This design comes from an exercise in tuning for small area on the open sky130 flow, not from production work.
Where RTL was checked, it was by simulation tests only, not by an equivalence proof against the original.
The series may have gaps, and a smaller design here may also do less where the tests do not look.
For runs 3 to 7, only the layout was checked, not whether the RTL still works.

$ cat flow/config.mk
export PLATFORM = sky130hd
export DESIGN_NAME = iic_driver
export DESIGN_NICKNAME = iic_driver
export VERILOG_FILES = /design/flow/design.v
export SDC_FILE = /design/flow/constraint.sdc
export NUM_CORES = 4
export LEC_CHECK = 0
export CAP_MARGIN = 20
export CORE_MARGIN = 2
export CORE_UTILIZATION = 40
export SLEW_MARGIN = 20
$ cat flow/constraint.sdc
create_clock -name core_clock -period 10.0 [get_ports {clk_in}]
set_input_delay 2.0000 -clock core_clock [delete_from_list [all_inputs] [get_ports {clk_in}]]
set_output_delay 2.0000 -clock core_clock [all_outputs]
set_load 0.01 [all_outputs]
$ cat flow/design.v
`timescale 1ns / 1ps
module iic_driver #
	(
		parameter	CLKIN_MHz = 100,  	 
		parameter 	IIC_KHz = 1000,  	 
		parameter	TIMEOUT_us = 1,		 
		parameter	RESTART_DELAY_us = 0  
	)
	(
	input 				clk_in,
	input 				rst_n,
	input 				sda_in,
	output	reg			sda_out,
	output	reg			sda_en,  	 
	output	reg			scl,	 	 
	input				cmd_en,  	 
	input	[7:0]		addr, 	 	 
	input	[31:0]		cmd,	 	 
	input	[2:0]		cmd_len,	 
	input				wdata_vld, 	 
	input	[7:0]		wdata,		 
	input	[7:0]		rd_len,  	 
	output	reg [7:0]	rdata, 		 
	output	reg			rdata_vld,	 
	output	reg			cmd_done,	 
	output	reg 		opt_err		 
    );
localparam  DATA_POS 	= CLKIN_MHz*1000 / (4*IIC_KHz) - 1,
    		CLK_POS 	= CLKIN_MHz*1000 / (2*IIC_KHz) - 1,
    		DATA_NEG 	= 3*CLKIN_MHz*1000 / (4*IIC_KHz) - 1,
			CLK_NEG 	= CLKIN_MHz*1000 / (IIC_KHz) - 1;
localparam  TIMEOUT = CLKIN_MHz * TIMEOUT_us + CLK_POS;
localparam	RESTART_DELAY = CLKIN_MHz * RESTART_DELAY_us;			
localparam  MAX_WR_LEN = 32;
localparam	IDLE 		= 4'd0,
			START 		= 4'd1,
			WRITE 		= 4'd2,
			WAIT_ASK	= 4'd3,
			DELAY		= 4'd4,
			READ		= 4'd5,
			ASK			= 4'd6,
			STOP		= 4'd7,
			FINISH		= 4'd8,
			ERR			= 4'd9;
localparam  DIR_READ	= 1'b1,
			DIR_WRITE	= 1'b0;
localparam 	OPT_IDLE	= 3'd0,
			ADDR1_DONE 	= 3'd1,
			CMD_DONE	= 3'd2,
			ADDR2_DONE	= 3'd3,
			WDATA_DONE	= 3'd4,
			RDATA_DONE	= 3'd5;
reg			cnt_flag;
reg 		dir_flag;
reg 		cmd_en_z; 
reg [2:0] 	opt_sta;
reg [2:0] 	opt_sta_z;		
reg [3:0] 	cur_sta,nxt_sta;
reg [31:0] 	timeout_cnt;
reg [31:0] 	delay_cnt;
reg [3:0] 	bit_cnt;       
reg [31:0] 	clk_cnt;
reg [7:0] 	byte_cnt;
reg [7:0]	byte_len;
reg [31:0]	dly_cnt;
reg [7:0]	wr_len;
reg [7:0] 	wdata_z;
reg [7:0]   wr_mem[MAX_WR_LEN - 1:0];
always@(posedge clk_in or negedge rst_n)
begin
	if(~rst_n)
		clk_cnt <= 0;
	else if(cur_sta == IDLE || clk_cnt == CLK_NEG)
		clk_cnt <= 0;
	else
	begin
		if(cnt_flag)
			clk_cnt <= clk_cnt + 1'b1;
		else
			clk_cnt <= clk_cnt;
	end
end
always@(posedge clk_in or negedge rst_n)
begin
	if(~rst_n)
		timeout_cnt <= 0;
	else
	begin
		if(nxt_sta == WAIT_ASK) 
			timeout_cnt <= timeout_cnt + 1'b1;
		else
			timeout_cnt <= 0;
	end
end
always@(posedge clk_in or negedge rst_n)
begin
	if(~rst_n)
		delay_cnt <= 0;
	else
	begin
		if(nxt_sta == DELAY) 
			delay_cnt <= delay_cnt + 1'b1;
		else
			delay_cnt <= 0;
	end
end
always@(posedge clk_in or negedge rst_n)
begin
	if(~rst_n)
		cnt_flag <= 1'b1;
	else if((nxt_sta == WAIT_ASK) && (clk_cnt >= DATA_NEG))
	begin
		if(timeout_cnt >= TIMEOUT)
			cnt_flag <= 1'b1;
		else if(sda_in == 1'b1)
			cnt_flag <= 1'b0;
		else
			cnt_flag <= 1'b1;
	end
	else if(nxt_sta == DELAY)
	begin
		if(delay_cnt > RESTART_DELAY)
			cnt_flag <= 1'b1;
		else
			cnt_flag <= 1'b0;
	end
	else
	begin
		cnt_flag <= 1'b1;
	end
end
always@(posedge clk_in or negedge rst_n)
begin
	if(~rst_n)
		cmd_en_z <= 8'h0;
	else
		cmd_en_z <= cmd_en;
end
always@(posedge clk_in or negedge rst_n)
begin
	if(~rst_n)
		dir_flag <= 1'h0;
	else if(cmd_en && ~cmd_en_z) 
		dir_flag <= addr[0];
	else
		dir_flag <= dir_flag;
end
always@(posedge clk_in or negedge rst_n)
begin
	if(~rst_n)
		wr_len <= 8'h0;
	else if(wdata_vld && wr_len < MAX_WR_LEN) 
		wr_len <= wr_len + 1'b1;
	else if(nxt_sta == IDLE)
		wr_len <= 8'h0;
	else
		wr_len <= wr_len;
end
integer i;
always@(posedge clk_in or negedge rst_n)
begin
	if(~rst_n)
	begin
		for(i = 0; i < MAX_WR_LEN; i = i+1)
			wr_mem[i] <= 8'h0;
	end
	else if(wdata_vld) 
		wr_mem[wr_len] <= wdata;
	else
		wr_mem[wr_len] <= wr_mem[wr_len];
end
always@(posedge clk_in or negedge rst_n)
begin
	if(~rst_n)
		bit_cnt <= 4'b0;
	else
	begin
		if(nxt_sta == WRITE || nxt_sta == READ)
		begin
			if(clk_cnt == DATA_POS)
				bit_cnt <= bit_cnt + 1'b1;
			else
				bit_cnt <= bit_cnt;
		end
		else
			bit_cnt <= 4'b0;
	end
end
always@(posedge clk_in or negedge rst_n)
begin
	if(~rst_n)
		opt_sta <= OPT_IDLE;
	else if(cur_sta == IDLE)
		opt_sta <= OPT_IDLE;
	else if(opt_sta == OPT_IDLE && cur_sta == WRITE && nxt_sta == WAIT_ASK)  
	begin
		if(cmd_len == 0)  
			opt_sta <= (dir_flag == DIR_READ)?ADDR2_DONE:CMD_DONE;
		else
			opt_sta <= ADDR1_DONE;
	end
	else if(opt_sta == ADDR1_DONE && cur_sta == WRITE && nxt_sta == WAIT_ASK && byte_len == byte_cnt) 
	begin
		if(dir_flag == DIR_WRITE && wr_len == 0)
			opt_sta <= WDATA_DONE;
		else
			opt_sta <= CMD_DONE;
	end
	else if(opt_sta == CMD_DONE && cur_sta == WRITE && nxt_sta == WAIT_ASK && dir_flag == DIR_READ)
		opt_sta <= ADDR2_DONE;
	else if(opt_sta == CMD_DONE && cur_sta == WRITE && nxt_sta == WAIT_ASK && byte_len == byte_cnt)
		opt_sta <= WDATA_DONE;
	else if(opt_sta == ADDR2_DONE && cur_sta == READ && nxt_sta == ASK && byte_len == byte_cnt)
		opt_sta <= RDATA_DONE;
	else
		opt_sta <= opt_sta;
end
always@(posedge clk_in or negedge rst_n)
begin
	if(~rst_n)
		opt_sta_z <= 3'b0;
	else
		opt_sta_z <= opt_sta;
end
always@(posedge clk_in or negedge rst_n)
begin
	if(~rst_n)
		byte_cnt <= 8'b0;
	else if(opt_sta_z != opt_sta)
		byte_cnt <= 8'b0;
	else
	begin
		if((nxt_sta == WRITE || nxt_sta == READ ) && (clk_cnt == CLK_POS) && (bit_cnt == 8))
			byte_cnt <= byte_cnt + 1'b1;
		else
			byte_cnt <= byte_cnt;
	end
end
always@(posedge clk_in or negedge rst_n)
begin
	if(~rst_n)
		byte_len <= 8'b0;
	else if(nxt_sta == START || nxt_sta == STOP)
		byte_len <= 8'd0;
	else if(cur_sta == START && nxt_sta == WRITE)  
		byte_len <= 8'd1;
	else if(opt_sta == ADDR1_DONE && nxt_sta == WAIT_ASK )
		byte_len <= cmd_len;
	else if(opt_sta == CMD_DONE && nxt_sta == WAIT_ASK)
		byte_len <= wr_len;
	else if(opt_sta == ADDR2_DONE && nxt_sta == WAIT_ASK )
		byte_len <= rd_len;
	else
		byte_len <= byte_len;
end
always@(posedge clk_in or negedge rst_n)
begin
	if(~rst_n)
		wdata_z <= 8'b0;
	else if(opt_sta == IDLE)
		wdata_z <= {addr[7:1],(cmd_len == 0) ? dir_flag : DIR_WRITE};
	else if(cur_sta == DELAY && nxt_sta == START)
		wdata_z <= {addr[7:1],DIR_READ};
	else if(opt_sta == ADDR1_DONE) 
	begin
		case(byte_cnt)
		0:wdata_z <= cmd[7:0];
		1:wdata_z <= cmd[15:8];
		2:wdata_z <= cmd[23:16];
		default:wdata_z <= cmd[31:24];
		endcase
	end
	else if(opt_sta == CMD_DONE && dir_flag == DIR_WRITE)
		wdata_z <= wr_mem[byte_cnt];
	else
		wdata_z <= wdata_z;
end
always@(posedge clk_in or negedge rst_n)
begin
	if(~rst_n)
		scl <= 1'b1;
	else if(nxt_sta == IDLE || (cur_sta == WAIT_ASK && nxt_sta == START))
		scl <= 1'b1;
	else if(nxt_sta == STOP || nxt_sta == DELAY)
	begin
		if(clk_cnt == CLK_POS)
			scl <= 1'b1;
		else
			scl <= scl;
	end
	else
	begin
		if(clk_cnt == CLK_POS)
			scl <= 1'b1;
		else if(clk_cnt == CLK_NEG)
			scl <= 1'b0;
	end
end
always@(posedge clk_in or negedge rst_n)
begin
	if(~rst_n)
	begin
		sda_out <= 1'b1;
	end
	else
	begin
		if(nxt_sta == IDLE)
		begin
			sda_out <= 1'b1;
		end
		else if(nxt_sta == START) 	
		begin
			if(clk_cnt == CLK_POS)
				sda_out <= 1'b0;
			else
				sda_out <= sda_out;
		end
		else if(nxt_sta == WRITE)
		begin
			if(clk_cnt == DATA_POS)
				sda_out <= wdata_z[7- bit_cnt];
			else
				sda_out <= sda_out;
		end
		else if(nxt_sta == DELAY)
		begin
			sda_out <= 1'b1;
		end
		else if(nxt_sta == ASK)
		begin
			if(clk_cnt == DATA_POS)
			begin
				if(byte_len == byte_cnt)
					sda_out <= 1'b1;
				else
					sda_out <= 1'b0;
			end
		end
		else if(nxt_sta == READ || nxt_sta == WAIT_ASK)
		begin
			sda_out <= 1'b1;
		end
		else if(nxt_sta == STOP)
		begin
			if(clk_cnt == DATA_POS)
				sda_out <= 1'b0;
			else if(clk_cnt == CLK_NEG)
				sda_out <= 1'b1;
		end
		else
		begin
			sda_out <= sda_out;
		end
	end
end
always@(posedge clk_in or negedge rst_n)
begin
	if(~rst_n)
	begin
		sda_en <= 1'b1;
	end
	else
	begin
		if(nxt_sta == READ || nxt_sta == WAIT_ASK)
			sda_en <= 1'b0;
		else
			sda_en <= 1'b1;
	end
end
always@(posedge clk_in or negedge rst_n)
begin
	if(~rst_n)
		rdata <= 8'b0;
	else if(nxt_sta == READ)
	begin
		if(clk_cnt == CLK_NEG)
			rdata <= {rdata[6:0],sda_in};
		else
			rdata <= rdata;
	end
	else if(nxt_sta != ASK)
		rdata <= 8'b0;
end
always@(posedge clk_in or negedge rst_n)
begin
	if(~rst_n)
		rdata_vld <= 1'b0;
	else if((cur_sta == READ) && (nxt_sta == ASK))
		rdata_vld <= 1'b1;
	else
		rdata_vld <= 1'b0;
end
always@(posedge clk_in or negedge rst_n)
begin
	if(~rst_n)
		cmd_done <= 1'b0;
	else if(cmd_en && !cmd_en_z)
		cmd_done <= 1'b0;
	else if(nxt_sta == FINISH)
		cmd_done <= 1'b1;
	else
		cmd_done <= cmd_done;
end
always@(posedge clk_in or negedge rst_n)
begin
	if(~rst_n)
		opt_err <= 1'b0;
	else if(cmd_en && !cmd_en_z)
		opt_err <= 1'b0;
	else if(timeout_cnt >= TIMEOUT)  
		opt_err <= 1'b1;
	else
		opt_err <= opt_err;
end
always@(posedge clk_in or negedge rst_n)
begin
	if(~rst_n)
		cur_sta <= IDLE;
	else
		cur_sta <= nxt_sta;
end
always@(*)
begin
	nxt_sta = cur_sta;
	case(cur_sta)
		IDLE:
			begin
				if(cmd_en && !cmd_en_z)    
					nxt_sta = START;
			end			
		START: 	if(clk_cnt == CLK_NEG) 	 
					nxt_sta = WRITE;	
		WRITE:	if((clk_cnt == DATA_POS) && (bit_cnt == 8))  
					nxt_sta = WAIT_ASK;
		WAIT_ASK:
			begin
				if(clk_cnt == DATA_POS)  
				begin
					if(timeout_cnt < TIMEOUT)
					begin
						if(opt_sta == CMD_DONE && dir_flag == DIR_READ)
							nxt_sta = DELAY;
						else if(opt_sta == ADDR2_DONE)
							nxt_sta = READ;
						else if(opt_sta == WDATA_DONE)
							nxt_sta = STOP;
						else
							nxt_sta = WRITE;
					end
					else
					nxt_sta = STOP; 
				end
			end
		DELAY:	if(clk_cnt == DATA_POS)  
					nxt_sta = START;
		READ:	if( (clk_cnt == DATA_POS) && (bit_cnt == 8))  
					nxt_sta = ASK;
		ASK:
			begin
				if(clk_cnt == DATA_POS)	 
				begin
					if(opt_sta == RDATA_DONE)
						nxt_sta = STOP;
					else
						nxt_sta = READ;
				end
			end
		STOP:	if(clk_cnt == DATA_POS)  
					nxt_sta = FINISH;	
		FINISH: nxt_sta = IDLE;
		default:nxt_sta = IDLE;
		endcase
end    
endmodule
$ cat flow/run.sh
#!/bin/bash
# synth_recipe.tcl (not shown) runs the flow's synth.tcl, then flattens the netlist and writes it again
# the make line also repeats each setting of config.mk as NAME=value (left out here)
make -C /OpenROAD-flow-scripts/flow DESIGN_CONFIG=/design/flow/config.mk WORK_HOME=/design/flow/orfs CLKGATE_MAP_FILE= SYNTH_SCRIPT=/design/flow/synth_recipe.tcl finish
==> impl_results.md, run 1 <==
- Largest register FFs: approximately 260
- Top area cells in the synthesized netlist: dfrtp_1 (48%), nor2_1 (6.0%), nand2_1 (4.2%)
- Met3 Routed Length: 9.11 mm
- Reg2Reg Depth: 10
- Final setup TNS: 0 ns
- Max clock buf depth: 3
- Synth Area in XOR/XNOR: ~4.1%
- Residual overflow from global routing: 0
- YS warnings: 2
- Resize count post-CTS: 0
- CP max stage delay: approximately 0.93 ns
- Area added between synthesis and finish: 15.0%
- CP Launch Type: input port
- Max Cap Violations: 0
- Inverters: 33
- Die boundary height: about 230 um
- Die Span X: ~230 um
- Synth Area in Adders: 1.35%
- Crit path DAT: 5.53 ns
- FILL cells: between 4000 and 5000
- Core ar.: approximately 53000 um^2
- Most used cell, CP: nand3_1
- Pin count of the biggest net entering global routing: 157
- Fraction of area in multi-input gates: 42.2%
- Worst-skew pair later-pin latency: 0.60 ns
- Dpl cells: just under 3000
- Synth cell count leaders: dfrtp_1 (411), nor2_1 (340), nand2_1 (240)
- Final wirelength: between 70 and 80 mm
- RSZ-0062 raised after global routing: false
- Seq cells post-synth: 415
- Library cells used by synthesis: 74
- Worst Hold End: delay_cnt[0]
- Fin crit share: between 50% and 60%
- PortBufs: 77
- # hold bufs at CTS: 0
- Crit Path Max Fanout: 41
- GRT Max-Usage Layer: met2
- Final Wtd Congestion: 1.02
- DR top layer: met5
- CTS tree: built
- Reg with most FFs: wr_mem
- Max Slew Vio Count: 0
- # Taps: 688
- Synth Cell Area: 21300 um^2
- Critical path required time: 10.46 ns
- Clock root buffer: clkbuf_16
- Post-synth EDFFs: 0
- Ys flop type: dfrtp_1
- CP Class: in2reg
- Cts bufs inserted: 45
- Post-DR vias/cell: 6.34
- Via Count: about 19000
- CP endpoint kind: flip-flop
- CP startpoint: cmd_en
- WL/cell: around 25 um
- Cell area after layout: 24500 um^2
- Place WS: roughly 4.4 ns
- Syn Inst Count: around 2300
- Number of non-clock buffers in the layout: ~130
- Share of layout cells above drive strength 1: under 10%
- Synth Area in Compound Gates: 20.0%
- R2r startpoint: clk_cnt[20]
- Final Core Density: a little under half
- Multi-input gates: around 1700
- Signal buf overhead: roughly 5%
- Final Hold Vio Count: 0
- Rel. slew slack: approximately 12%
- Met1 WL: between 30 and 40 mm
- Hold path startpoint: delay_cnt[0]
- Post-CTS setup buffer count: 0
- IO Count: 78
- Seq cells: about 420
- Critical path's top delay family: simple AND/OR/NAND/NOR gates
- Final setup fails: 0
- Reg area: ~10000 um^2
- Most frequent cell after synthesis: dfrtp_1
- Asr flop ratio synth: 100%
- Met2 routed WL: about 34 mm
- Diode count: 0
- Smallest hold slack: 0.489 ns
- Met3 Resource Use GR: 8.63%
- Antenna violations before repair: 3
- Critical path endpoint: byte_len[1]
- Largest area contributor in the netlist: dfrtp_1
- Status: no timing/DRC/antenna violations
- DR pass1 iterations: 9
- Worst-margin pin slew: ~1.3 ns
- Cell row count: 84
- Slowest cell on the critical path: nor3b_2
- Synthesized area per cell: 9.19 um^2
- Die area: around 55000 um^2
- Largest class: flip-flops and latches
- Final-stage net count: between 2000 and 2500
- Post-DP HPWL: about 51 mm
- Sequential cell area share: 42.4%
- Clock slew seen by the registers of the worst setup and hold paths: about 0.06 ns
- WHS Path Cells: 1
- Clock Sinks: slightly above 400
- Multi-input gate area: slightly above 10000 um^2
- Post-route DRC violation count: 0
- Placed Instance Area: roughly 23000 um^2
- H-tree Lvls: 2
- Worst Path Buf+Inv: 1
- Final setup margin: slightly below 5 ns
- Antenna Nets Post-Route: 0
- Post-synthesis simple-gate area fraction: between 20% and 30%
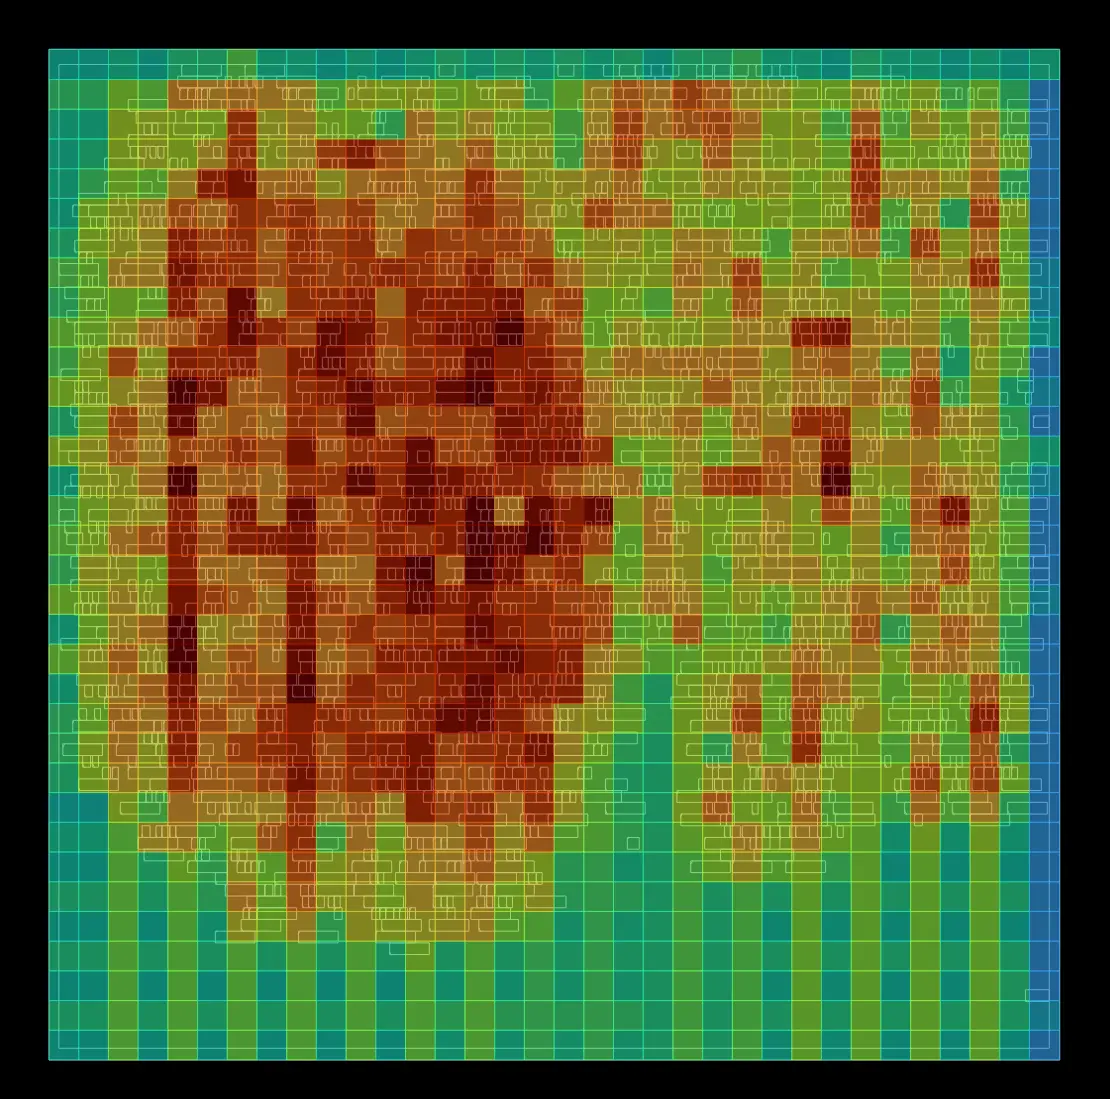
Fig. 1. Routing congestion map (run 1).
GRT met1 Usage: 36.2%
routing usage on met2: 41.2%
GRT Total Usage: 27.6%

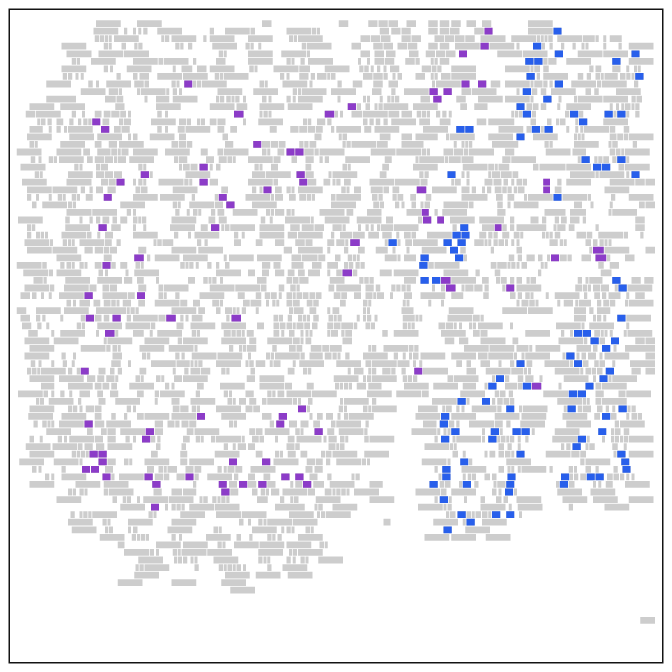
Fig. 2. Logic cells by family (run 1).
AND-OR and OR-AND gates -> purple  # cells 83
XOR/XNOR gates -> blue  # cells 100

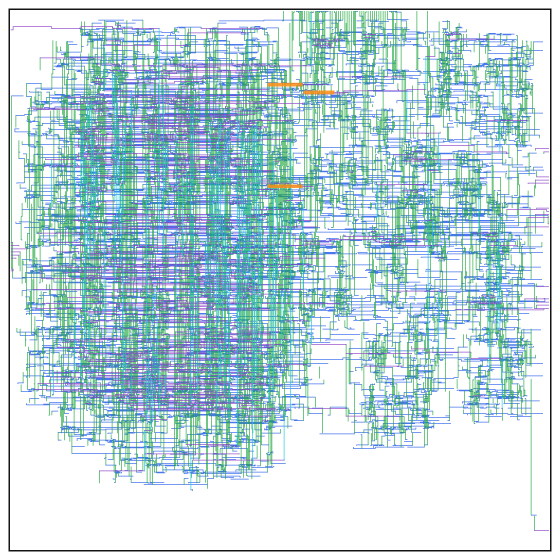
Fig. 3. Wiring by layer (run 1).
met2 -> green  # wire length 33.6 mm
met4 -> cyan  # wire length 4560 um
met5 -> orange  # wire length 39.6 um
met1 -> blue  # wire length 30.7 mm
met3 -> purple  # wire length 9110 um

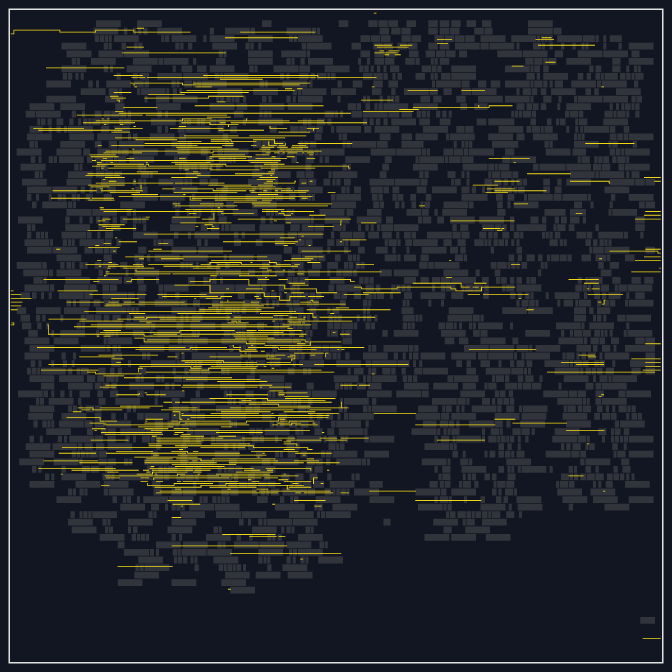
Fig. 4. M3 wires (run 1).
Cells faint in the background.
wire length on this layer = 9110 um
nets with wire on the layer = 327
longest straight run = 91.3 um

--- run 2 (changed files replaced; the others as in run 1) ---
==> flow/design.v <==
`timescale 1ns / 1ps
module iic_driver #
	(
		parameter	CLKIN_MHz = 100,
		parameter 	IIC_KHz = 1000,
		parameter	TIMEOUT_us = 1,
		parameter	RESTART_DELAY_us = 0
	)
	(
	input 				clk_in,
	input 				rst_n,
	input 				sda_in,
	output				sda_out,
	output				sda_en,
	output				scl,
	input				cmd_en,
	input	[7:0]		addr,
	input	[31:0]		cmd,
	input	[2:0]		cmd_len,
	input				wdata_vld,
	input	[7:0]		wdata,
	input	[7:0]		rd_len,
	output	reg [7:0]	rdata,
	output				rdata_vld,
	output				cmd_done,
	output	reg 		opt_err
    );
localparam	S_IDLE0   = 4'b0000,	 
			S_IDLE1   = 4'b0001,	 
			S_STARTA  = 4'b0010,	 
			S_STARTR  = 4'b0011,	 
			S_W_ADDR  = 4'b0100,
			S_W_CMD   = 4'b0101,
			S_W_WR    = 4'b0110,
			S_W_RADDR = 4'b0111,
			S_A_ADDR  = 4'b1000,
			S_A_CMD   = 4'b1001,
			S_A_WR    = 4'b1010,
			S_A_RADDR = 4'b1011,
			S_DELAY   = 4'b1100,
			S_READ    = 4'b1101,
			S_ASK     = 4'b1110,
			S_STOP    = 4'b1111;
reg [3:0]	st, nst;
reg [6:0]	clk_cnt;	 
reg			cnt_flag;
reg [7:0]	tcnt;		 
reg [7:0]	bc;			 
reg [5:0]	wn;			 
reg			cmd_en_z;
reg [7:0]	fifo [0:31];
wire rise   = cmd_en & ~cmd_en_z;
wire c24    = (clk_cnt == 7'd24);
wire c99    = (clk_cnt == 7'd99);
wire ge74   = (clk_cnt >= 7'd74);
wire ge50   = (clk_cnt >= 7'd50);
wire lt25   = (clk_cnt < 7'd25);
wire is_idle  = (st[3:1] == 3'b000);
wire is_start = (st[3:1] == 3'b001);
wire is_w     = (st[3:2] == 2'b01);
wire is_a     = (st[3:2] == 2'b10);
wire tmo      = tcnt >= 8'd156;
wire last_bit = (tcnt[3:0] == 4'd7);
wire last_cmd = (bc[1:0] == cmd_len[1:0]);
wire last_wr  = (bc[5:0] == wn);
wire last_rd  = (bc == rd_len);
wire wn_zero  = (wn == 6'd0);
wire align    = (st == S_W_ADDR) & ~bc[5];
wire consume  = (st == S_W_WR) & c24 & last_bit;
wire shift    = wdata_vld | align | consume;
always @(*) begin
	nst = st;
	case (st)
	S_IDLE0, S_IDLE1:
		if (rise) nst = S_STARTA;
	S_STARTA:
		if (c99) nst = S_W_ADDR;
	S_STARTR:
		if (c99) nst = S_W_RADDR;
	S_W_ADDR, S_W_CMD, S_W_WR, S_W_RADDR:
		if (c24 & last_bit) nst = {2'b10, st[1:0]};
	S_A_ADDR:
		if (c24) begin
			if (tmo) nst = S_STOP;
			else if (cmd_len != 3'd0) nst = S_W_CMD;
			else if (addr[0]) nst = S_READ;
			else nst = S_W_WR;
		end
	S_A_CMD:
		if (c24) begin
			if (tmo) nst = S_STOP;
			else if (!last_cmd) nst = S_W_CMD;
			else if (addr[0]) nst = S_DELAY;
			else if (wn_zero) nst = S_STOP;
			else nst = S_W_WR;
		end
	S_A_WR:
		if (c24) begin
			if (tmo | last_wr) nst = S_STOP;
			else nst = S_W_WR;
		end
	S_A_RADDR:
		if (c24) nst = tmo ? S_STOP : S_READ;
	S_DELAY:
		if (c24) nst = S_STARTR;
	S_READ:
		if (c24 & last_bit) nst = S_ASK;
	S_ASK:
		if (c24) nst = last_rd ? S_STOP : S_READ;
	S_STOP:
		if (c24) nst = S_IDLE1;
	endcase
end
always @(posedge clk_in or negedge rst_n)
	if (~rst_n) st <= S_IDLE0;
	else st <= nst;
always @(posedge clk_in) begin
	cmd_en_z <= cmd_en;
	if (is_idle | c99) clk_cnt <= 7'd0;
	else if (cnt_flag) clk_cnt <= clk_cnt + 7'd1;
	cnt_flag <= ~((is_a & ge74 & ~tmo & sda_in) | ((nst == S_DELAY) & (st != S_DELAY)));
	if (is_a) tcnt <= c24 ? 8'd0 : tcnt + 8'd1;
	else if (is_w | (st == S_READ)) begin
		if (c24) tcnt <= tcnt + 8'd1;
	end
	else if (st == S_ASK) tcnt <= 8'd0;
	else tcnt <= 8'hff;
	if (is_idle) bc <= {7'd0, wdata_vld};
	else if (st == S_STARTA) begin
		if (wdata_vld) bc <= bc + 8'd1;
		if (c99) wn <= bc[5:0];
	end
	else if (align) bc <= bc + 8'd1;
	else if ((st == S_A_ADDR) | (st == S_A_RADDR) | (st == S_DELAY) | ((st == S_A_CMD) & c24 & last_cmd))
		bc <= 8'd0;
	else if (((st == S_W_CMD) | (st == S_W_WR) | (st == S_READ)) & c24 & last_bit)
		bc <= bc + 8'd1;
	if (c99) rdata <= {rdata[6:0], sda_in};
end
integer i;
always @(posedge clk_in)
	if (shift) begin
		fifo[0] <= wdata;
		for (i = 1; i < 32; i = i + 1)
			fifo[i] <= fifo[i-1];
	end
always @(posedge clk_in or negedge rst_n)
	if (~rst_n) opt_err <= 1'b0;
	else if (rise) opt_err <= 1'b0;
	else if (is_a & tmo) opt_err <= 1'b1;
reg [7:0] txb;
always @(*) begin
	case (st[1:0])
	2'b00: txb = {addr[7:1], (cmd_len == 3'd0) ? addr[0] : 1'b0};
	2'b01: case (bc[1:0])
			2'd0: txb = cmd[7:0];
			2'd1: txb = cmd[15:8];
			2'd2: txb = cmd[23:16];
			default: txb = cmd[31:24];
			endcase
	2'b10: txb = fifo[31];
	default: txb = {addr[7:1], 1'b1};
	endcase
end
reg sda_o;
always @(*) begin
	case (st)
	S_STARTA, S_STARTR: sda_o = ~ge50;
	S_W_ADDR, S_W_CMD, S_W_WR, S_W_RADDR: sda_o = tcnt[3] ? 1'b0 : txb[~tcnt[2:0]];
	S_ASK:  sda_o = last_rd;
	S_STOP: sda_o = lt25;
	default: sda_o = 1'b1;
	endcase
end
assign sda_out = sda_o;
assign sda_en = ~(is_a | (st == S_READ));
assign scl = is_idle | is_start | ge50 | (((st == S_DELAY) | (st == S_STOP)) & lt25);
assign rdata_vld = (st == S_ASK) & (clk_cnt == 7'd25);
assign cmd_done  = (st == S_IDLE1);
endmodule
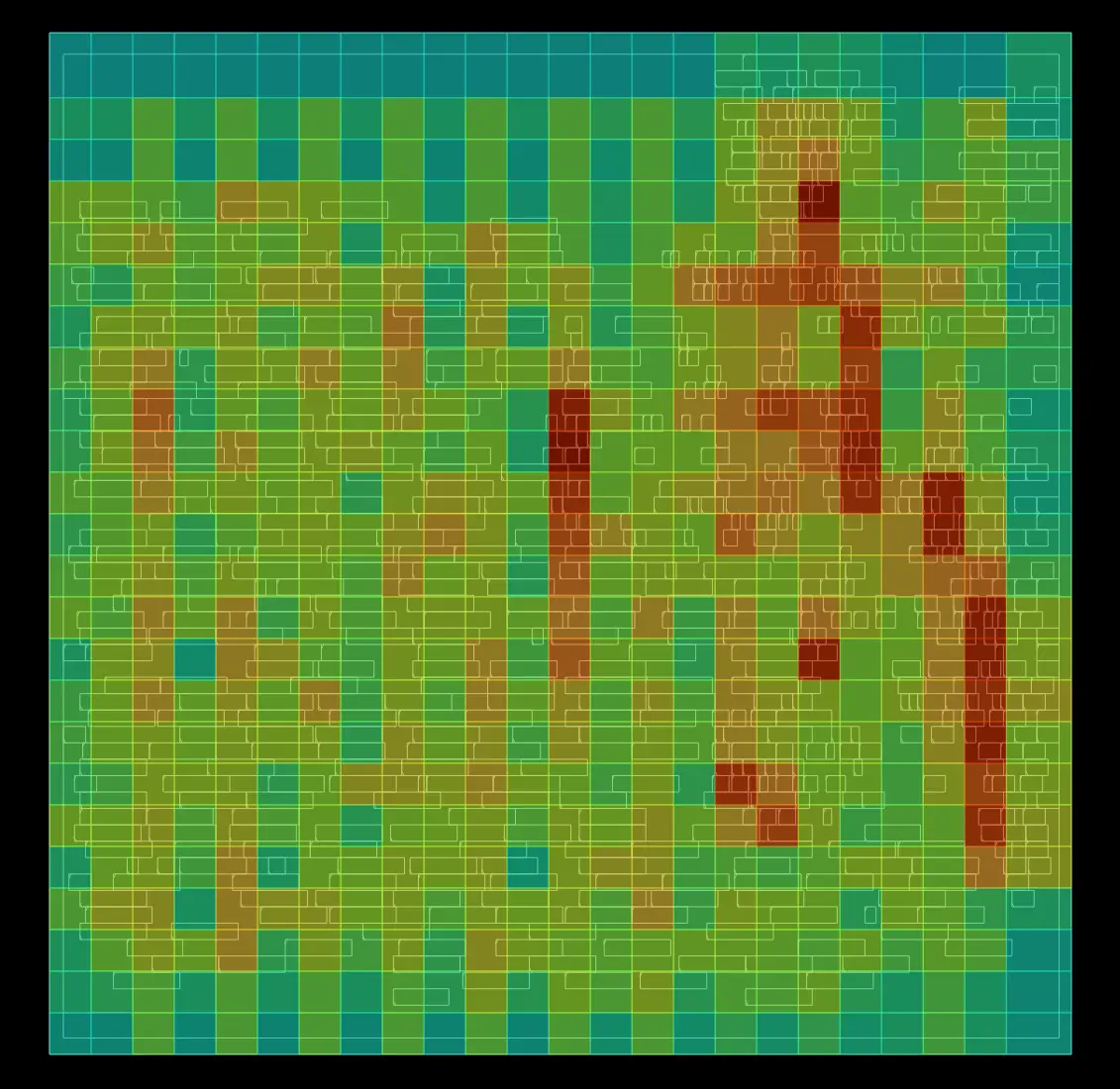
Fig. 5. Routing congestion map (run 2).
GRT met1 Usage: 18.3%
met3 Resource Use GR: 2.89%

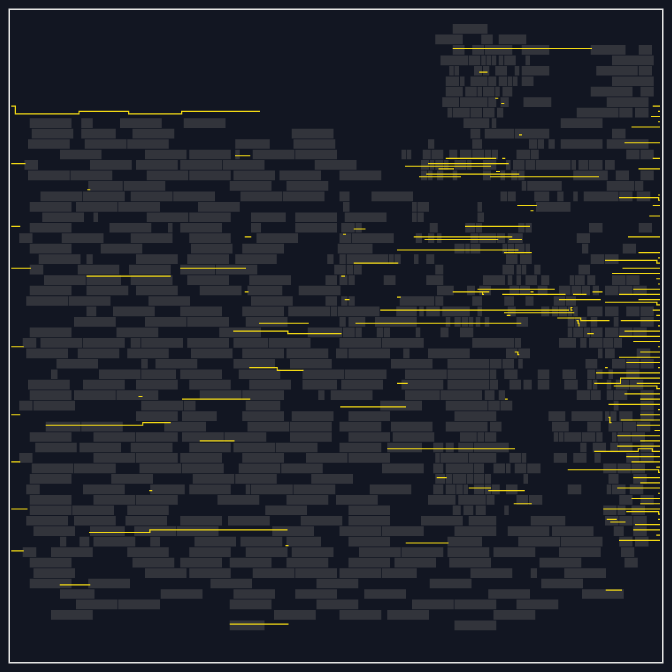
Fig. 6. M3 wires (run 2).
Cells faint in the background.
wire length on this layer = 1360 um
nets with wire on the layer = 117
longest straight run = 48.8 um
main direction = horizontal

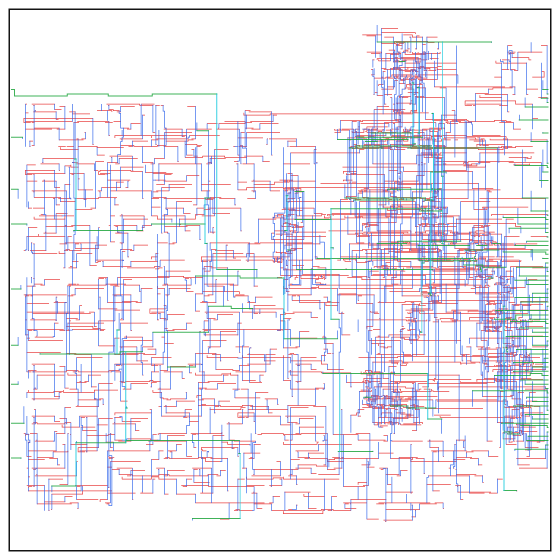
Fig. 7. Wiring by layer (run 2).
met4 -> cyan  # wire length 505 um
met1 -> red  # wire length 8640 um
met2 -> blue  # wire length 8340 um
met3 -> green  # wire length 1360 um

==> run 2 against run 1 <==
Against the previous run:
- still clean on timing, DRC and antenna
- via count decreased by 71%
- clock-buffer cell count decreased by 31
- first-iteration DRC count decreased by 81%
- register-to-register slack improved by 0.28 ns
- final area decreased by 46%
- sequential cell count decreased by 115
- die area decreased by 48%
- critical path depth decreased by 1
- highest routed layer is now met4
==> impl_results.md, run 2 <==
- Synth Area in Compound Gates: 7.03% (-13 points)
- Ys flop type: edfxtp_1
- Number of non-clock buffers in the layout: 82 (-39%)
- Reg area: 8820 um^2 (-15%)
- Post-DP HPWL: 11.5 mm (-77%)
- # hold bufs at CTS: 0 (unchanged)
- Share of layout cells above drive strength 1: 9.13% (-0.56 points)
- Status: no timing/DRC/antenna violations
- Slowest cell on the critical path: clkdlybuf4s50_1
- YS warnings: 2 (unchanged)
- WL/cell: 17.5 um (-31%)
- Via Count: 5631 (-71%)
- CP Launch Type: input port
- IO Count: 78 (unchanged)
- Hold path startpoint: fifo[21][2]
- WHS Path Cells: 0 (-1)
- Worst-skew pair later-pin latency: 0.57 ns (-0.03 ns)
- Max Cap Violations: 0 (unchanged)
- Synth Area in XOR/XNOR: 2.40% (-1.7 points)
- Synth cell count leaders: edfxtp_1 (279), nand2_1 (33), nor2_1 (25), o21ai_0 (25), xor2_1 (21)
- PortBufs: 77 (unchanged)
- Inverters: 12 (-64%)
- Largest class: flip-flops and latches
- Met2 routed WL: 8.34 mm (-75%)
- Final setup TNS: 0 ns (unchanged)
- Asr flop ratio synth: 1.67% (-98 points)
- Diode count: 0 (unchanged)
- CTS tree: built
- Area added between synthesis and finish: 20.0%
- Resize count post-CTS: 0 (unchanged)
- Reg2Reg Depth: 9 (-1)
- Post-synthesis simple-gate area fraction: 6.35% (-14 points)
- Final Core Density: 48.8% (+2.2 points)
- Final Hold Vio Count: 0 (unchanged)
- Critical path endpoint: sda_out
- CP endpoint kind: output pin
- Pin count of the biggest net entering global routing: 90 (-43%)
- Worst Hold End: fifo[22][2]
- Dpl cells: 1019 (-66%)
- Final-stage net count: 784 (-68%)
- Clock slew seen by the registers of the worst setup and hold paths: 0.07 ns (about the same)
- Reg with most FFs: fifo
- Multi-input gates: 284 (-83%)
- DR top layer: met4
- Seq cells post-synth: 300 (-28%)
- Crit Path Max Fanout: 3 (-93%)
- Fin crit share: 63.2% (+12 points)
- Top area cells in the synthesized netlist: edfxtp_1 (76%), dfxtp_1 (2.9%), xor2_1 (1.7%)
- Die boundary height: 169 um (-28%)
- Cell row count: 60 (-29%)
- Sequential cell area share: 67.1% (+25 points)
- CP Class: in2out
- R2r startpoint: clk_cnt[1]
- Rel. slew slack: 31.0% (+19 points)
- Antenna violations before repair: 0 (-3)
- Post-synth EDFFs: 279 (+279)
- Worst Path Buf+Inv: 2 (+1)
- Syn Inst Count: 622 (-73%)
==> run 2 -> run 3 <==
--- a/flow/design.v
+++ b/flow/design.v
@@ -20,7 +20,7 @@
 	input				wdata_vld,
 	input	[7:0]		wdata,
 	input	[7:0]		rd_len,
-	output	reg [7:0]	rdata,
+	output	[7:0]	rdata,
 	output				rdata_vld,
 	output				cmd_done,
 	output	reg 		opt_err
@@ -46,7 +46,6 @@
 reg			cnt_flag;
 reg [7:0]	tcnt;		 
 reg [7:0]	bc;			 
-reg [5:0]	wn;			 
 reg			cmd_en_z;
 reg [7:0]	fifo [0:31];
 wire rise   = cmd_en & ~cmd_en_z;
@@ -61,13 +60,13 @@
 wire is_a     = (st[3:2] == 2'b10);
 wire tmo      = tcnt >= 8'd156;
 wire last_bit = (tcnt[3:0] == 4'd7);
-wire last_cmd = (bc[1:0] == cmd_len[1:0]);
-wire last_wr  = (bc[5:0] == wn);
+wire last_cmd = (bc[7:6] == cmd_len[1:0]);
+wire last_wr  = bc[5];
 wire last_rd  = (bc == rd_len);
-wire wn_zero  = (wn == 6'd0);
-wire align    = (st == S_W_ADDR) & ~bc[5];
+wire align    = (st == S_STARTA) & clk_cnt[6] & ~tcnt[5];
 wire consume  = (st == S_W_WR) & c24 & last_bit;
-wire shift    = wdata_vld | align | consume;
+wire rd_shift = (st == S_READ) & c99;
+wire shift    = wdata_vld | align | consume | rd_shift;
 always @(*) begin
 	nst = st;
 	case (st)
@@ -91,7 +90,7 @@
 			if (tmo) nst = S_STOP;
 			else if (!last_cmd) nst = S_W_CMD;
 			else if (addr[0]) nst = S_DELAY;
-			else if (wn_zero) nst = S_STOP;
+			else if (last_wr) nst = S_STOP;
 			else nst = S_W_WR;
 		end
 	S_A_WR:
@@ -124,23 +123,21 @@
 		if (c24) tcnt <= tcnt + 8'd1;
 	end
 	else if (st == S_ASK) tcnt <= 8'd0;
+	else if (is_idle) tcnt <= {7'd0, wdata_vld};
+	else if ((st == S_STARTA) & ~c99) begin
+		if (wdata_vld | align) tcnt <= tcnt + 8'd1;
+	end
 	else tcnt <= 8'hff;
-	if (is_idle) bc <= {7'd0, wdata_vld};
-	else if (st == S_STARTA) begin
-		if (wdata_vld) bc <= bc + 8'd1;
-		if (c99) wn <= bc[5:0];
-	end
-	else if (align) bc <= bc + 8'd1;
-	else if ((st == S_A_ADDR) | (st == S_A_RADDR) | (st == S_DELAY) | ((st == S_A_CMD) & c24 & last_cmd))
+	if (is_idle) bc <= 8'd0;
+	else if (align | consume | (((st == S_W_CMD) | (st == S_READ)) & c24 & last_bit))
+		bc <= bc + ((st == S_W_CMD) ? 8'd64 : 8'd1);
+	else if ((st == S_A_RADDR) | ((st == S_A_ADDR) & addr[0]))
 		bc <= 8'd0;
-	else if (((st == S_W_CMD) | (st == S_W_WR) | (st == S_READ)) & c24 & last_bit)
-		bc <= bc + 8'd1;
-	if (c99) rdata <= {rdata[6:0], sda_in};
 end
 integer i;
 always @(posedge clk_in)
 	if (shift) begin
-		fifo[0] <= wdata;
+		fifo[0] <= st[3] ? {fifo[0][6:0], sda_in} : wdata;
 		for (i = 1; i < 32; i = i + 1)
 			fifo[i] <= fifo[i-1];
 	end
@@ -152,7 +149,7 @@
 always @(*) begin
 	case (st[1:0])
 	2'b00: txb = {addr[7:1], (cmd_len == 3'd0) ? addr[0] : 1'b0};
-	2'b01: case (bc[1:0])
+	2'b01: case (bc[7:6])
 			2'd0: txb = cmd[7:0];
 			2'd1: txb = cmd[15:8];
 			2'd2: txb = cmd[23:16];
@@ -175,6 +172,7 @@
 assign sda_out = sda_o;
 assign sda_en = ~(is_a | (st == S_READ));
 assign scl = is_idle | is_start | ge50 | (((st == S_DELAY) | (st == S_STOP)) & lt25);
+assign rdata     = fifo[0];
 assign rdata_vld = (st == S_ASK) & (clk_cnt == 7'd25);
 assign cmd_done  = (st == S_IDLE1);
 endmodule
==> flow/flow/run.sh (new file) <==
#!/bin/bash
set -euo pipefail
export BUFFER_PORTS_ARGS="-buffer_cell sky130_fd_sc_hd__buf_1"
export CTS_ARGS="-sink_clustering_enable -repair_clock_nets -dont_use_dummy_load"
bash standard.sh > flow_make.log 2>&1
==> flow/standard.sh (new file) <==
#!/bin/bash
# synth_recipe.tcl (not shown) runs the flow's synth.tcl, then flattens the netlist and writes it again
# the make line also repeats each setting of config.mk as NAME=value (left out here)
make -C /OpenROAD-flow-scripts/flow DESIGN_CONFIG=/design/flow/config.mk WORK_HOME=/design/flow/orfs CLKGATE_MAP_FILE= SYNTH_SCRIPT=/design/flow/synth_recipe.tcl "${@:-finish}"
removed: flow/run.sh
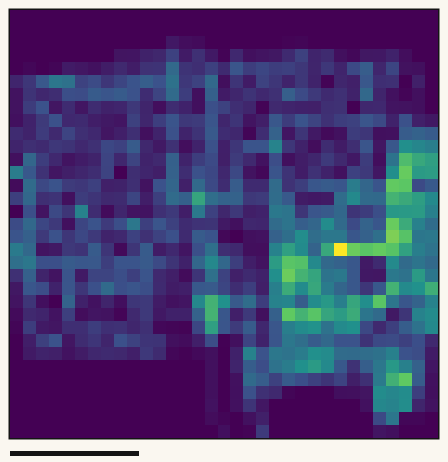
Fig. 8. Routed metal per tile (run 3).
Scale bar: 50 um. 33 x 33 tiles, from dark purple (low) to yellow (high), scaled to the fullest tile. Values are wire area over tile area, all layers added.
densest ninth of the die = right middle
emptiest ninth of the die = bottom left
fullest tile = 0.60
mean over tiles = 0.10
nearly empty tiles = 25%

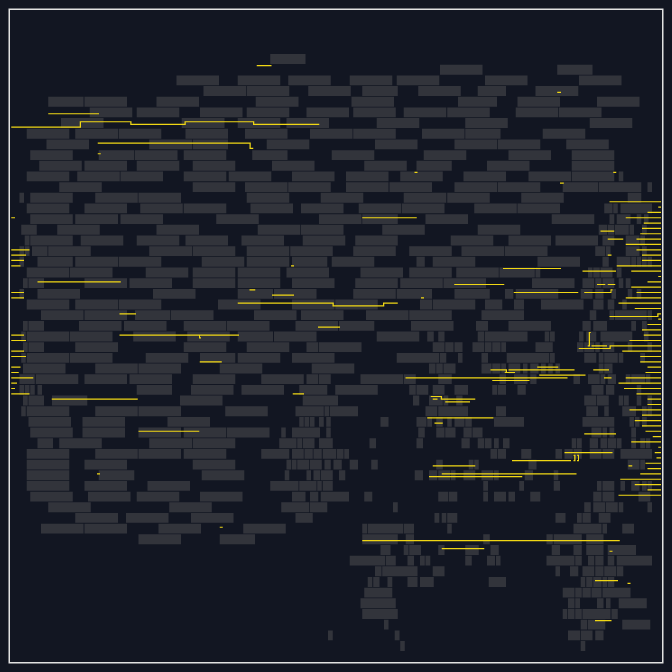
Fig. 9. M3 wires (run 3).
Cells faint in the background.
nets with wire on the layer = 105
share of all routed wire = 6.2%

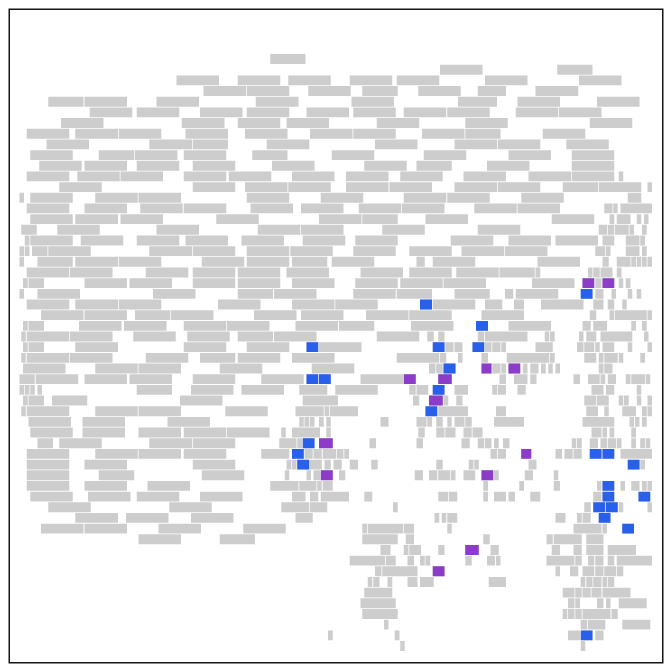
Fig. 10. Logic cells by family (run 3).
XOR/XNOR gates -> blue  # cells 25
AND-OR and OR-AND gates -> purple  # cells 13

==> run 3 against run 2 <==
Against the previous run:
- non-clock buffer count rose by 2
- critical endpoint unchanged
- utilization down 2.8 points
- highest routed layer unchanged
- via count decreased by 4.0%
==> impl_results.md, run 3 <==
- Max Cap Violations: 0 (unchanged)
- Top area cells in the synthesized netlist: edfxtp_1 (75%), dfxtp_1 (3.2%), nor2_1 (1.2%)
- Sequential share of the synthesized area: 79.8%
- CP endpoint kind: output pin
- Place WS: 4.42 ns
- Pin count of the biggest net entering global routing: 232 (+160%)
- Share of the synthesized area in the top cell type: about three quarters
- Residual overflow from global routing: 0
- Reg with most FFs: fifo
- Final Core Density: 46.0% (-2.8 points)
- # hold bufs at CTS: 0 (unchanged)
- Die boundary height: 166 um (-1.9%)
- Rel. slew slack: 32.4% (+1.4 points)
- Dpl cells: 997 (-2.2%)
- Post-DR vias/cell: approximately 5.3
- Seq cells post-synth: 286 (-4.7%)
- Most frequent cells in the layout: edfxtp_1 (264), buf_1 (77), nor2_1 (35), clkbuf_16 (28), a21oi_1 (25)
- Asr flop ratio synth: 1.75% (+0.082 points)
- Share of layout cells above drive strength 1: 7.96% (-1.2 points)
- Clock Sinks: 286
- Final setup TNS: 0 ns (unchanged)
- Inverters: 14 (+2)
- YS warnings: 2 (unchanged)
- Max clock buf depth: 3
- FMAX: approximately 0.18 GHz
- GRT Max-Usage Layer: met2
- Die area: about 28000 um^2
- Ys flop type: edfxtp_1
- Synth Area in XOR/XNOR: 2.08% (-0.32 points)
- Sequential cell area share: 70.5% (+3.4 points)
- Antenna violations before repair: 0 (unchanged)
- Library cells used by synthesis: 62
- Largest class: flip-flops and latches
- Signal buf overhead: 3.14%
- Worst Hold End: fifo[23][1]
- Classification of the worst-slack hold path: reg2reg
- H-tree Lvls: 1
- Diode count: 0 (unchanged)
- Routing usage on met2: around 20%
- Area added between synthesis and finish: 13.2%
- Fin crit period: 5.60 ns
- Crit Path Max Fanout: 3 (unchanged)
- R2r startpoint: clk_cnt[1]
- Synthesized area per cell: 17.4 um^2
- CP Depth: 7
- Hold path startpoint: fifo[22][1]
- CP Class: in2out
- Met1 WL: 7.95 mm
- Antenna Nets Post-Route: 0
- Number of non-clock buffers in the layout: 84 (+2.4%)
- Main combinational cell family by area after synthesis: simple AND/OR/NAND/NOR gates
- Syn Inst Count: 604 (-2.9%)
- Worst-skew pair later-pin latency: 0.54 ns (-0.03 ns)
- Reg2Reg Depth: 8 (-1)
- Status: no timing/DRC/antenna violations
- GRT met1 Usage: 17.6% (-0.63 points)
- Setup Skew: about 0.062 ns
- WHS Path Cells: 0 (unchanged)
- Commonest non-fill, non-tap cell in the layout: edfxtp_1
- Slowest cell on the critical path: o41ai_1
- CP max stage delay: between 0.3 and 0.4 ns
- Met3 Resource Use GR: 2.67% (-0.22 points)
- Post-DP HPWL: 10.7 mm (-6.5%)
- Synth Area in Adders: approximately 1.1%
- Worst Path Buf+Inv: 2 (unchanged)
- Cell row count: 59 (-1.7%)
- Clock slew seen by the registers of the worst setup and hold paths: 0.06 ns (about the same)
- Synth Area in Compound Gates: 6.14% (-0.89 points)
- Worst reg2reg endpoint: fifo[26][1]
- Synth cell count leaders: edfxtp_1 (264), nor2_1 (35), a21oi_1 (25)
- Multi-input gates: 279 (-1.8%)
- Largest area contributor in the netlist: edfxtp_1
- DR top layer: met4
- Critical path's top delay family: compound AO/OA/AOI/OAI gates
- Post-synthesis simple-gate area fraction: 6.30% (-0.048 points)
- CP Launch Type: input port
- Final-stage net count: 766 (-2.3%)
- Placed Instance Area: between 10000 and 15000 um^2
- Clock buffer cells: 28
- Fin crit share: 56.0% (-7.2 points)
- Met2 routed WL: 8.05 mm (-3.5%)
- DR pass1 iterations: 5
- GRT Total Usage: between 10 and 15%
- Critical path endpoint: sda_out
- Mux cell area share after synthesis: between 2 and 3%
- Via Count: 5405 (-4.0%)
- WL/cell: 17.1 um (-2.2%)
- CTS tree: built
- Die Span X: 166 um
- Max Slew Vio Count: 0
- IO Count: 78 (unchanged)
- Post-synth EDFFs: 264 (-5.4%)
- First-pass GRT wire length: about 29 mm
- Clock root buffer: clkbuf_16
- Final Hold Vio Count: 0 (unchanged)
- Crit path cell chain: buf_1, nor3_1, a311oi_1, o41ai_1, a211oi_1, o41ai_1, buf_1
- Resize count post-CTS: 0 (unchanged)
- PortBufs: 77 (unchanged)
- Reg area: 8390 um^2 (-4.9%)
==> run 3 -> run 4 <==
==> flow/run.sh (new file) <==
#!/bin/bash
# synth_recipe.tcl (not shown) runs the flow's synth.tcl, then flattens the netlist and writes it again
# the make line also repeats each setting of config.mk as NAME=value (left out here)
make -C /OpenROAD-flow-scripts/flow DESIGN_CONFIG=/design/flow/config.mk WORK_HOME=/design/flow/orfs CLKGATE_MAP_FILE= SYNTH_SCRIPT=/design/flow/synth_recipe.tcl finish
--- a/flow/config.mk
+++ b/flow/config.mk
@@ -8,4 +8,5 @@
 export CAP_MARGIN = 20
 export CORE_MARGIN = 2
 export CORE_UTILIZATION = 40
+export CTS_BUF_LIST = sky130_fd_sc_hd__clkbuf_8
 export SLEW_MARGIN = 20
removed: flow/flow/run.sh
removed: flow/standard.sh
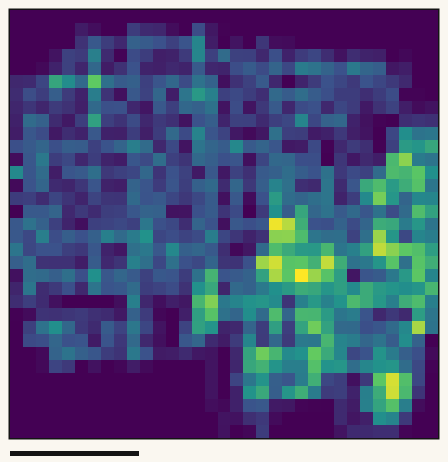
Fig. 11. Routed metal per tile (run 4).
Scale bar: 50 um. 33 x 33 tiles, from dark purple (low) to yellow (high), scaled to the fullest tile. Values are wire area over tile area, all layers added.
fullest tile = 0.47
tiles over half the peak = 12%
emptiest ninth of the die = bottom left

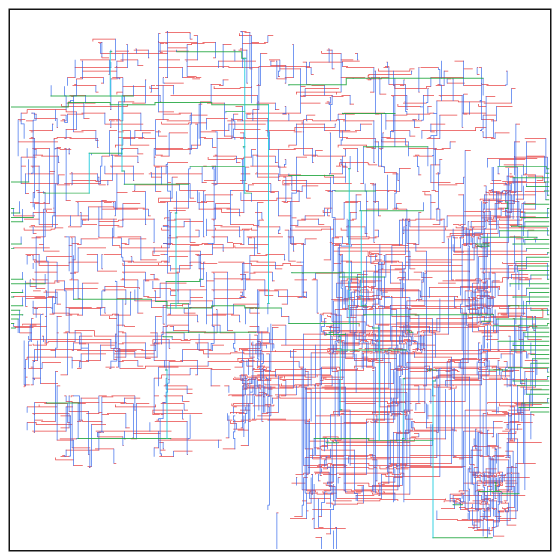
Fig. 12. Wiring by layer (run 4).
met4 -> cyan  # wire length 403 um
met3 -> green  # wire length 1200 um
met2 -> blue  # wire length 8420 um
met1 -> red  # wire length 8680 um

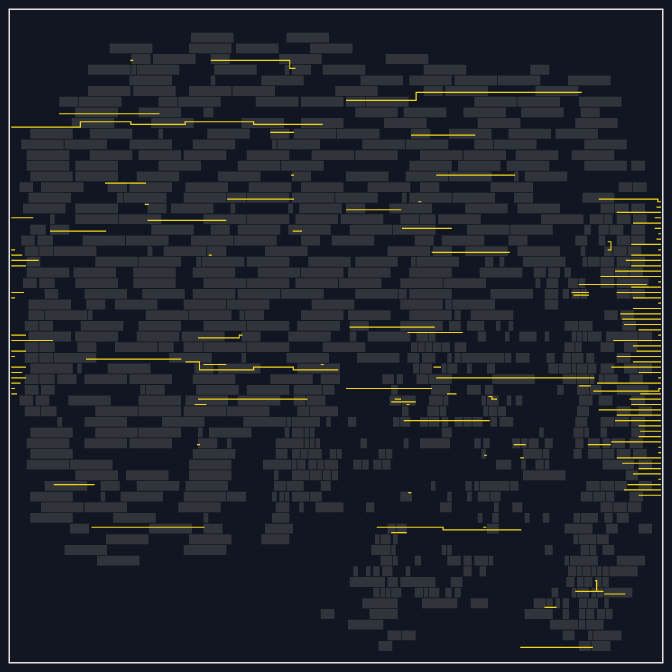
Fig. 13. M3 wires (run 4).
Cells faint in the background.
share of all routed wire = 6.4%
main direction = horizontal
wire length on this layer = 1200 um
nets with wire on the layer = 99
longest straight run = 42.1 um

==> run 4 against run 3 <==
Against the previous run:
- sequential share of layout area decreased by 3.4 points
- largest cell class unchanged
- clock skew shrank 0.030 ns
- still clean
- utilization is 2.3 points higher
- die area did not move
==> impl_results.md, run 4 <==
- GRT Max-Usage Layer: met2
- Final Hold Vio Count: 0 (unchanged)
- Met1 WL: 8.68 mm (+9.2%)
- Signal buf overhead: 6.64% (+3.5 points)
- Via Count: 5532 (+2.3%)
- Met3 Resource Use GR: 3.93% (+1.3 points)
- Library cells used by synthesis: 62 (unchanged)
- Share of layout cells above drive strength 1: 10.8% (+2.8 points)
- Ys flop type: edfxtp_1
- Clock Sinks: 286 (unchanged)
- Sequential share of the synthesized area: 79.8% (unchanged)
- Setup Skew: 0.0318 ns (-0.0300 ns)
- Worst reg2reg endpoint: fifo[22][7]
- Reg area: 8390 um^2 (unchanged)
- # hold bufs at CTS: 0 (unchanged)
- Area added between synthesis and finish: 18.9%
- Fin crit share: 63.9% (+8.0 points)
- Cell row count: 59 (unchanged)
- Post-DR vias/cell: 5.14 (-2.5%)
- Placed Instance Area: 11700 um^2 (+4.3%)
- Worst Hold End: fifo[27][1]
- Inverters: 14 (unchanged)
- Crit path cell chain: clkdlybuf4s50_1, nor3_1, a311oi_1, o41ai_1, a211oi_1, o41ai_1, clkdlybuf4s50_1
- Largest area contributor in the netlist: edfxtp_1
- Syn Inst Count: 604 (unchanged)
- Diode count: 0 (unchanged)
- Worst-skew pair later-pin latency: 0.56 ns (+0.02 ns)
- Multi-input gates: 279 (unchanged)
- Most frequent cells in the layout: edfxtp_1 (264), clkdlybuf4s50_1 (77), clkbuf_8 (47), nor2_1 (35), inv_1 (30)
- Post-synthesis simple-gate area fraction: 6.30% (unchanged)
- CP Class: in2out
- PortBufs: 77 (unchanged)
- Worst Path Buf+Inv: 2 (unchanged)
- Synthesized area per cell: 17.4 um^2 (unchanged)
- DR top layer: met4
- Antenna violations before repair: 0 (unchanged)
- Largest class: flip-flops and latches
- Synth Area in Adders: 1.07% (unchanged)
- Seq cells post-synth: 286 (unchanged)
- Mux cell area share after synthesis: 2.97% (unchanged)
- Reg with most FFs: fifo
- CP max stage delay: 0.61 ns (+0.23 ns)
- YS warnings: 2 (unchanged)
- Die boundary height: 166 um (unchanged)
- Die area: 27600 um^2 (unchanged)
- Main combinational cell family by area after synthesis: simple AND/OR/NAND/NOR gates
- First-pass GRT wire length: 30.4 mm (+5.4%)
- Die Span X: 166 um (unchanged)
- Fin crit period: 6.39 ns (+0.798 ns)
- Max Slew Vio Count: 0 (unchanged)
- Final-stage net count: 784 (+2.3%)
- WHS Path Cells: 0 (unchanged)
- DR pass1 iterations: 4 (-1)
- GRT met1 Usage: 18.7% (+1.1 points)
- Status: no timing/DRC/antenna violations
- Reg2Reg Depth: 7 (-1)
- Slowest cell on the critical path: clkdlybuf4s50_1
- H-tree Lvls: 2 (+1)
- Critical path endpoint: sda_out
- Clock slew seen by the registers of the worst setup and hold paths: 0.06 ns (about the same)
- GRT Total Usage: 13.6% (+0.95 points)
- Dpl cells: 998 (+0.10%)
- Routing usage on met2: 20.8% (+0.83 points)
- Clock root buffer: clkbuf_8
- Critical path's top delay family: buffers and inverters
==> run 4 -> run 5 <==
==> flow/flow/run.sh (new file) <==
#!/bin/bash
set -euo pipefail
export BUFFER_PORTS_ARGS="-buffer_cell sky130_fd_sc_hd__buf_1"
export CTS_ARGS="-sink_clustering_enable -repair_clock_nets -dont_use_dummy_load -buf_list sky130_fd_sc_hd__clkbuf_8 -sink_clustering_size 16 -sink_clustering_max_diameter 80"
bash standard.sh > flow_make.log 2>&1
==> flow/standard.sh (new file) <==
#!/bin/bash
# synth_recipe.tcl (not shown) runs the flow's synth.tcl, then flattens the netlist and writes it again
# the make line also repeats each setting of config.mk as NAME=value (left out here)
make -C /OpenROAD-flow-scripts/flow DESIGN_CONFIG=/design/flow/config.mk WORK_HOME=/design/flow/orfs CLKGATE_MAP_FILE= SYNTH_SCRIPT=/design/flow/synth_recipe.tcl "${@:-finish}"
--- a/flow/config.mk
+++ b/flow/config.mk
@@ -8,5 +8,4 @@
 export CAP_MARGIN = 20
 export CORE_MARGIN = 2
 export CORE_UTILIZATION = 40
-export CTS_BUF_LIST = sky130_fd_sc_hd__clkbuf_8
 export SLEW_MARGIN = 20
removed: flow/run.sh
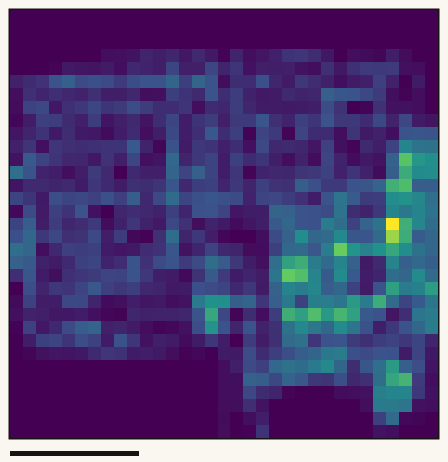
Fig. 14. Routed metal per tile (run 5).
Scale bar: 50 um. 33 x 33 tiles, from dark purple (low) to yellow (high), scaled to the fullest tile. Values are wire area over tile area, all layers added.
tiles over half the peak = 3.1%
fullest tile = 0.68
mean over tiles = 0.10
nearly empty tiles = 26%
emptiest ninth of the die = bottom left
densest ninth of the die = right middle

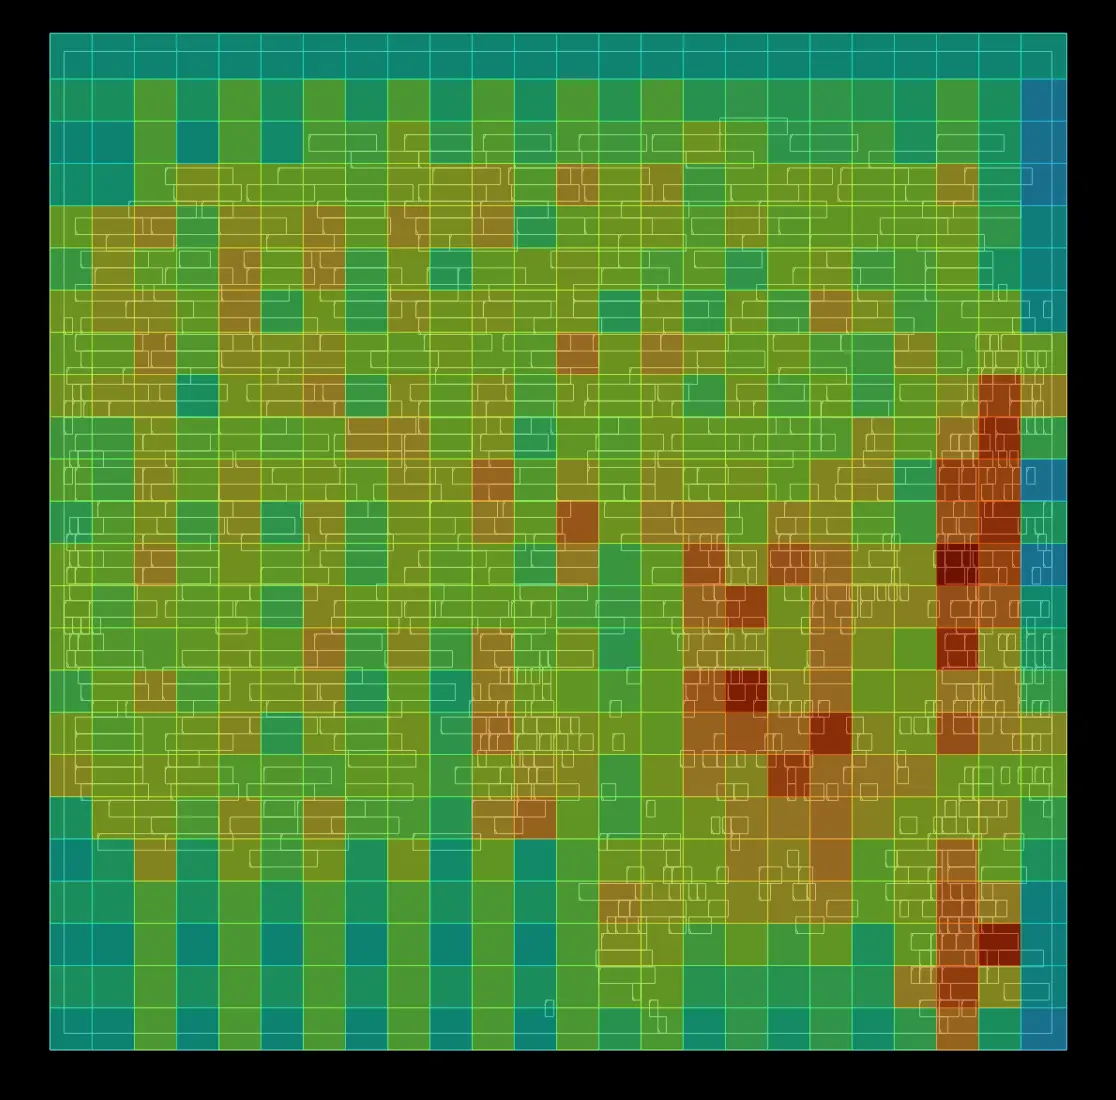
Fig. 15. Routing congestion map (run 5).
GRT Max-Usage Layer: met2
Final Core Density: 44.4%

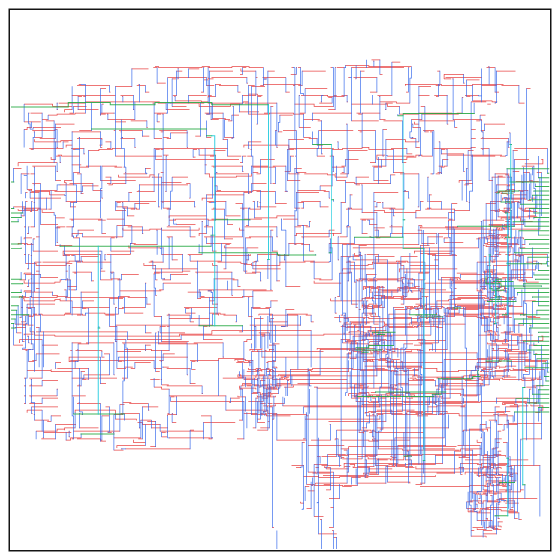
Fig. 16. Wiring by layer (run 5).
met2 -> blue  # wire length 7850 um
met1 -> red  # wire length 8240 um
met4 -> cyan  # wire length 429 um
met3 -> green  # wire length 896 um

==> run 5 against run 4 <==
Against the previous run:
- critical path depth is the same
- still clean
- routed wire length decreased by 6.9%
- via count decreased by 3.4%
- clock skew grew 0.045 ns
- sequential share of layout area rose by 5.8 points
- global-route usage down 1.1 points
- final area decreased by 8.0%
==> impl_results.md, run 5 <==
- DR pass1 iterations: 5 (+1)
- Largest registers: fifo (256), bc (8), tcnt (8)
- Vias in the first global route: approximately 5400
- CP startpoint: cmd_len[0]
- Crit path cell chain: buf_1, nor3_1, a311oi_1, o41ai_1, a211oi_1, o41ai_1, buf_1
- Clock buffer cells: 22
- Synth Cell Area: 10500 um^2
- Max Cap Violations: 0
- Final Hold Vio Count: 0 (unchanged)
- Largest register FFs: about 260
- Share of layout cells above drive strength 1: 7.15% (-3.6 points)
- Number of non-clock buffers in the layout: 84
- GRT Total Usage: 12.5% (-1.1 points)
- Clock root buffer: clkbuf_8
- Antenna violations before repair: 0 (unchanged)
- Post-DR vias/cell: 5.24 (+2.0%)
- Area added between synthesis and finish: 9.40%
- Final-stage net count: 760 (-3.1%)
- Most frequent cells in the layout: edfxtp_1 (264), buf_1 (77), nor2_1 (35), a21oi_1 (25), clkbuf_8 (22)
- # hold bufs at CTS: 0 (unchanged)
- RSZ-0062 raised after global routing: false
- Synthesized net count: about 680
- Worst-skew pair later-pin latency: 0.53 ns (-0.03 ns)
- Max Slew Vio Count: 0 (unchanged)
- Resize count post-CTS: 0
- Initial Util: around two fifths
- DR top layer: met4
- IO Count: 78
- H-tree Lvls: 1 (-1)
- Cell row count: 59 (unchanged)
- Fin crit period: 5.67 ns (-0.724 ns)
- Final setup TNS: 0 ns
- Post-CTS setup buffer count: 0
- Worst reg2reg endpoint: fifo[4][7]
- Status: no timing/DRC/antenna violations
- Post-DP HPWL: 10.7 mm
- Crit Path Max Fanout: 3
- Final Wtd Congestion: a little over 0.9
- CP max stage delay: 0.43 ns (-0.18 ns)
- Post-synth EDFFs: between 200 and 300
- GRT met1 Usage: 17.9% (-0.78 points)
- Via Count: 5345 (-3.4%)
- Reg2Reg Depth: 8 (+1)
- Place WS: roughly 4.4 ns
- Final setup margin: about 4.3 ns
- CP Class: in2out
- Top area cells in the synthesized netlist: edfxtp_1 (75%), dfxtp_1 (3.2%), nor2_1 (1.2%)
- Layout clock area frac: under 10%
- Classification of the worst-slack hold path: reg2reg
- Main combinational cell family by area after synthesis: simple AND/OR/NAND/NOR gates
- Fin crit share: 56.7% (-7.2 points)
- Die area: 27600 um^2 (unchanged)
- Multi-input gates: 279 (unchanged)
- Library cells used by synthesis: 62 (unchanged)
- Diode count: 0 (unchanged)
- Rel. slew slack: 31.8%
- Dpl cells: 997 (-0.10%)
- Worst Path Buf+Inv: 2 (unchanged)
- Final setup fails: 0
- PortBufs: 77 (unchanged)
- Critical path endpoint: sda_out
- Worst Hold End: fifo[22][3]
- CP endpoint kind: output pin
- Syn Inst Count: 604 (unchanged)
- Met3 Routed Length: about 900 um
- Routing usage on met2: 19.8% (-1.0 points)
- Setup Skew: 0.0770 ns (+0.0451 ns)
- Sequential share of the synthesized area: 79.8% (unchanged)
- Die boundary height: 166 um (unchanged)
- YS warnings: 2 (unchanged)
- Critical path's top delay family: compound AO/OA/AOI/OAI gates
- Synth Area in Adders: 1.07% (unchanged)
- Seq cells: roughly 290
- Cell area after layout: ~12000 um^2
- Ys flop type: edfxtp_1
- Commonest non-fill, non-tap cell in the layout: edfxtp_1
- Placed Instance Area: 11200 um^2 (-4.1%)
- CP Depth: 7
- Largest area contributor in the netlist: edfxtp_1
- Hold path startpoint: fifo[21][3]
- Clock slew seen by the registers of the worst setup and hold paths: 0.09 ns (+0.03 ns)
- First-pass GRT wire length: 28.5 mm (-6.1%)
- Multi-input gate area: a little under 2000 um^2
- Die Span X: 166 um (unchanged)
- Slowest cell on the critical path: o41ai_1
- Inverters: 14 (unchanged)
- Largest class: flip-flops and latches
- WHS Path Cells: 0 (unchanged)
- Seq cells post-synth: 286 (unchanged)
- Clock Sinks: 286 (unchanged)
- Signal buf overhead: 3.25% (-3.4 points)
- Met3 Resource Use GR: 2.29% (-1.6 points)
- Post-synthesis simple-gate area fraction: 6.30% (unchanged)
- Share of the synthesized area in the top cell type: 75.4%
- Reg area: 8390 um^2 (unchanged)
- Synthesized area per cell: 17.4 um^2 (unchanged)
- Met1 WL: 8.24 mm (-5.1%)
- Mux cell area share after synthesis: 2.97% (unchanged)
- CTS tree: built
- Reg with most FFs: fifo
- CP Launch Type: input port
==> run 5 -> run 6 <==
==> flow/flow/run.sh (replaced) <==
#!/bin/bash
set -euo pipefail
export BUFFER_PORTS_ARGS="-buffer_cell sky130_fd_sc_hd__buf_1"
export CTS_ARGS="-sink_clustering_enable -repair_clock_nets -dont_use_dummy_load -buf_list sky130_fd_sc_hd__clkbuf_16 -sink_clustering_size 30 -sink_clustering_max_diameter 100"
bash standard.sh > flow_make.log 2>&1
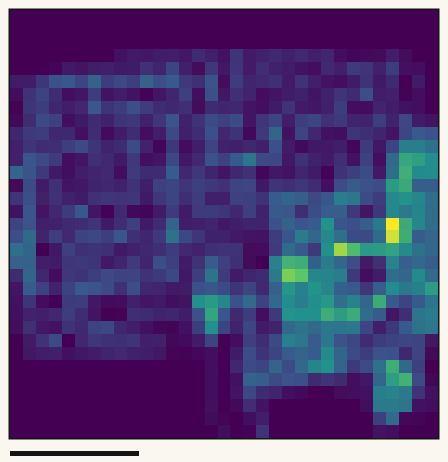
Fig. 17. Routed metal per tile (run 6).
Scale bar: 50 um. 33 x 33 tiles, from dark purple (low) to yellow (high), scaled to the fullest tile. Values are wire area over tile area, all layers added.
nearly empty tiles = 25%
tiles over half the peak = 3.4%
fullest tile = 0.68
emptiest ninth of the die = bottom left
densest ninth of the die = right middle

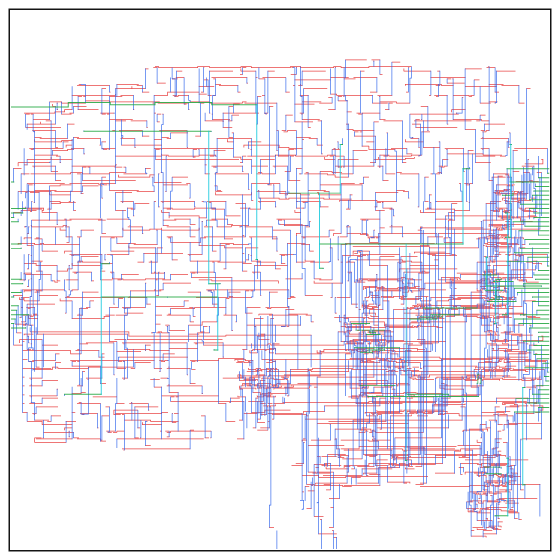
Fig. 18. Wiring by layer (run 6).
met2 -> blue  # wire length 7860 um
met1 -> red  # wire length 8160 um
met3 -> green  # wire length 832 um
met4 -> cyan  # wire length 414 um

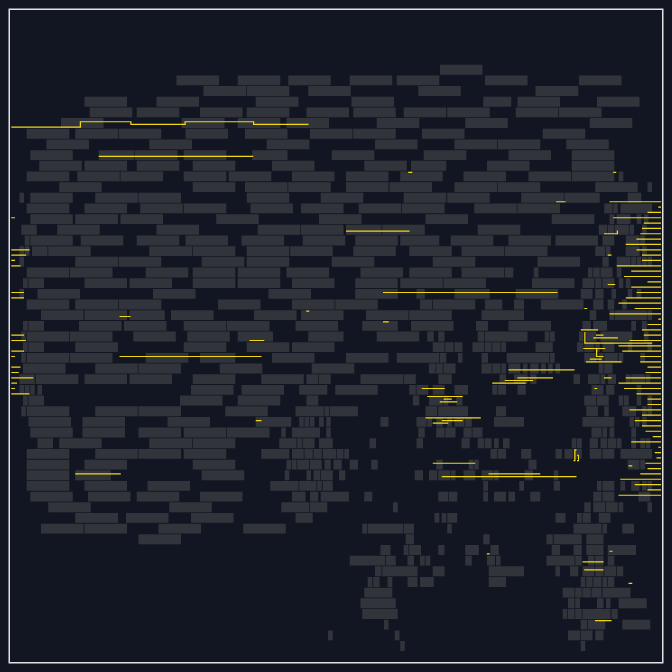
Fig. 19. M3 wires (run 6).
Cells faint in the background.
share of all routed wire = 4.8%
longest straight run = 44.2 um
wire length on this layer = 832 um
main direction = horizontal
nets with wire on the layer = 102

==> run 6 against run 5 <==
Against the previous run:
- utilization is 0.18 points higher
- via count down 0.84%
- sequential share of layout area decreased by 0.30 points
- setup slack better by 0.014 ns
- cell count fell by 0.78%
- sequential cell count did not move
- worst hold slack worse by 0.015 ns
- critical path depth unchanged
- critical endpoint unchanged
- largest cell class unchanged
- highest routed layer unchanged
==> impl_results.md, run 6 <==
- Post-DR vias/cell: 5.24 (about the same)
- Antenna Nets Post-Route: 0
- YS warnings: 2 (unchanged)
- H-tree Lvls: 1 (unchanged)
- # hold bufs at CTS: 0 (unchanged)
- Worst-skew pair later-pin latency: 0.48 ns (-0.05 ns)
- DRT iter0 DRCs: 478
- Flop2flop setup slack: 5.97 ns
- Smallest hold slack: 0.381 ns
- Residual overflow from global routing: 0
- Fin crit period: 5.66 ns (-0.0136 ns)
- Vias in the first global route: 5358 (-1.5%)
- Inverters: 14 (unchanged)
- Hold path startpoint: fifo[29][3]
- Critical path required time: 8.00 ns
- Synthesized area per cell: 17.4 um^2 (unchanged)
- Signal buf overhead: 3.24% (-0.013 points)
- Worst-margin pin slew: ~1 ns
- CP endpoint kind: output pin
- CP Launch Type: input port
- Final Core Density: 44.6% (+0.18 points)
- Final Wtd Congestion: 0.923 (unchanged)
- Post-synth EDFFs: 264 (unchanged)
- CTS tree: built
- GRT met1 Usage: 17.5% (-0.39 points)
- Commonest non-fill, non-tap cell in the layout: edfxtp_1
- Share of layout cells above drive strength 1: 6.06% (-1.1 points)
- Final wirelength: about 17 mm
- Post-CTS setup buffer count: 0 (unchanged)
- FMAX: ~0.18 GHz
- Final setup fails: 0 (unchanged)
- Critical path's top delay family: compound AO/OA/AOI/OAI gates
- Final-stage net count: 752 (-1.1%)
- Largest registers: fifo (256), bc (8), tcnt (8)
- Via Count: 5300 (-0.84%)
- Share of the synthesized area in the top cell type: 75.4% (unchanged)
- Crit Path Max Fanout: 3 (unchanged)
- Clock buffer cells: 14 (-36%)
- CP startpoint: cmd_len[0]
- Classification of the worst-slack hold path: reg2reg
- Largest register FFs: 256 (unchanged)
- Asr flop ratio synth: about 1.7%
- Clock slew seen by the registers of the worst setup and hold paths: 0.10 ns (about the same)
- Post-route DRC violation count: 0
- Slowest cell on the critical path: o41ai_1
- Initial Util: 40.6% (unchanged)
- Status: no timing/DRC/antenna violations
- CP max stage delay: 0.42 ns (about the same)
- Cell area after layout: 11600 um^2 (+0.41%)
- Max Slew Vio Count: 0 (unchanged)
- Seq cells: 286 (unchanged)
- Diode count: 0 (unchanged)
- Worst Hold End: fifo[30][3]
- Fin crit share: 56.6% (-0.14 points)
- Final setup TNS: 0 ns (unchanged)
- # Taps: ~340
- Die boundary height: 166 um (unchanged)
- Sequential share of the synthesized area: 79.8% (unchanged)
- GRT Max-Usage Layer: met2
- Placed Instance Area: 11200 um^2 (unchanged)
- Synth Area in Adders: 1.07% (unchanged)
- Syn Inst Count: 604 (unchanged)
- GRT Total Usage: 12.4% (-0.15 points)
- Reg with most FFs: fifo
- Post-synthesis simple-gate area fraction: 6.30% (unchanged)
- Critical path endpoint: sda_out
- IO Count: 78 (unchanged)
- R2r startpoint: clk_cnt[1]
- Cts bufs inserted: 14
- PortBufs: 77 (unchanged)
- Die Span X: 166 um (unchanged)
- Most frequent cells in the layout: edfxtp_1 (264), buf_1 (77), nor2_1 (35), a21oi_1 (25), nand2_1 (20)
- Largest area contributor in the netlist: edfxtp_1
- Synthesized net count: 677 (unchanged)
- Clock Sinks: 286 (unchanged)
- CP Depth: 7 (unchanged)
- Area added between synthesis and finish: 9.85%
- Multi-input gates: 279 (unchanged)
- RSZ-0062 raised after global routing: false
- Multi-input gate area: 1970 um^2 (unchanged)
- Synth Area in Compound Gates: between 6 and 7%
- FILL cells: 2246
- Mux cell area share after synthesis: 2.97% (unchanged)
- Post-DP HPWL: 10.7 mm (unchanged)
- Main combinational cell family by area after synthesis: simple AND/OR/NAND/NOR gates
- Routing usage on met2: 20.0% (+0.13 points)
- Die area: 27600 um^2 (unchanged)
- Met3 Routed Length: 832 um (-7.1%)
- Reg2Reg Depth: 8 (unchanged)
- Setup Skew: 0.0454 ns (-0.0316 ns)
- WHS Path Cells: 0 (unchanged)
- Reg area: 8390 um^2 (unchanged)
- Top area cells in the synthesized netlist: edfxtp_1 (75%), dfxtp_1 (3.2%), nor2_1 (1.2%)
- Final setup margin: 4.34 ns (+0.0136 ns)
- DR top layer: met4
- Pin count of the biggest net entering global routing: 232
- Synth Cell Area: 10500 um^2 (unchanged)
- Ys flop type: edfxtp_1
- Library cells used by synthesis: 62 (unchanged)
- Number of non-clock buffers in the layout: 84 (unchanged)
- Antenna violations before repair: 0 (unchanged)
- Final Hold Vio Count: 0 (unchanged)
- Resize count post-CTS: 0 (unchanged)
- Worst reg2reg endpoint: fifo[13][0]
- Clock root buffer: clkbuf_16
- Most frequent cell after synthesis: edfxtp_1
- Met1 WL: 8.16 mm (-0.93%)
- Crit path cell chain: buf_1, nor3_1, a311oi_1, o41ai_1, a211oi_1, o41ai_1, buf_1
- Layout clock area frac: 3.03% (+0.40 points)
- Rel. slew slack: 32.5% (+0.69 points)
- Max Cap Violations: 0 (unchanged)
- Synth Area in XOR/XNOR: between 2 and 2.5%
- First-pass GRT wire length: 28.3 mm (-0.80%)
- CP Class: in2out
- Met3 Resource Use GR: 2.17% (-0.12 points)
- Post-Layout Cell Count: a little over 1000
- Core ar.: between 20000 and 30000 um^2
- Seq cells post-synth: 286 (unchanged)
- Place WS: 4.42 ns (unchanged)
- DR pass1 iterations: 5 (unchanged)
- Dpl cells: 997 (unchanged)
- Largest class: flip-flops and latches
- Cell row count: 59 (unchanged)
- Fraction of area in multi-input gates: 17.0%
- Worst Path Buf+Inv: 2 (unchanged)
==> run 6 -> run 7 <==
--- a/flow/design.v
+++ b/flow/design.v
@@ -145,25 +145,16 @@
 	if (~rst_n) opt_err <= 1'b0;
 	else if (rise) opt_err <= 1'b0;
 	else if (is_a & tmo) opt_err <= 1'b1;
-reg [7:0] txb;
-always @(*) begin
-	case (st[1:0])
-	2'b00: txb = {addr[7:1], (cmd_len == 3'd0) ? addr[0] : 1'b0};
-	2'b01: case (bc[7:6])
-			2'd0: txb = cmd[7:0];
-			2'd1: txb = cmd[15:8];
-			2'd2: txb = cmd[23:16];
-			default: txb = cmd[31:24];
-			endcase
-	2'b10: txb = fifo[31];
-	default: txb = {addr[7:1], 1'b1};
-	endcase
-end
+wire [2:0] bidx = ~tcnt[2:0];
+wire cmd_bit  = cmd[{bc[7:6], bidx}];
+wire addr_bit = (bidx == 3'd0) ? (st[0] | ((cmd_len == 3'd0) & addr[0])) : addr[bidx];
+wire wr_bit   = fifo[31][bidx];
+wire txbit    = (st[1:0] == 2'b01) ? cmd_bit : (st[1:0] == 2'b10) ? wr_bit : addr_bit;
 reg sda_o;
 always @(*) begin
 	case (st)
 	S_STARTA, S_STARTR: sda_o = ~ge50;
-	S_W_ADDR, S_W_CMD, S_W_WR, S_W_RADDR: sda_o = tcnt[3] ? 1'b0 : txb[~tcnt[2:0]];
+	S_W_ADDR, S_W_CMD, S_W_WR, S_W_RADDR: sda_o = ~tcnt[3] & txbit;
 	S_ASK:  sda_o = last_rd;
 	S_STOP: sda_o = lt25;
 	default: sda_o = 1'b1;
==> flow/flow/run.sh (replaced) <==
#!/bin/bash
set -euo pipefail
export BUFFER_PORTS_ARGS="-buffer_cell sky130_fd_sc_hd__buf_1"
export CTS_ARGS="-sink_clustering_enable -repair_clock_nets -dont_use_dummy_load -buf_list sky130_fd_sc_hd__clkbuf_8 -sink_clustering_size 16 -sink_clustering_max_diameter 80"
bash standard.sh > flow_make.log 2>&1
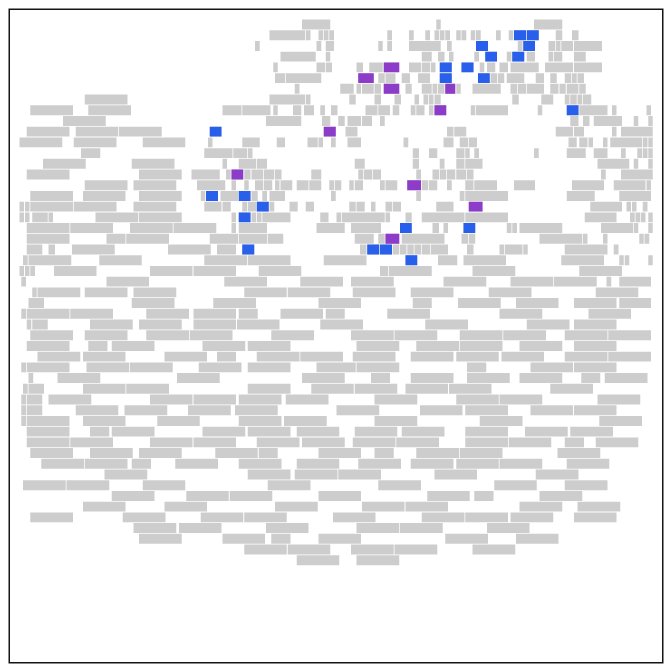
Fig. 20. Logic cells by family (run 7).
AND-OR and OR-AND gates -> purple  # cells 10, where top middle
XOR/XNOR gates -> blue  # cells 22

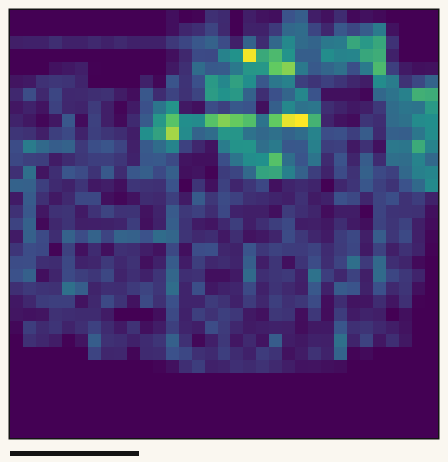
Fig. 21. Routed metal per tile (run 7).
Scale bar: 50 um. 33 x 33 tiles, from dark purple (low) to yellow (high), scaled to the fullest tile. Values are wire area over tile area, all layers added.
tiles over half the peak = 4.0%
nearly empty tiles = 27%
mean over tiles = 0.091
densest ninth of the die = top middle
fullest tile = 0.61

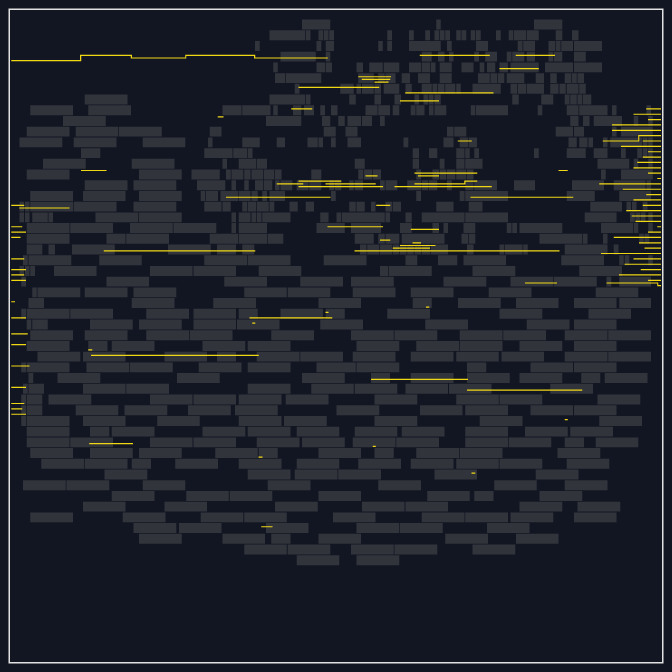
Fig. 22. M3 wires (run 7).
Cells faint in the background.
share of all routed wire = 6.1%
main direction = horizontal
wire length on this layer = 955 um

==> run 7 against run 6 <==
Against the previous run:
- still clean on timing, DRC and antenna
- utilization down 0.31 points
- worst hold slack worse by 0.0090 ns
- routed wire length is 9.6% lower
- via count down 4.7%
- setup slack worse by 0.13 ns
- clock-buffer cell count up 8
- die area fell by 0.78%
- sequential share of layout area up 0.71 points
- non-clock buffer count fell by 2
- critical path type unchanged
- critical endpoint unchanged
==> impl_results.md, run 7 <==
- Die boundary height: 166 um (-0.39%)
- Die area: 27400 um^2 (-0.78%)
- DR top layer: met4
- Final setup TNS: 0 ns (unchanged)
- Post-CTS setup buffer count: 0 (unchanged)
- Synthesized net count: 643 (-5.0%)
- Top area cells in the synthesized netlist: edfxtp_1 (76%), dfxtp_1 (3.3%), mux4_2 (3.0%)
- Synth Area in XOR/XNOR: 1.85% (-0.24 points)
- Reg2Reg Depth: 6 (-2)
- Final Hold Vio Count: 0 (unchanged)
- Smallest hold slack: 0.372 ns (-0.00897 ns)
- Resize count post-CTS: 0 (unchanged)
- Place WS: 4.21 ns (-0.209 ns)
- Commonest non-fill, non-tap cell in the layout: edfxtp_1
- Clock Sinks: 286 (unchanged)
- Rel. slew slack: 46.5% (+14 points)
- Clock root buffer: clkbuf_8
- Critical path endpoint: sda_out
- Critical path's top delay family: multiplexers
- Residual overflow from global routing: 0 (unchanged)
- Flop2flop setup slack: 5.97 ns (about the same)
- Asr flop ratio synth: 1.75% (unchanged)
- Largest register FFs: 256 (unchanged)
- Antenna Nets Post-Route: 0 (unchanged)
- Cts bufs inserted: 22 (+8)
- Largest class: flip-flops and latches
- Synth Cell Area: 10400 um^2 (-0.80%)
- Final wirelength: 15.6 mm (-9.6%)
- Pin count of the biggest net entering global routing: 240 (+3.4%)
- Die Span X: 166 um (-0.39%)
- CP max stage delay: 0.48 ns (+0.06 ns)
- First-pass GRT wire length: 24.2 mm (-15%)
- GRT Max-Usage Layer: met2
- Clock slew seen by the registers of the worst setup and hold paths: 0.10 ns (about the same)
- Fraction of area in multi-input gates: 16.6% (-0.41 points)
- Fin crit period: 5.79 ns (+0.133 ns)
- Max Slew Vio Count: 0 (unchanged)
- YS warnings: 2 (unchanged)
- Worst reg2reg endpoint: fifo[21][2]
- Multi-input gate area: 1900 um^2 (-3.4%)
- Area added between synthesis and finish: 9.65%
- CTS tree: built
- CP Class: in2out
- Initial Util: 40.4% (-0.21 points)
- Final setup fails: 0 (unchanged)
- Max Cap Violations: 0 (unchanged)
- Worst-margin pin slew: 0.800 ns (-0.205 ns)
- WHS Path Cells: 0 (unchanged)
- Largest area contributor in the netlist: edfxtp_1
- Status: no timing/DRC/antenna violations
- Library cells used by synthesis: 60 (-3.2%)
- Most frequent cells in the layout: edfxtp_1 (264), buf_1 (77), nor2_1 (28), a21oi_1 (24), clkbuf_8 (22)
- Reg with most FFs: fifo
- H-tree Lvls: 1 (unchanged)
- Post-DR vias/cell: 5.11 (-2.4%)
- Cell row count: 59 (unchanged)
- Main combinational cell family by area after synthesis: simple AND/OR/NAND/NOR gates
- Inverters: 17 (+3)
- Sequential share of the synthesized area: 80.4% (+0.64 points)
- Via Count: 5051 (-4.7%)
- Reg area: 8390 um^2 (unchanged)
- Clock buffer cells: 22 (+8)
- Mux cell area share after synthesis: 4.26% (+1.3 points)
- Slowest cell on the critical path: mux4_2
- IO Count: 78 (unchanged)
- Crit Path Max Fanout: 1 (-2)
- Post-route DRC violation count: 0 (unchanged)
- Diode count: 0 (unchanged)
- Seq cells: 286 (unchanged)
- Post-synth EDFFs: 264 (unchanged)
- CP Depth: 8 (+1)
- Synthesized area per cell: 18.3 um^2 (+5.3%)
- R2r startpoint: st[1]
- Number of non-clock buffers in the layout: 82 (-2.4%)
- # hold bufs at CTS: 0 (unchanged)
- FMAX: 0.173 GHz (-2.3%)
- GRT Total Usage: 11.0% (-1.3 points)
- Share of the synthesized area in the top cell type: 76.0% (+0.61 points)
- Worst Path Buf+Inv: 2 (unchanged)
- # Taps: 335 (unchanged)
- Multi-input gates: 246 (-12%)
- Most frequent cell after synthesis: edfxtp_1
- Met1 WL: 7.28 mm (-11%)
- Met3 Routed Length: 955 um (+15%)
- Antenna violations before repair: 0 (unchanged)
- Worst-skew pair later-pin latency: 0.51 ns (+0.03 ns)
- Final-stage net count: 729 (-3.1%)
- Syn Inst Count: 569 (-5.8%)
- Setup Skew: 0.0647 ns (+0.0193 ns)
- Post-DP HPWL: 9.47 mm (-12%)
- Placed Instance Area: 11100 um^2 (-0.77%)
- Hold path startpoint: fifo[21][6]
- Final Core Density: 44.3% (-0.31 points)
- FILL cells: 2270 (+1.1%)
- Core ar.: 25800 um^2 (-0.28%)
- Fin crit share: 57.9% (+1.3 points)
- Post-Layout Cell Count: 988 (-2.4%)
- Classification of the worst-slack hold path: reg2reg
==> run 7 -> run 8 <==
--- a/flow/design.v
+++ b/flow/design.v
@@ -62,7 +62,7 @@
 wire last_bit = (tcnt[3:0] == 4'd7);
 wire last_cmd = (bc[7:6] == cmd_len[1:0]);
 wire last_wr  = bc[5];
-wire last_rd  = (bc == rd_len);
+wire last_rd  = &bc;	 
 wire align    = (st == S_STARTA) & clk_cnt[6] & ~tcnt[5];
 wire consume  = (st == S_W_WR) & c24 & last_bit;
 wire rd_shift = (st == S_READ) & c99;
@@ -131,8 +131,8 @@
 	if (is_idle) bc <= 8'd0;
 	else if (align | consume | (((st == S_W_CMD) | (st == S_READ)) & c24 & last_bit))
 		bc <= bc + ((st == S_W_CMD) ? 8'd64 : 8'd1);
-	else if ((st == S_A_RADDR) | ((st == S_A_ADDR) & addr[0]))
-		bc <= 8'd0;
+	else if ((st == S_A_RADDR) | ((st == S_A_ADDR) & addr[0] & (cmd_len == 3'd0)))
+		bc <= ~rd_len;
 end
 integer i;
 always @(posedge clk_in)
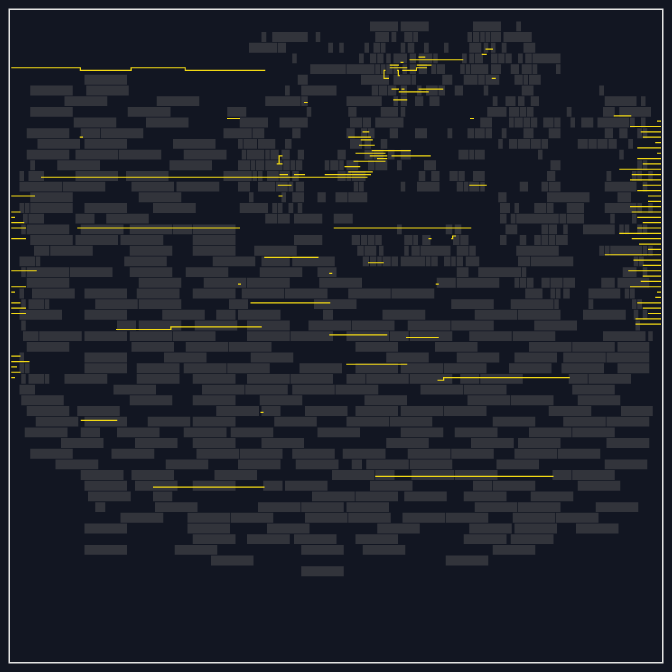
Fig. 23. M3 wires (run 8).
Cells faint in the background.
longest straight run = 82.8 um
main direction = horizontal

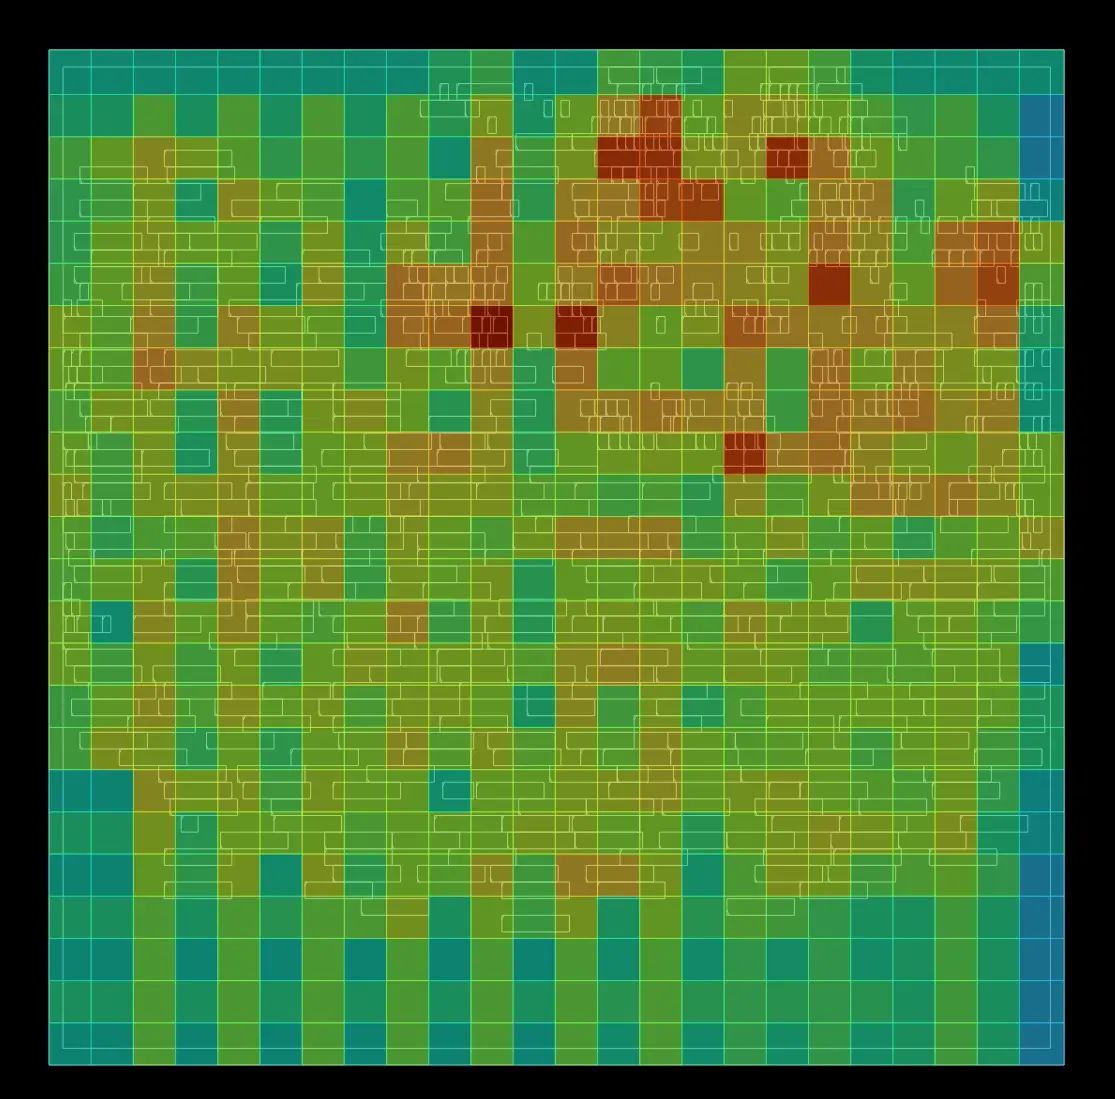
Fig. 24. Routing congestion map (run 8).
GRT Total Usage: 11.8%
met3 Resource Use GR: 2.48%
WL/cell: 16.5 um
Final Core Density: 44.2%
GRT met1 Usage: 17.0%

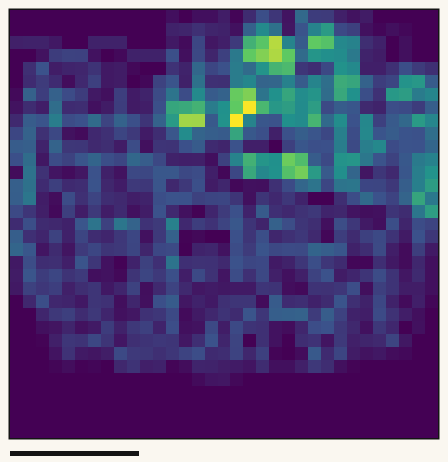
Fig. 25. Routed metal per tile (run 8).
Scale bar: 50 um. 33 x 33 tiles, from dark purple (low) to yellow (high), scaled to the fullest tile. Values are wire area over tile area, all layers added.
emptiest ninth of the die = bottom left
mean over tiles = 0.096
densest ninth of the die = top middle
nearly empty tiles = 24%
fullest tile = 0.59

==> run 8 against run 7 <==
Against the previous run:
- non-clock buffer count stayed put
- synthesized area is 0.60% higher
- critical path type unchanged
- critical path depth stayed put
- synthesized cell count is 4.2% higher
- cell count is 1.9% higher
- routed wire length is 6.6% higher
- clock-buffer cell count stayed put
- still clean
- worst hold slack better by 0.029 ns
==> impl_results.md, run 8 <==
- Status: no timing/DRC/antenna violations
- WHS Path Cells: 0 (unchanged)
- Post-DR vias/cell: 5.23 (+2.3%)
- Inverters: 14 (-3)
- Largest register FFs: 256 (unchanged)
- Final-stage net count: 748 (+2.6%)
- Fin crit period: 5.71 ns (-0.0831 ns)
- Post-CTS setup buffer count: 0 (unchanged)
- Number of non-clock buffers in the layout: 82 (unchanged)
- Critical path's top delay family: compound AO/OA/AOI/OAI gates
- Met1 WL: 7.91 mm (+8.6%)
- Top area cells in the synthesized netlist: edfxtp_1 (76%), dfxtp_1 (3.2%), mux4_2 (2.6%)
- Critical path endpoint: sda_out
- Most frequent cells in the layout: edfxtp_1 (264), buf_1 (77), nor2_1 (32), a21oi_1 (26)
- Die boundary height: 166 um (+0.29%)
- Area added between synthesis and finish: 9.05%
- Setup Skew: 0.0453 ns (-0.0193 ns)
- H-tree Lvls: 1 (unchanged)
- Residual overflow from global routing: 0 (unchanged)
- Main combinational cell family by area after synthesis: simple AND/OR/NAND/NOR gates
- Diode count: 0 (unchanged)
- Library cells used by synthesis: 61 (+1.7%)
- CP Depth: 8 (unchanged)
- Worst-skew pair later-pin latency: 0.53 ns (+0.02 ns)
- Flop2flop setup slack: 5.43 ns (-0.54 ns)
- Commonest non-fill, non-tap cell in the layout: edfxtp_1
- CP max stage delay: 0.45 ns (-0.03 ns)
- IO Count: 78 (unchanged)
- Core ar.: 25900 um^2 (+0.29%)
- Sequential share of the synthesized area: 79.9% (-0.48 points)
- Post-route DRC violation count: 0 (unchanged)
- Post-Layout Cell Count: 1007 (+1.9%)
- Worst reg2reg endpoint: fifo[26][1]
- # Taps: 335 (unchanged)
- Final wirelength: 16.6 mm (+6.6%)
- Final setup TNS: 0 ns (unchanged)
- Via Count: 5269 (+4.3%)
- Crit path cell chain: buf_1, mux4_2, nor2b_1, a2111oi_0, a31oi_1, a31oi_1, o311ai_0, buf_1
- CP Class: in2out
- Seq cells: 286 (unchanged)
- Initial Util: 40.5% (+0.13 points)
- Resize count post-CTS: 0 (unchanged)
- Worst Path Buf+Inv: 2 (unchanged)
- Final setup fails: 0 (unchanged)
- Slowest cell on the critical path: mux4_2
- Worst-margin pin slew: 1.02 ns (+0.217 ns)
- Multi-input gate area: 1950 um^2 (+2.8%)
- Asr flop ratio synth: 1.75% (unchanged)
- Mux cell area share after synthesis: 3.81% (-0.44 points)
- GRT Max-Usage Layer: met2
- Clock slew seen by the registers of the worst setup and hold paths: 0.09 ns (about the same)
- Antenna violations before repair: 0 (unchanged)
- Fin crit share: 57.1% (-0.83 points)
- Reg with most FFs: fifo
- Synth Cell Area: 10500 um^2 (+0.60%)
- Most frequent cell after synthesis: edfxtp_1
- Synth Area in Adders: between 1 and 1.5%
- Rel. slew slack: 32.2% (-14 points)
- Max Slew Vio Count: 0 (unchanged)
- Reg area: 8390 um^2 (unchanged)
- Smallest hold slack: 0.401 ns (+0.0295 ns)
- First-pass GRT wire length: 26.8 mm (+11%)
- Place WS: 4.30 ns (+0.0860 ns)
- CTS tree: built
- Die Span X: 166 um (+0.29%)
- YS warnings: 2 (unchanged)
- Cts bufs inserted: 22 (unchanged)
- Max Cap Violations: 0 (unchanged)
- Clock buffer cells: 22 (unchanged)
- Cell row count: 59 (unchanged)
- R2r startpoint: tcnt[0]
- Post-synth EDFFs: 264 (unchanged)
- Post-DP HPWL: 10.2 mm (+7.5%)
- Classification of the worst-slack hold path: reg2reg
- Largest class: flip-flops and latches
- Die area: 27600 um^2 (+0.59%)
- Pin count of the biggest net entering global routing: 87 (-64%)
- Hold path startpoint: fifo[20][6]
- Share of the synthesized area in the top cell type: 75.5% (-0.45 points)
- Crit Path Max Fanout: 1 (unchanged)
- Final Hold Vio Count: 0 (unchanged)
- Placed Instance Area: 11100 um^2 (+0.49%)
- Largest area contributor in the netlist: edfxtp_1
- DR top layer: met4
- FMAX: 0.175 GHz (+1.5%)
- Clock root buffer: clkbuf_8
- Syn Inst Count: 593 (+4.2%)
- # hold bufs at CTS: 0 (unchanged)
- Synth Area in XOR/XNOR: 1.25% (-0.59 points)
==> run 8 -> run 9 <==
--- a/flow/design.v
+++ b/flow/design.v
@@ -59,7 +59,8 @@
 wire is_w     = (st[3:2] == 2'b01);
 wire is_a     = (st[3:2] == 2'b10);
 wire tmo      = tcnt >= 8'd156;
-wire last_bit = (tcnt[3:0] == 4'd7);
+wire last_bit = &tcnt[2:0];
+wire post     = lt25 & tcnt[5];	 
 wire last_cmd = (bc[7:6] == cmd_len[1:0]);
 wire last_wr  = bc[5];
 wire last_rd  = &bc;	 
@@ -72,10 +73,8 @@
 	case (st)
 	S_IDLE0, S_IDLE1:
 		if (rise) nst = S_STARTA;
-	S_STARTA:
-		if (c99) nst = S_W_ADDR;
-	S_STARTR:
-		if (c99) nst = S_W_RADDR;
+	S_STARTA, S_STARTR:
+		if (c24 & tcnt[5]) nst = {2'b01, st[0], st[0]};
 	S_W_ADDR, S_W_CMD, S_W_WR, S_W_RADDR:
 		if (c24 & last_bit) nst = {2'b10, st[1:0]};
 	S_A_ADDR:
@@ -119,15 +118,14 @@
 	else if (cnt_flag) clk_cnt <= clk_cnt + 7'd1;
 	cnt_flag <= ~((is_a & ge74 & ~tmo & sda_in) | ((nst == S_DELAY) & (st != S_DELAY)));
 	if (is_a) tcnt <= c24 ? 8'd0 : tcnt + 8'd1;
-	else if (is_w | (st == S_READ)) begin
-		if (c24) tcnt <= tcnt + 8'd1;
+	else if (st == S_DELAY) tcnt <= tcnt + 8'd1;
+	else if (st == S_ASK) tcnt <= 8'd0;
+	else if (is_idle) tcnt <= wdata_vld ? tcnt + 8'd1 : 8'd0;
+	else if (is_start) begin
+		if (c24 & tcnt[5]) tcnt <= 8'd0;
+		else if (wdata_vld | align) tcnt <= tcnt + 8'd1;
 	end
-	else if (st == S_ASK) tcnt <= 8'd0;
-	else if (is_idle) tcnt <= {7'd0, wdata_vld};
-	else if ((st == S_STARTA) & ~c99) begin
-		if (wdata_vld | align) tcnt <= tcnt + 8'd1;
-	end
-	else tcnt <= 8'hff;
+	else if (c24) tcnt <= tcnt + 8'd1;
 	if (is_idle) bc <= 8'd0;
 	else if (align | consume | (((st == S_W_CMD) | (st == S_READ)) & c24 & last_bit))
 		bc <= bc + ((st == S_W_CMD) ? 8'd64 : 8'd1);
@@ -153,8 +151,8 @@
 reg sda_o;
 always @(*) begin
 	case (st)
-	S_STARTA, S_STARTR: sda_o = ~ge50;
-	S_W_ADDR, S_W_CMD, S_W_WR, S_W_RADDR: sda_o = ~tcnt[3] & txbit;
+	S_STARTA, S_STARTR: sda_o = ~ge50 & ~post;
+	S_W_ADDR, S_W_CMD, S_W_WR, S_W_RADDR: sda_o = txbit;
 	S_ASK:  sda_o = last_rd;
 	S_STOP: sda_o = lt25;
 	default: sda_o = 1'b1;
@@ -162,7 +160,7 @@
 end
 assign sda_out = sda_o;
 assign sda_en = ~(is_a | (st == S_READ));
-assign scl = is_idle | is_start | ge50 | (((st == S_DELAY) | (st == S_STOP)) & lt25);
+assign scl = is_idle | ge50 | (is_start & ~post) | (((st == S_DELAY) | (st == S_STOP)) & lt25);
 assign rdata     = fifo[0];
 assign rdata_vld = (st == S_ASK) & (clk_cnt == 7'd25);
 assign cmd_done  = (st == S_IDLE1);
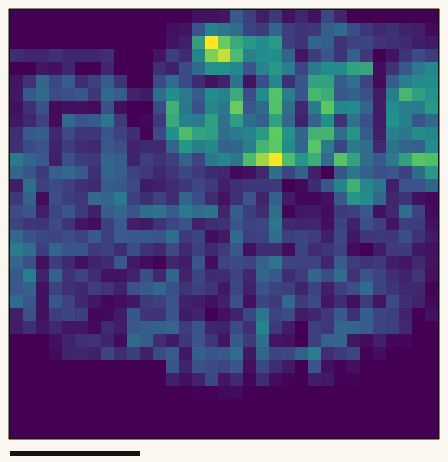
Fig. 26. Routed metal per tile (run 9).
Scale bar: 50 um. 33 x 33 tiles, from dark purple (low) to yellow (high), scaled to the fullest tile. Values are wire area over tile area, all layers added.
nearly empty tiles = 24%
fullest tile = 0.52
mean over tiles = 0.095
emptiest ninth of the die = bottom left

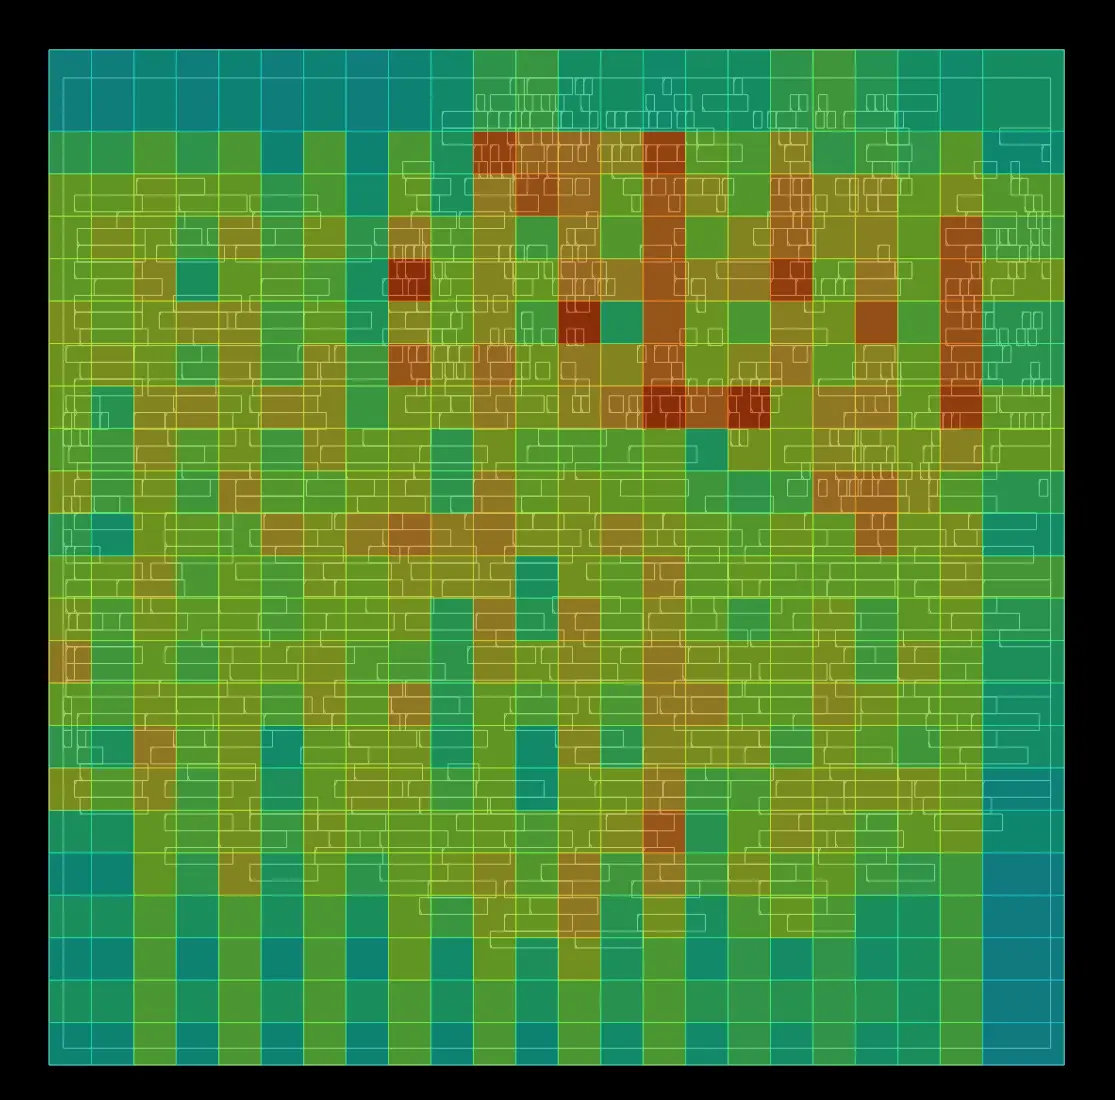
Fig. 27. Routing congestion map (run 9).
GRT Total Usage: 11.9%
GRT met1 Usage: 17.5%

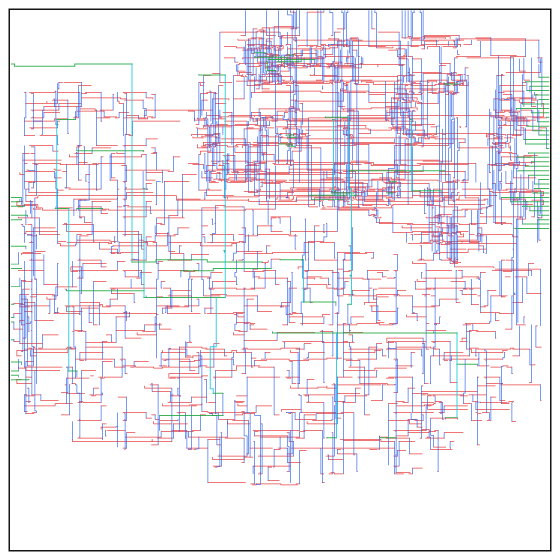
Fig. 28. Wiring by layer (run 9).
met4 -> cyan  # wire length 443 um
met3 -> green  # wire length 715 um
met1 -> red  # wire length 7840 um
met2 -> blue  # wire length 7370 um

==> run 9 against run 8 <==
Against the previous run:
- still clean
- register-to-register slack better by 0.20 ns
- die area down 1.1%
- clock skew up 0.0068 ns
- fmax down 0.88%
- non-clock buffer count down 1
- setup slack worse by 0.050 ns
- worst hold slack worse by 0.0050 ns
- critical path type unchanged
- highest routed layer unchanged
==> impl_results.md, run 9 <==
- Critical path's top delay family: simple AND/OR/NAND/NOR gates
- Post-Layout Cell Count: 989 (-1.8%)
- WL/cell: 16.5 um (+0.20%)
- Top area cells in the synthesized netlist: edfxtp_1 (76%), dfxtp_1 (3.3%), mux4_2 (2.4%)
- YS warnings: 2 (unchanged)
- Met1 WL: 7.84 mm (-0.94%)
- Crit Path Max Fanout: 1 (unchanged)
- Seq cells: 286 (unchanged)
- Final setup fails: 0 (unchanged)
- Flop2flop setup slack: 5.63 ns (+0.20 ns)
- Crit path cell chain: buf_1, mux2_2, o311ai_0, a311oi_1, or4_1, nand3_1, nand4_1, buf_1
- GRT Max-Usage Layer: met2
- Final Core Density: 44.8% (+0.61 points)
- CP Depth: 8 (unchanged)
- Status: no timing/DRC/antenna violations
- Worst reg2reg endpoint: fifo[2][3]
- Final-stage net count: 735 (-1.7%)
- Reg with most FFs: fifo
- Largest class: flip-flops and latches
- Die area: 27200 um^2 (-1.1%)
- Fin crit share: 57.6% (+0.50 points)
- # Taps: 330 (-1.5%)
- Cell row count: 58 (-1.7%)
- Fraction of area in multi-input gates: between 15 and 20%
- Die Span X: 165 um (-0.57%)
- Antenna violations before repair: 0 (unchanged)
- Reg area: 8390 um^2 (unchanged)
- Largest register FFs: 256 (unchanged)
- Post-synth EDFFs: 264 (unchanged)
- Cts bufs inserted: 22 (unchanged)
- H-tree Lvls: 1 (unchanged)
- Smallest hold slack: 0.397 ns (-0.00499 ns)
- Post-DR vias/cell: 5.12 (-2.2%)
- Placed Instance Area: 11000 um^2 (-1.0%)
- FMAX: 0.174 GHz (-0.88%)
- Post-DP HPWL: 10.1 mm (-0.67%)
- Place WS: 4.28 ns (-0.0247 ns)
- Clock buffer cells: 22 (unchanged)
- Pin count of the biggest net entering global routing: 157 (+80%)
- Setup Skew: 0.0522 ns (+0.00682 ns)
- Via Count: 5063 (-3.9%)
- Fin crit period: 5.76 ns (+0.0504 ns)
- Number of non-clock buffers in the layout: 81 (-1.2%)
- Inverters: 15 (+1)
- Resize count post-CTS: 0 (unchanged)
- Core ar.: 25300 um^2 (-2.3%)
- First-pass GRT wire length: 25.8 mm (-3.8%)
- Multi-input gates: roughly 260
- CP max stage delay: 0.55 ns (+0.10 ns)
- Synth Area in XOR/XNOR: 1.01% (-0.24 points)
- Worst-skew pair later-pin latency: 0.54 ns (about the same)
- Mux cell area share after synthesis: 4.04% (+0.23 points)
- Largest registers: fifo (256), bc (8), tcnt (8)
- Die boundary height: 165 um (-0.57%)
- Synthesized area per cell: about 18 um^2
- Critical path endpoint: sda_out
- Post-CTS setup buffer count: 0 (unchanged)
- Final Hold Vio Count: 0 (unchanged)
- Worst Path Buf+Inv: 2 (unchanged)
- Worst-margin pin slew: 0.917 ns (-0.100 ns)
- Library cells used by synthesis: 62 (+1.6%)
- Met3 Resource Use GR: 2.10% (-0.38 points)
- Clock root buffer: clkbuf_8
- # hold bufs at CTS: 0 (unchanged)
- Residual overflow from global routing: 0 (unchanged)
- Diode count: 0 (unchanged)
- Slowest cell on the critical path: or4_1
- FILL cells: between 2000 and 2500
- Final setup TNS: 0 ns (unchanged)
- IO Count: 78 (unchanged)
- Most frequent cell after synthesis: edfxtp_1
- Hold path startpoint: fifo[6][2]
- CTS tree: built
- Max Slew Vio Count: 0 (unchanged)
- Area added between synthesis and finish: 9.33%
- R2r startpoint: tcnt[0]
- Final wirelength: 16.4 mm (-1.6%)
- Main combinational cell family by area after synthesis: simple AND/OR/NAND/NOR gates
- Most frequent cells in the layout: edfxtp_1 (264), buf_1 (77), nor2_1 (38), nand2_1 (24), clkbuf_8 (22)
- Rel. slew slack: 38.9% (+6.7 points)
- WHS Path Cells: 0 (unchanged)
- Synth Cell Area: 10400 um^2 (-1.2%)
- Max Cap Violations: 0 (unchanged)
- Asr flop ratio synth: 1.75% (unchanged)
- Syn Inst Count: 580 (-2.2%)
- CP Class: in2out
- Clock slew seen by the registers of the worst setup and hold paths: 0.10 ns (about the same)
- DR top layer: met4
- Post-route DRC violation count: 0 (unchanged)
- Commonest non-fill, non-tap cell in the layout: edfxtp_1

==> screenshots <==
Logic cells by family.
shot_01.png
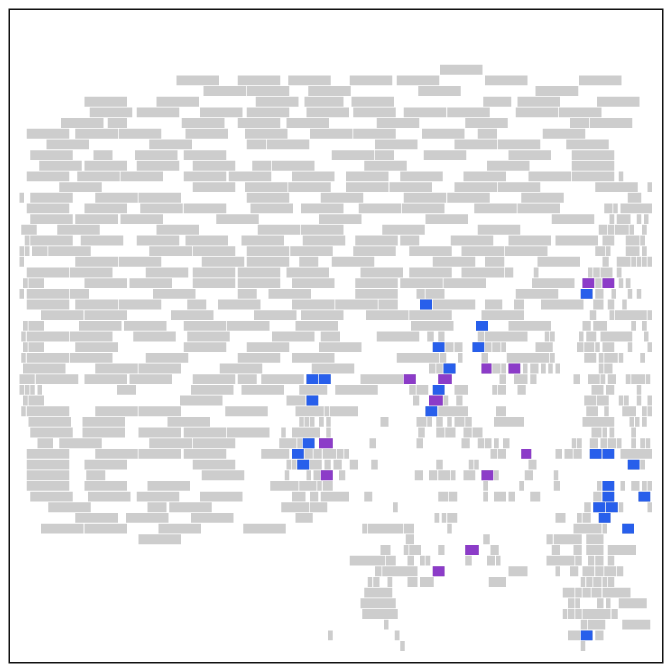
shot_02.png
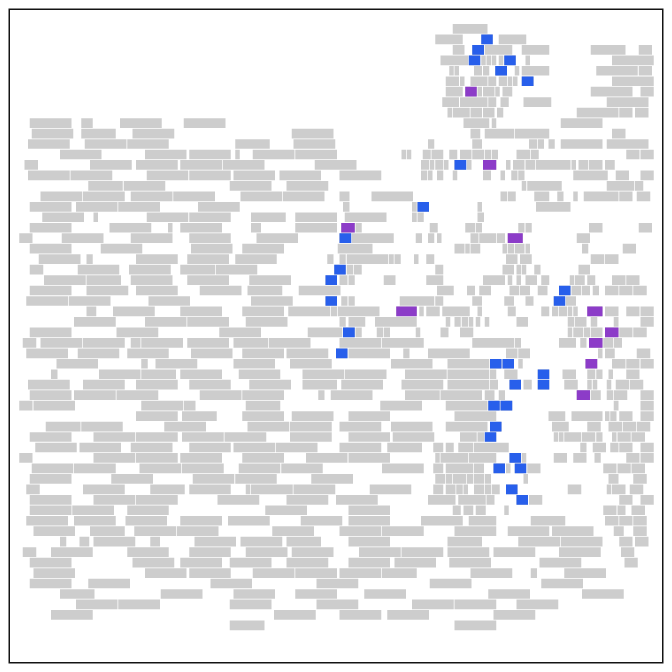
shot_03.png
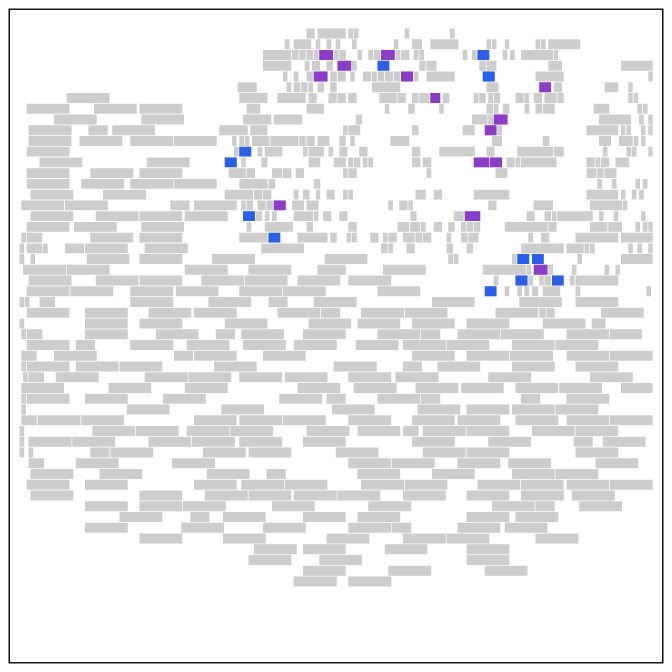
- shot_02.png = run 2
- shot_01.png = run 5
- shot_03.png = run 9


==> notes/layouts.md <==
Pictures saved along the way, in no particular order.

Wiring by layer.
picture 1
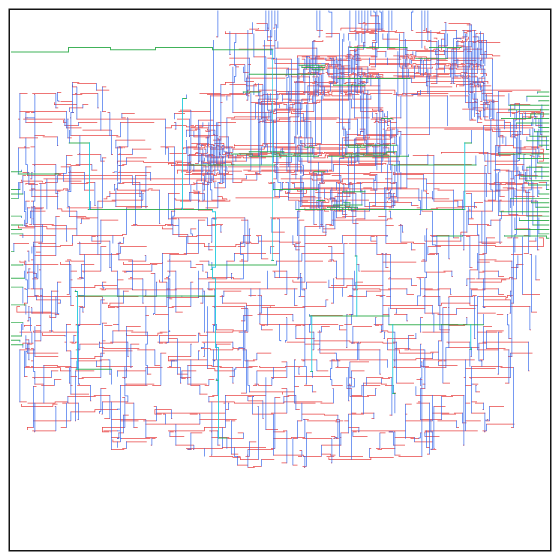
picture 2
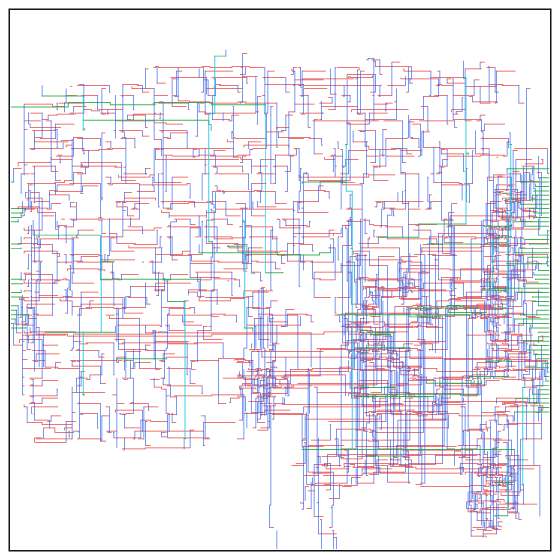
run 7 -> picture 1
run 3 -> picture 2

Key to picture 2:
met4 -> cyan  # wire length 506 um
met3 -> green  # wire length 1090 um
met1 -> red  # wire length 7950 um
met2 -> blue  # wire length 8050 um

separate check: timing with driven ports:
How much do the figures lean on ideal ports? The routed layouts below were timed once more, with nothing changed but the port constraints.
Step 1 (the two cells are an assumption about what drives the block):
set clk [get_ports {clk_in}]
set_driving_cell -lib_cell sky130_fd_sc_hd__clkbuf_16 $clk
set_driving_cell -lib_cell sky130_fd_sc_hd__buf_2 [delete_from_list [all_inputs] $clk]
Step 2, shift: input delay + t, output delay - t, t = (earliest + latest rising clock arrival at the registers) / 2. This alone moves slack from input paths to output paths.
a / b / c = ideal ports / drivers / drivers and shift; a / b = the first two.
run | t (ns) | slack for setup (ns) | worst setup path after step 2 | latest minus earliest clock arrival (ns)
run 1 | 0.647 | 4.929 / 4.966 / 4.320 | input to register | 0.039 / 0.039
run 2 | 0.592 | 3.684 / 3.653 / 3.653 | input to output | 0.028 / 0.028
run 3 | 0.557 | 4.405 / 4.382 / 4.382 | input to output | 0.062 / 0.062
run 4 | 0.579 | 3.607 / 3.577 / 3.577 | input to output | 0.033 / 0.033
run 5 | 0.532 | 4.331 / 4.308 / 4.308 | input to output | 0.077 / 0.077
run 6 | 0.497 | 4.345 / 4.321 / 4.321 | input to output | 0.045 / 0.045
run 7 | 0.522 | 4.211 / 4.183 / 4.183 | input to output | 0.065 / 0.066
run 8 | 0.540 | 4.295 / 4.268 / 4.268 | input to output | 0.045 / 0.045
run 9 | 0.552 | 4.244 / 4.220 / 4.220 | input to output | 0.052 / 0.053
After both steps setup and hold are still met in every run listed. For run 1, which loses most, drivers alone change the setup slack by +0.037 ns; drivers and shift together by -0.609 ns.
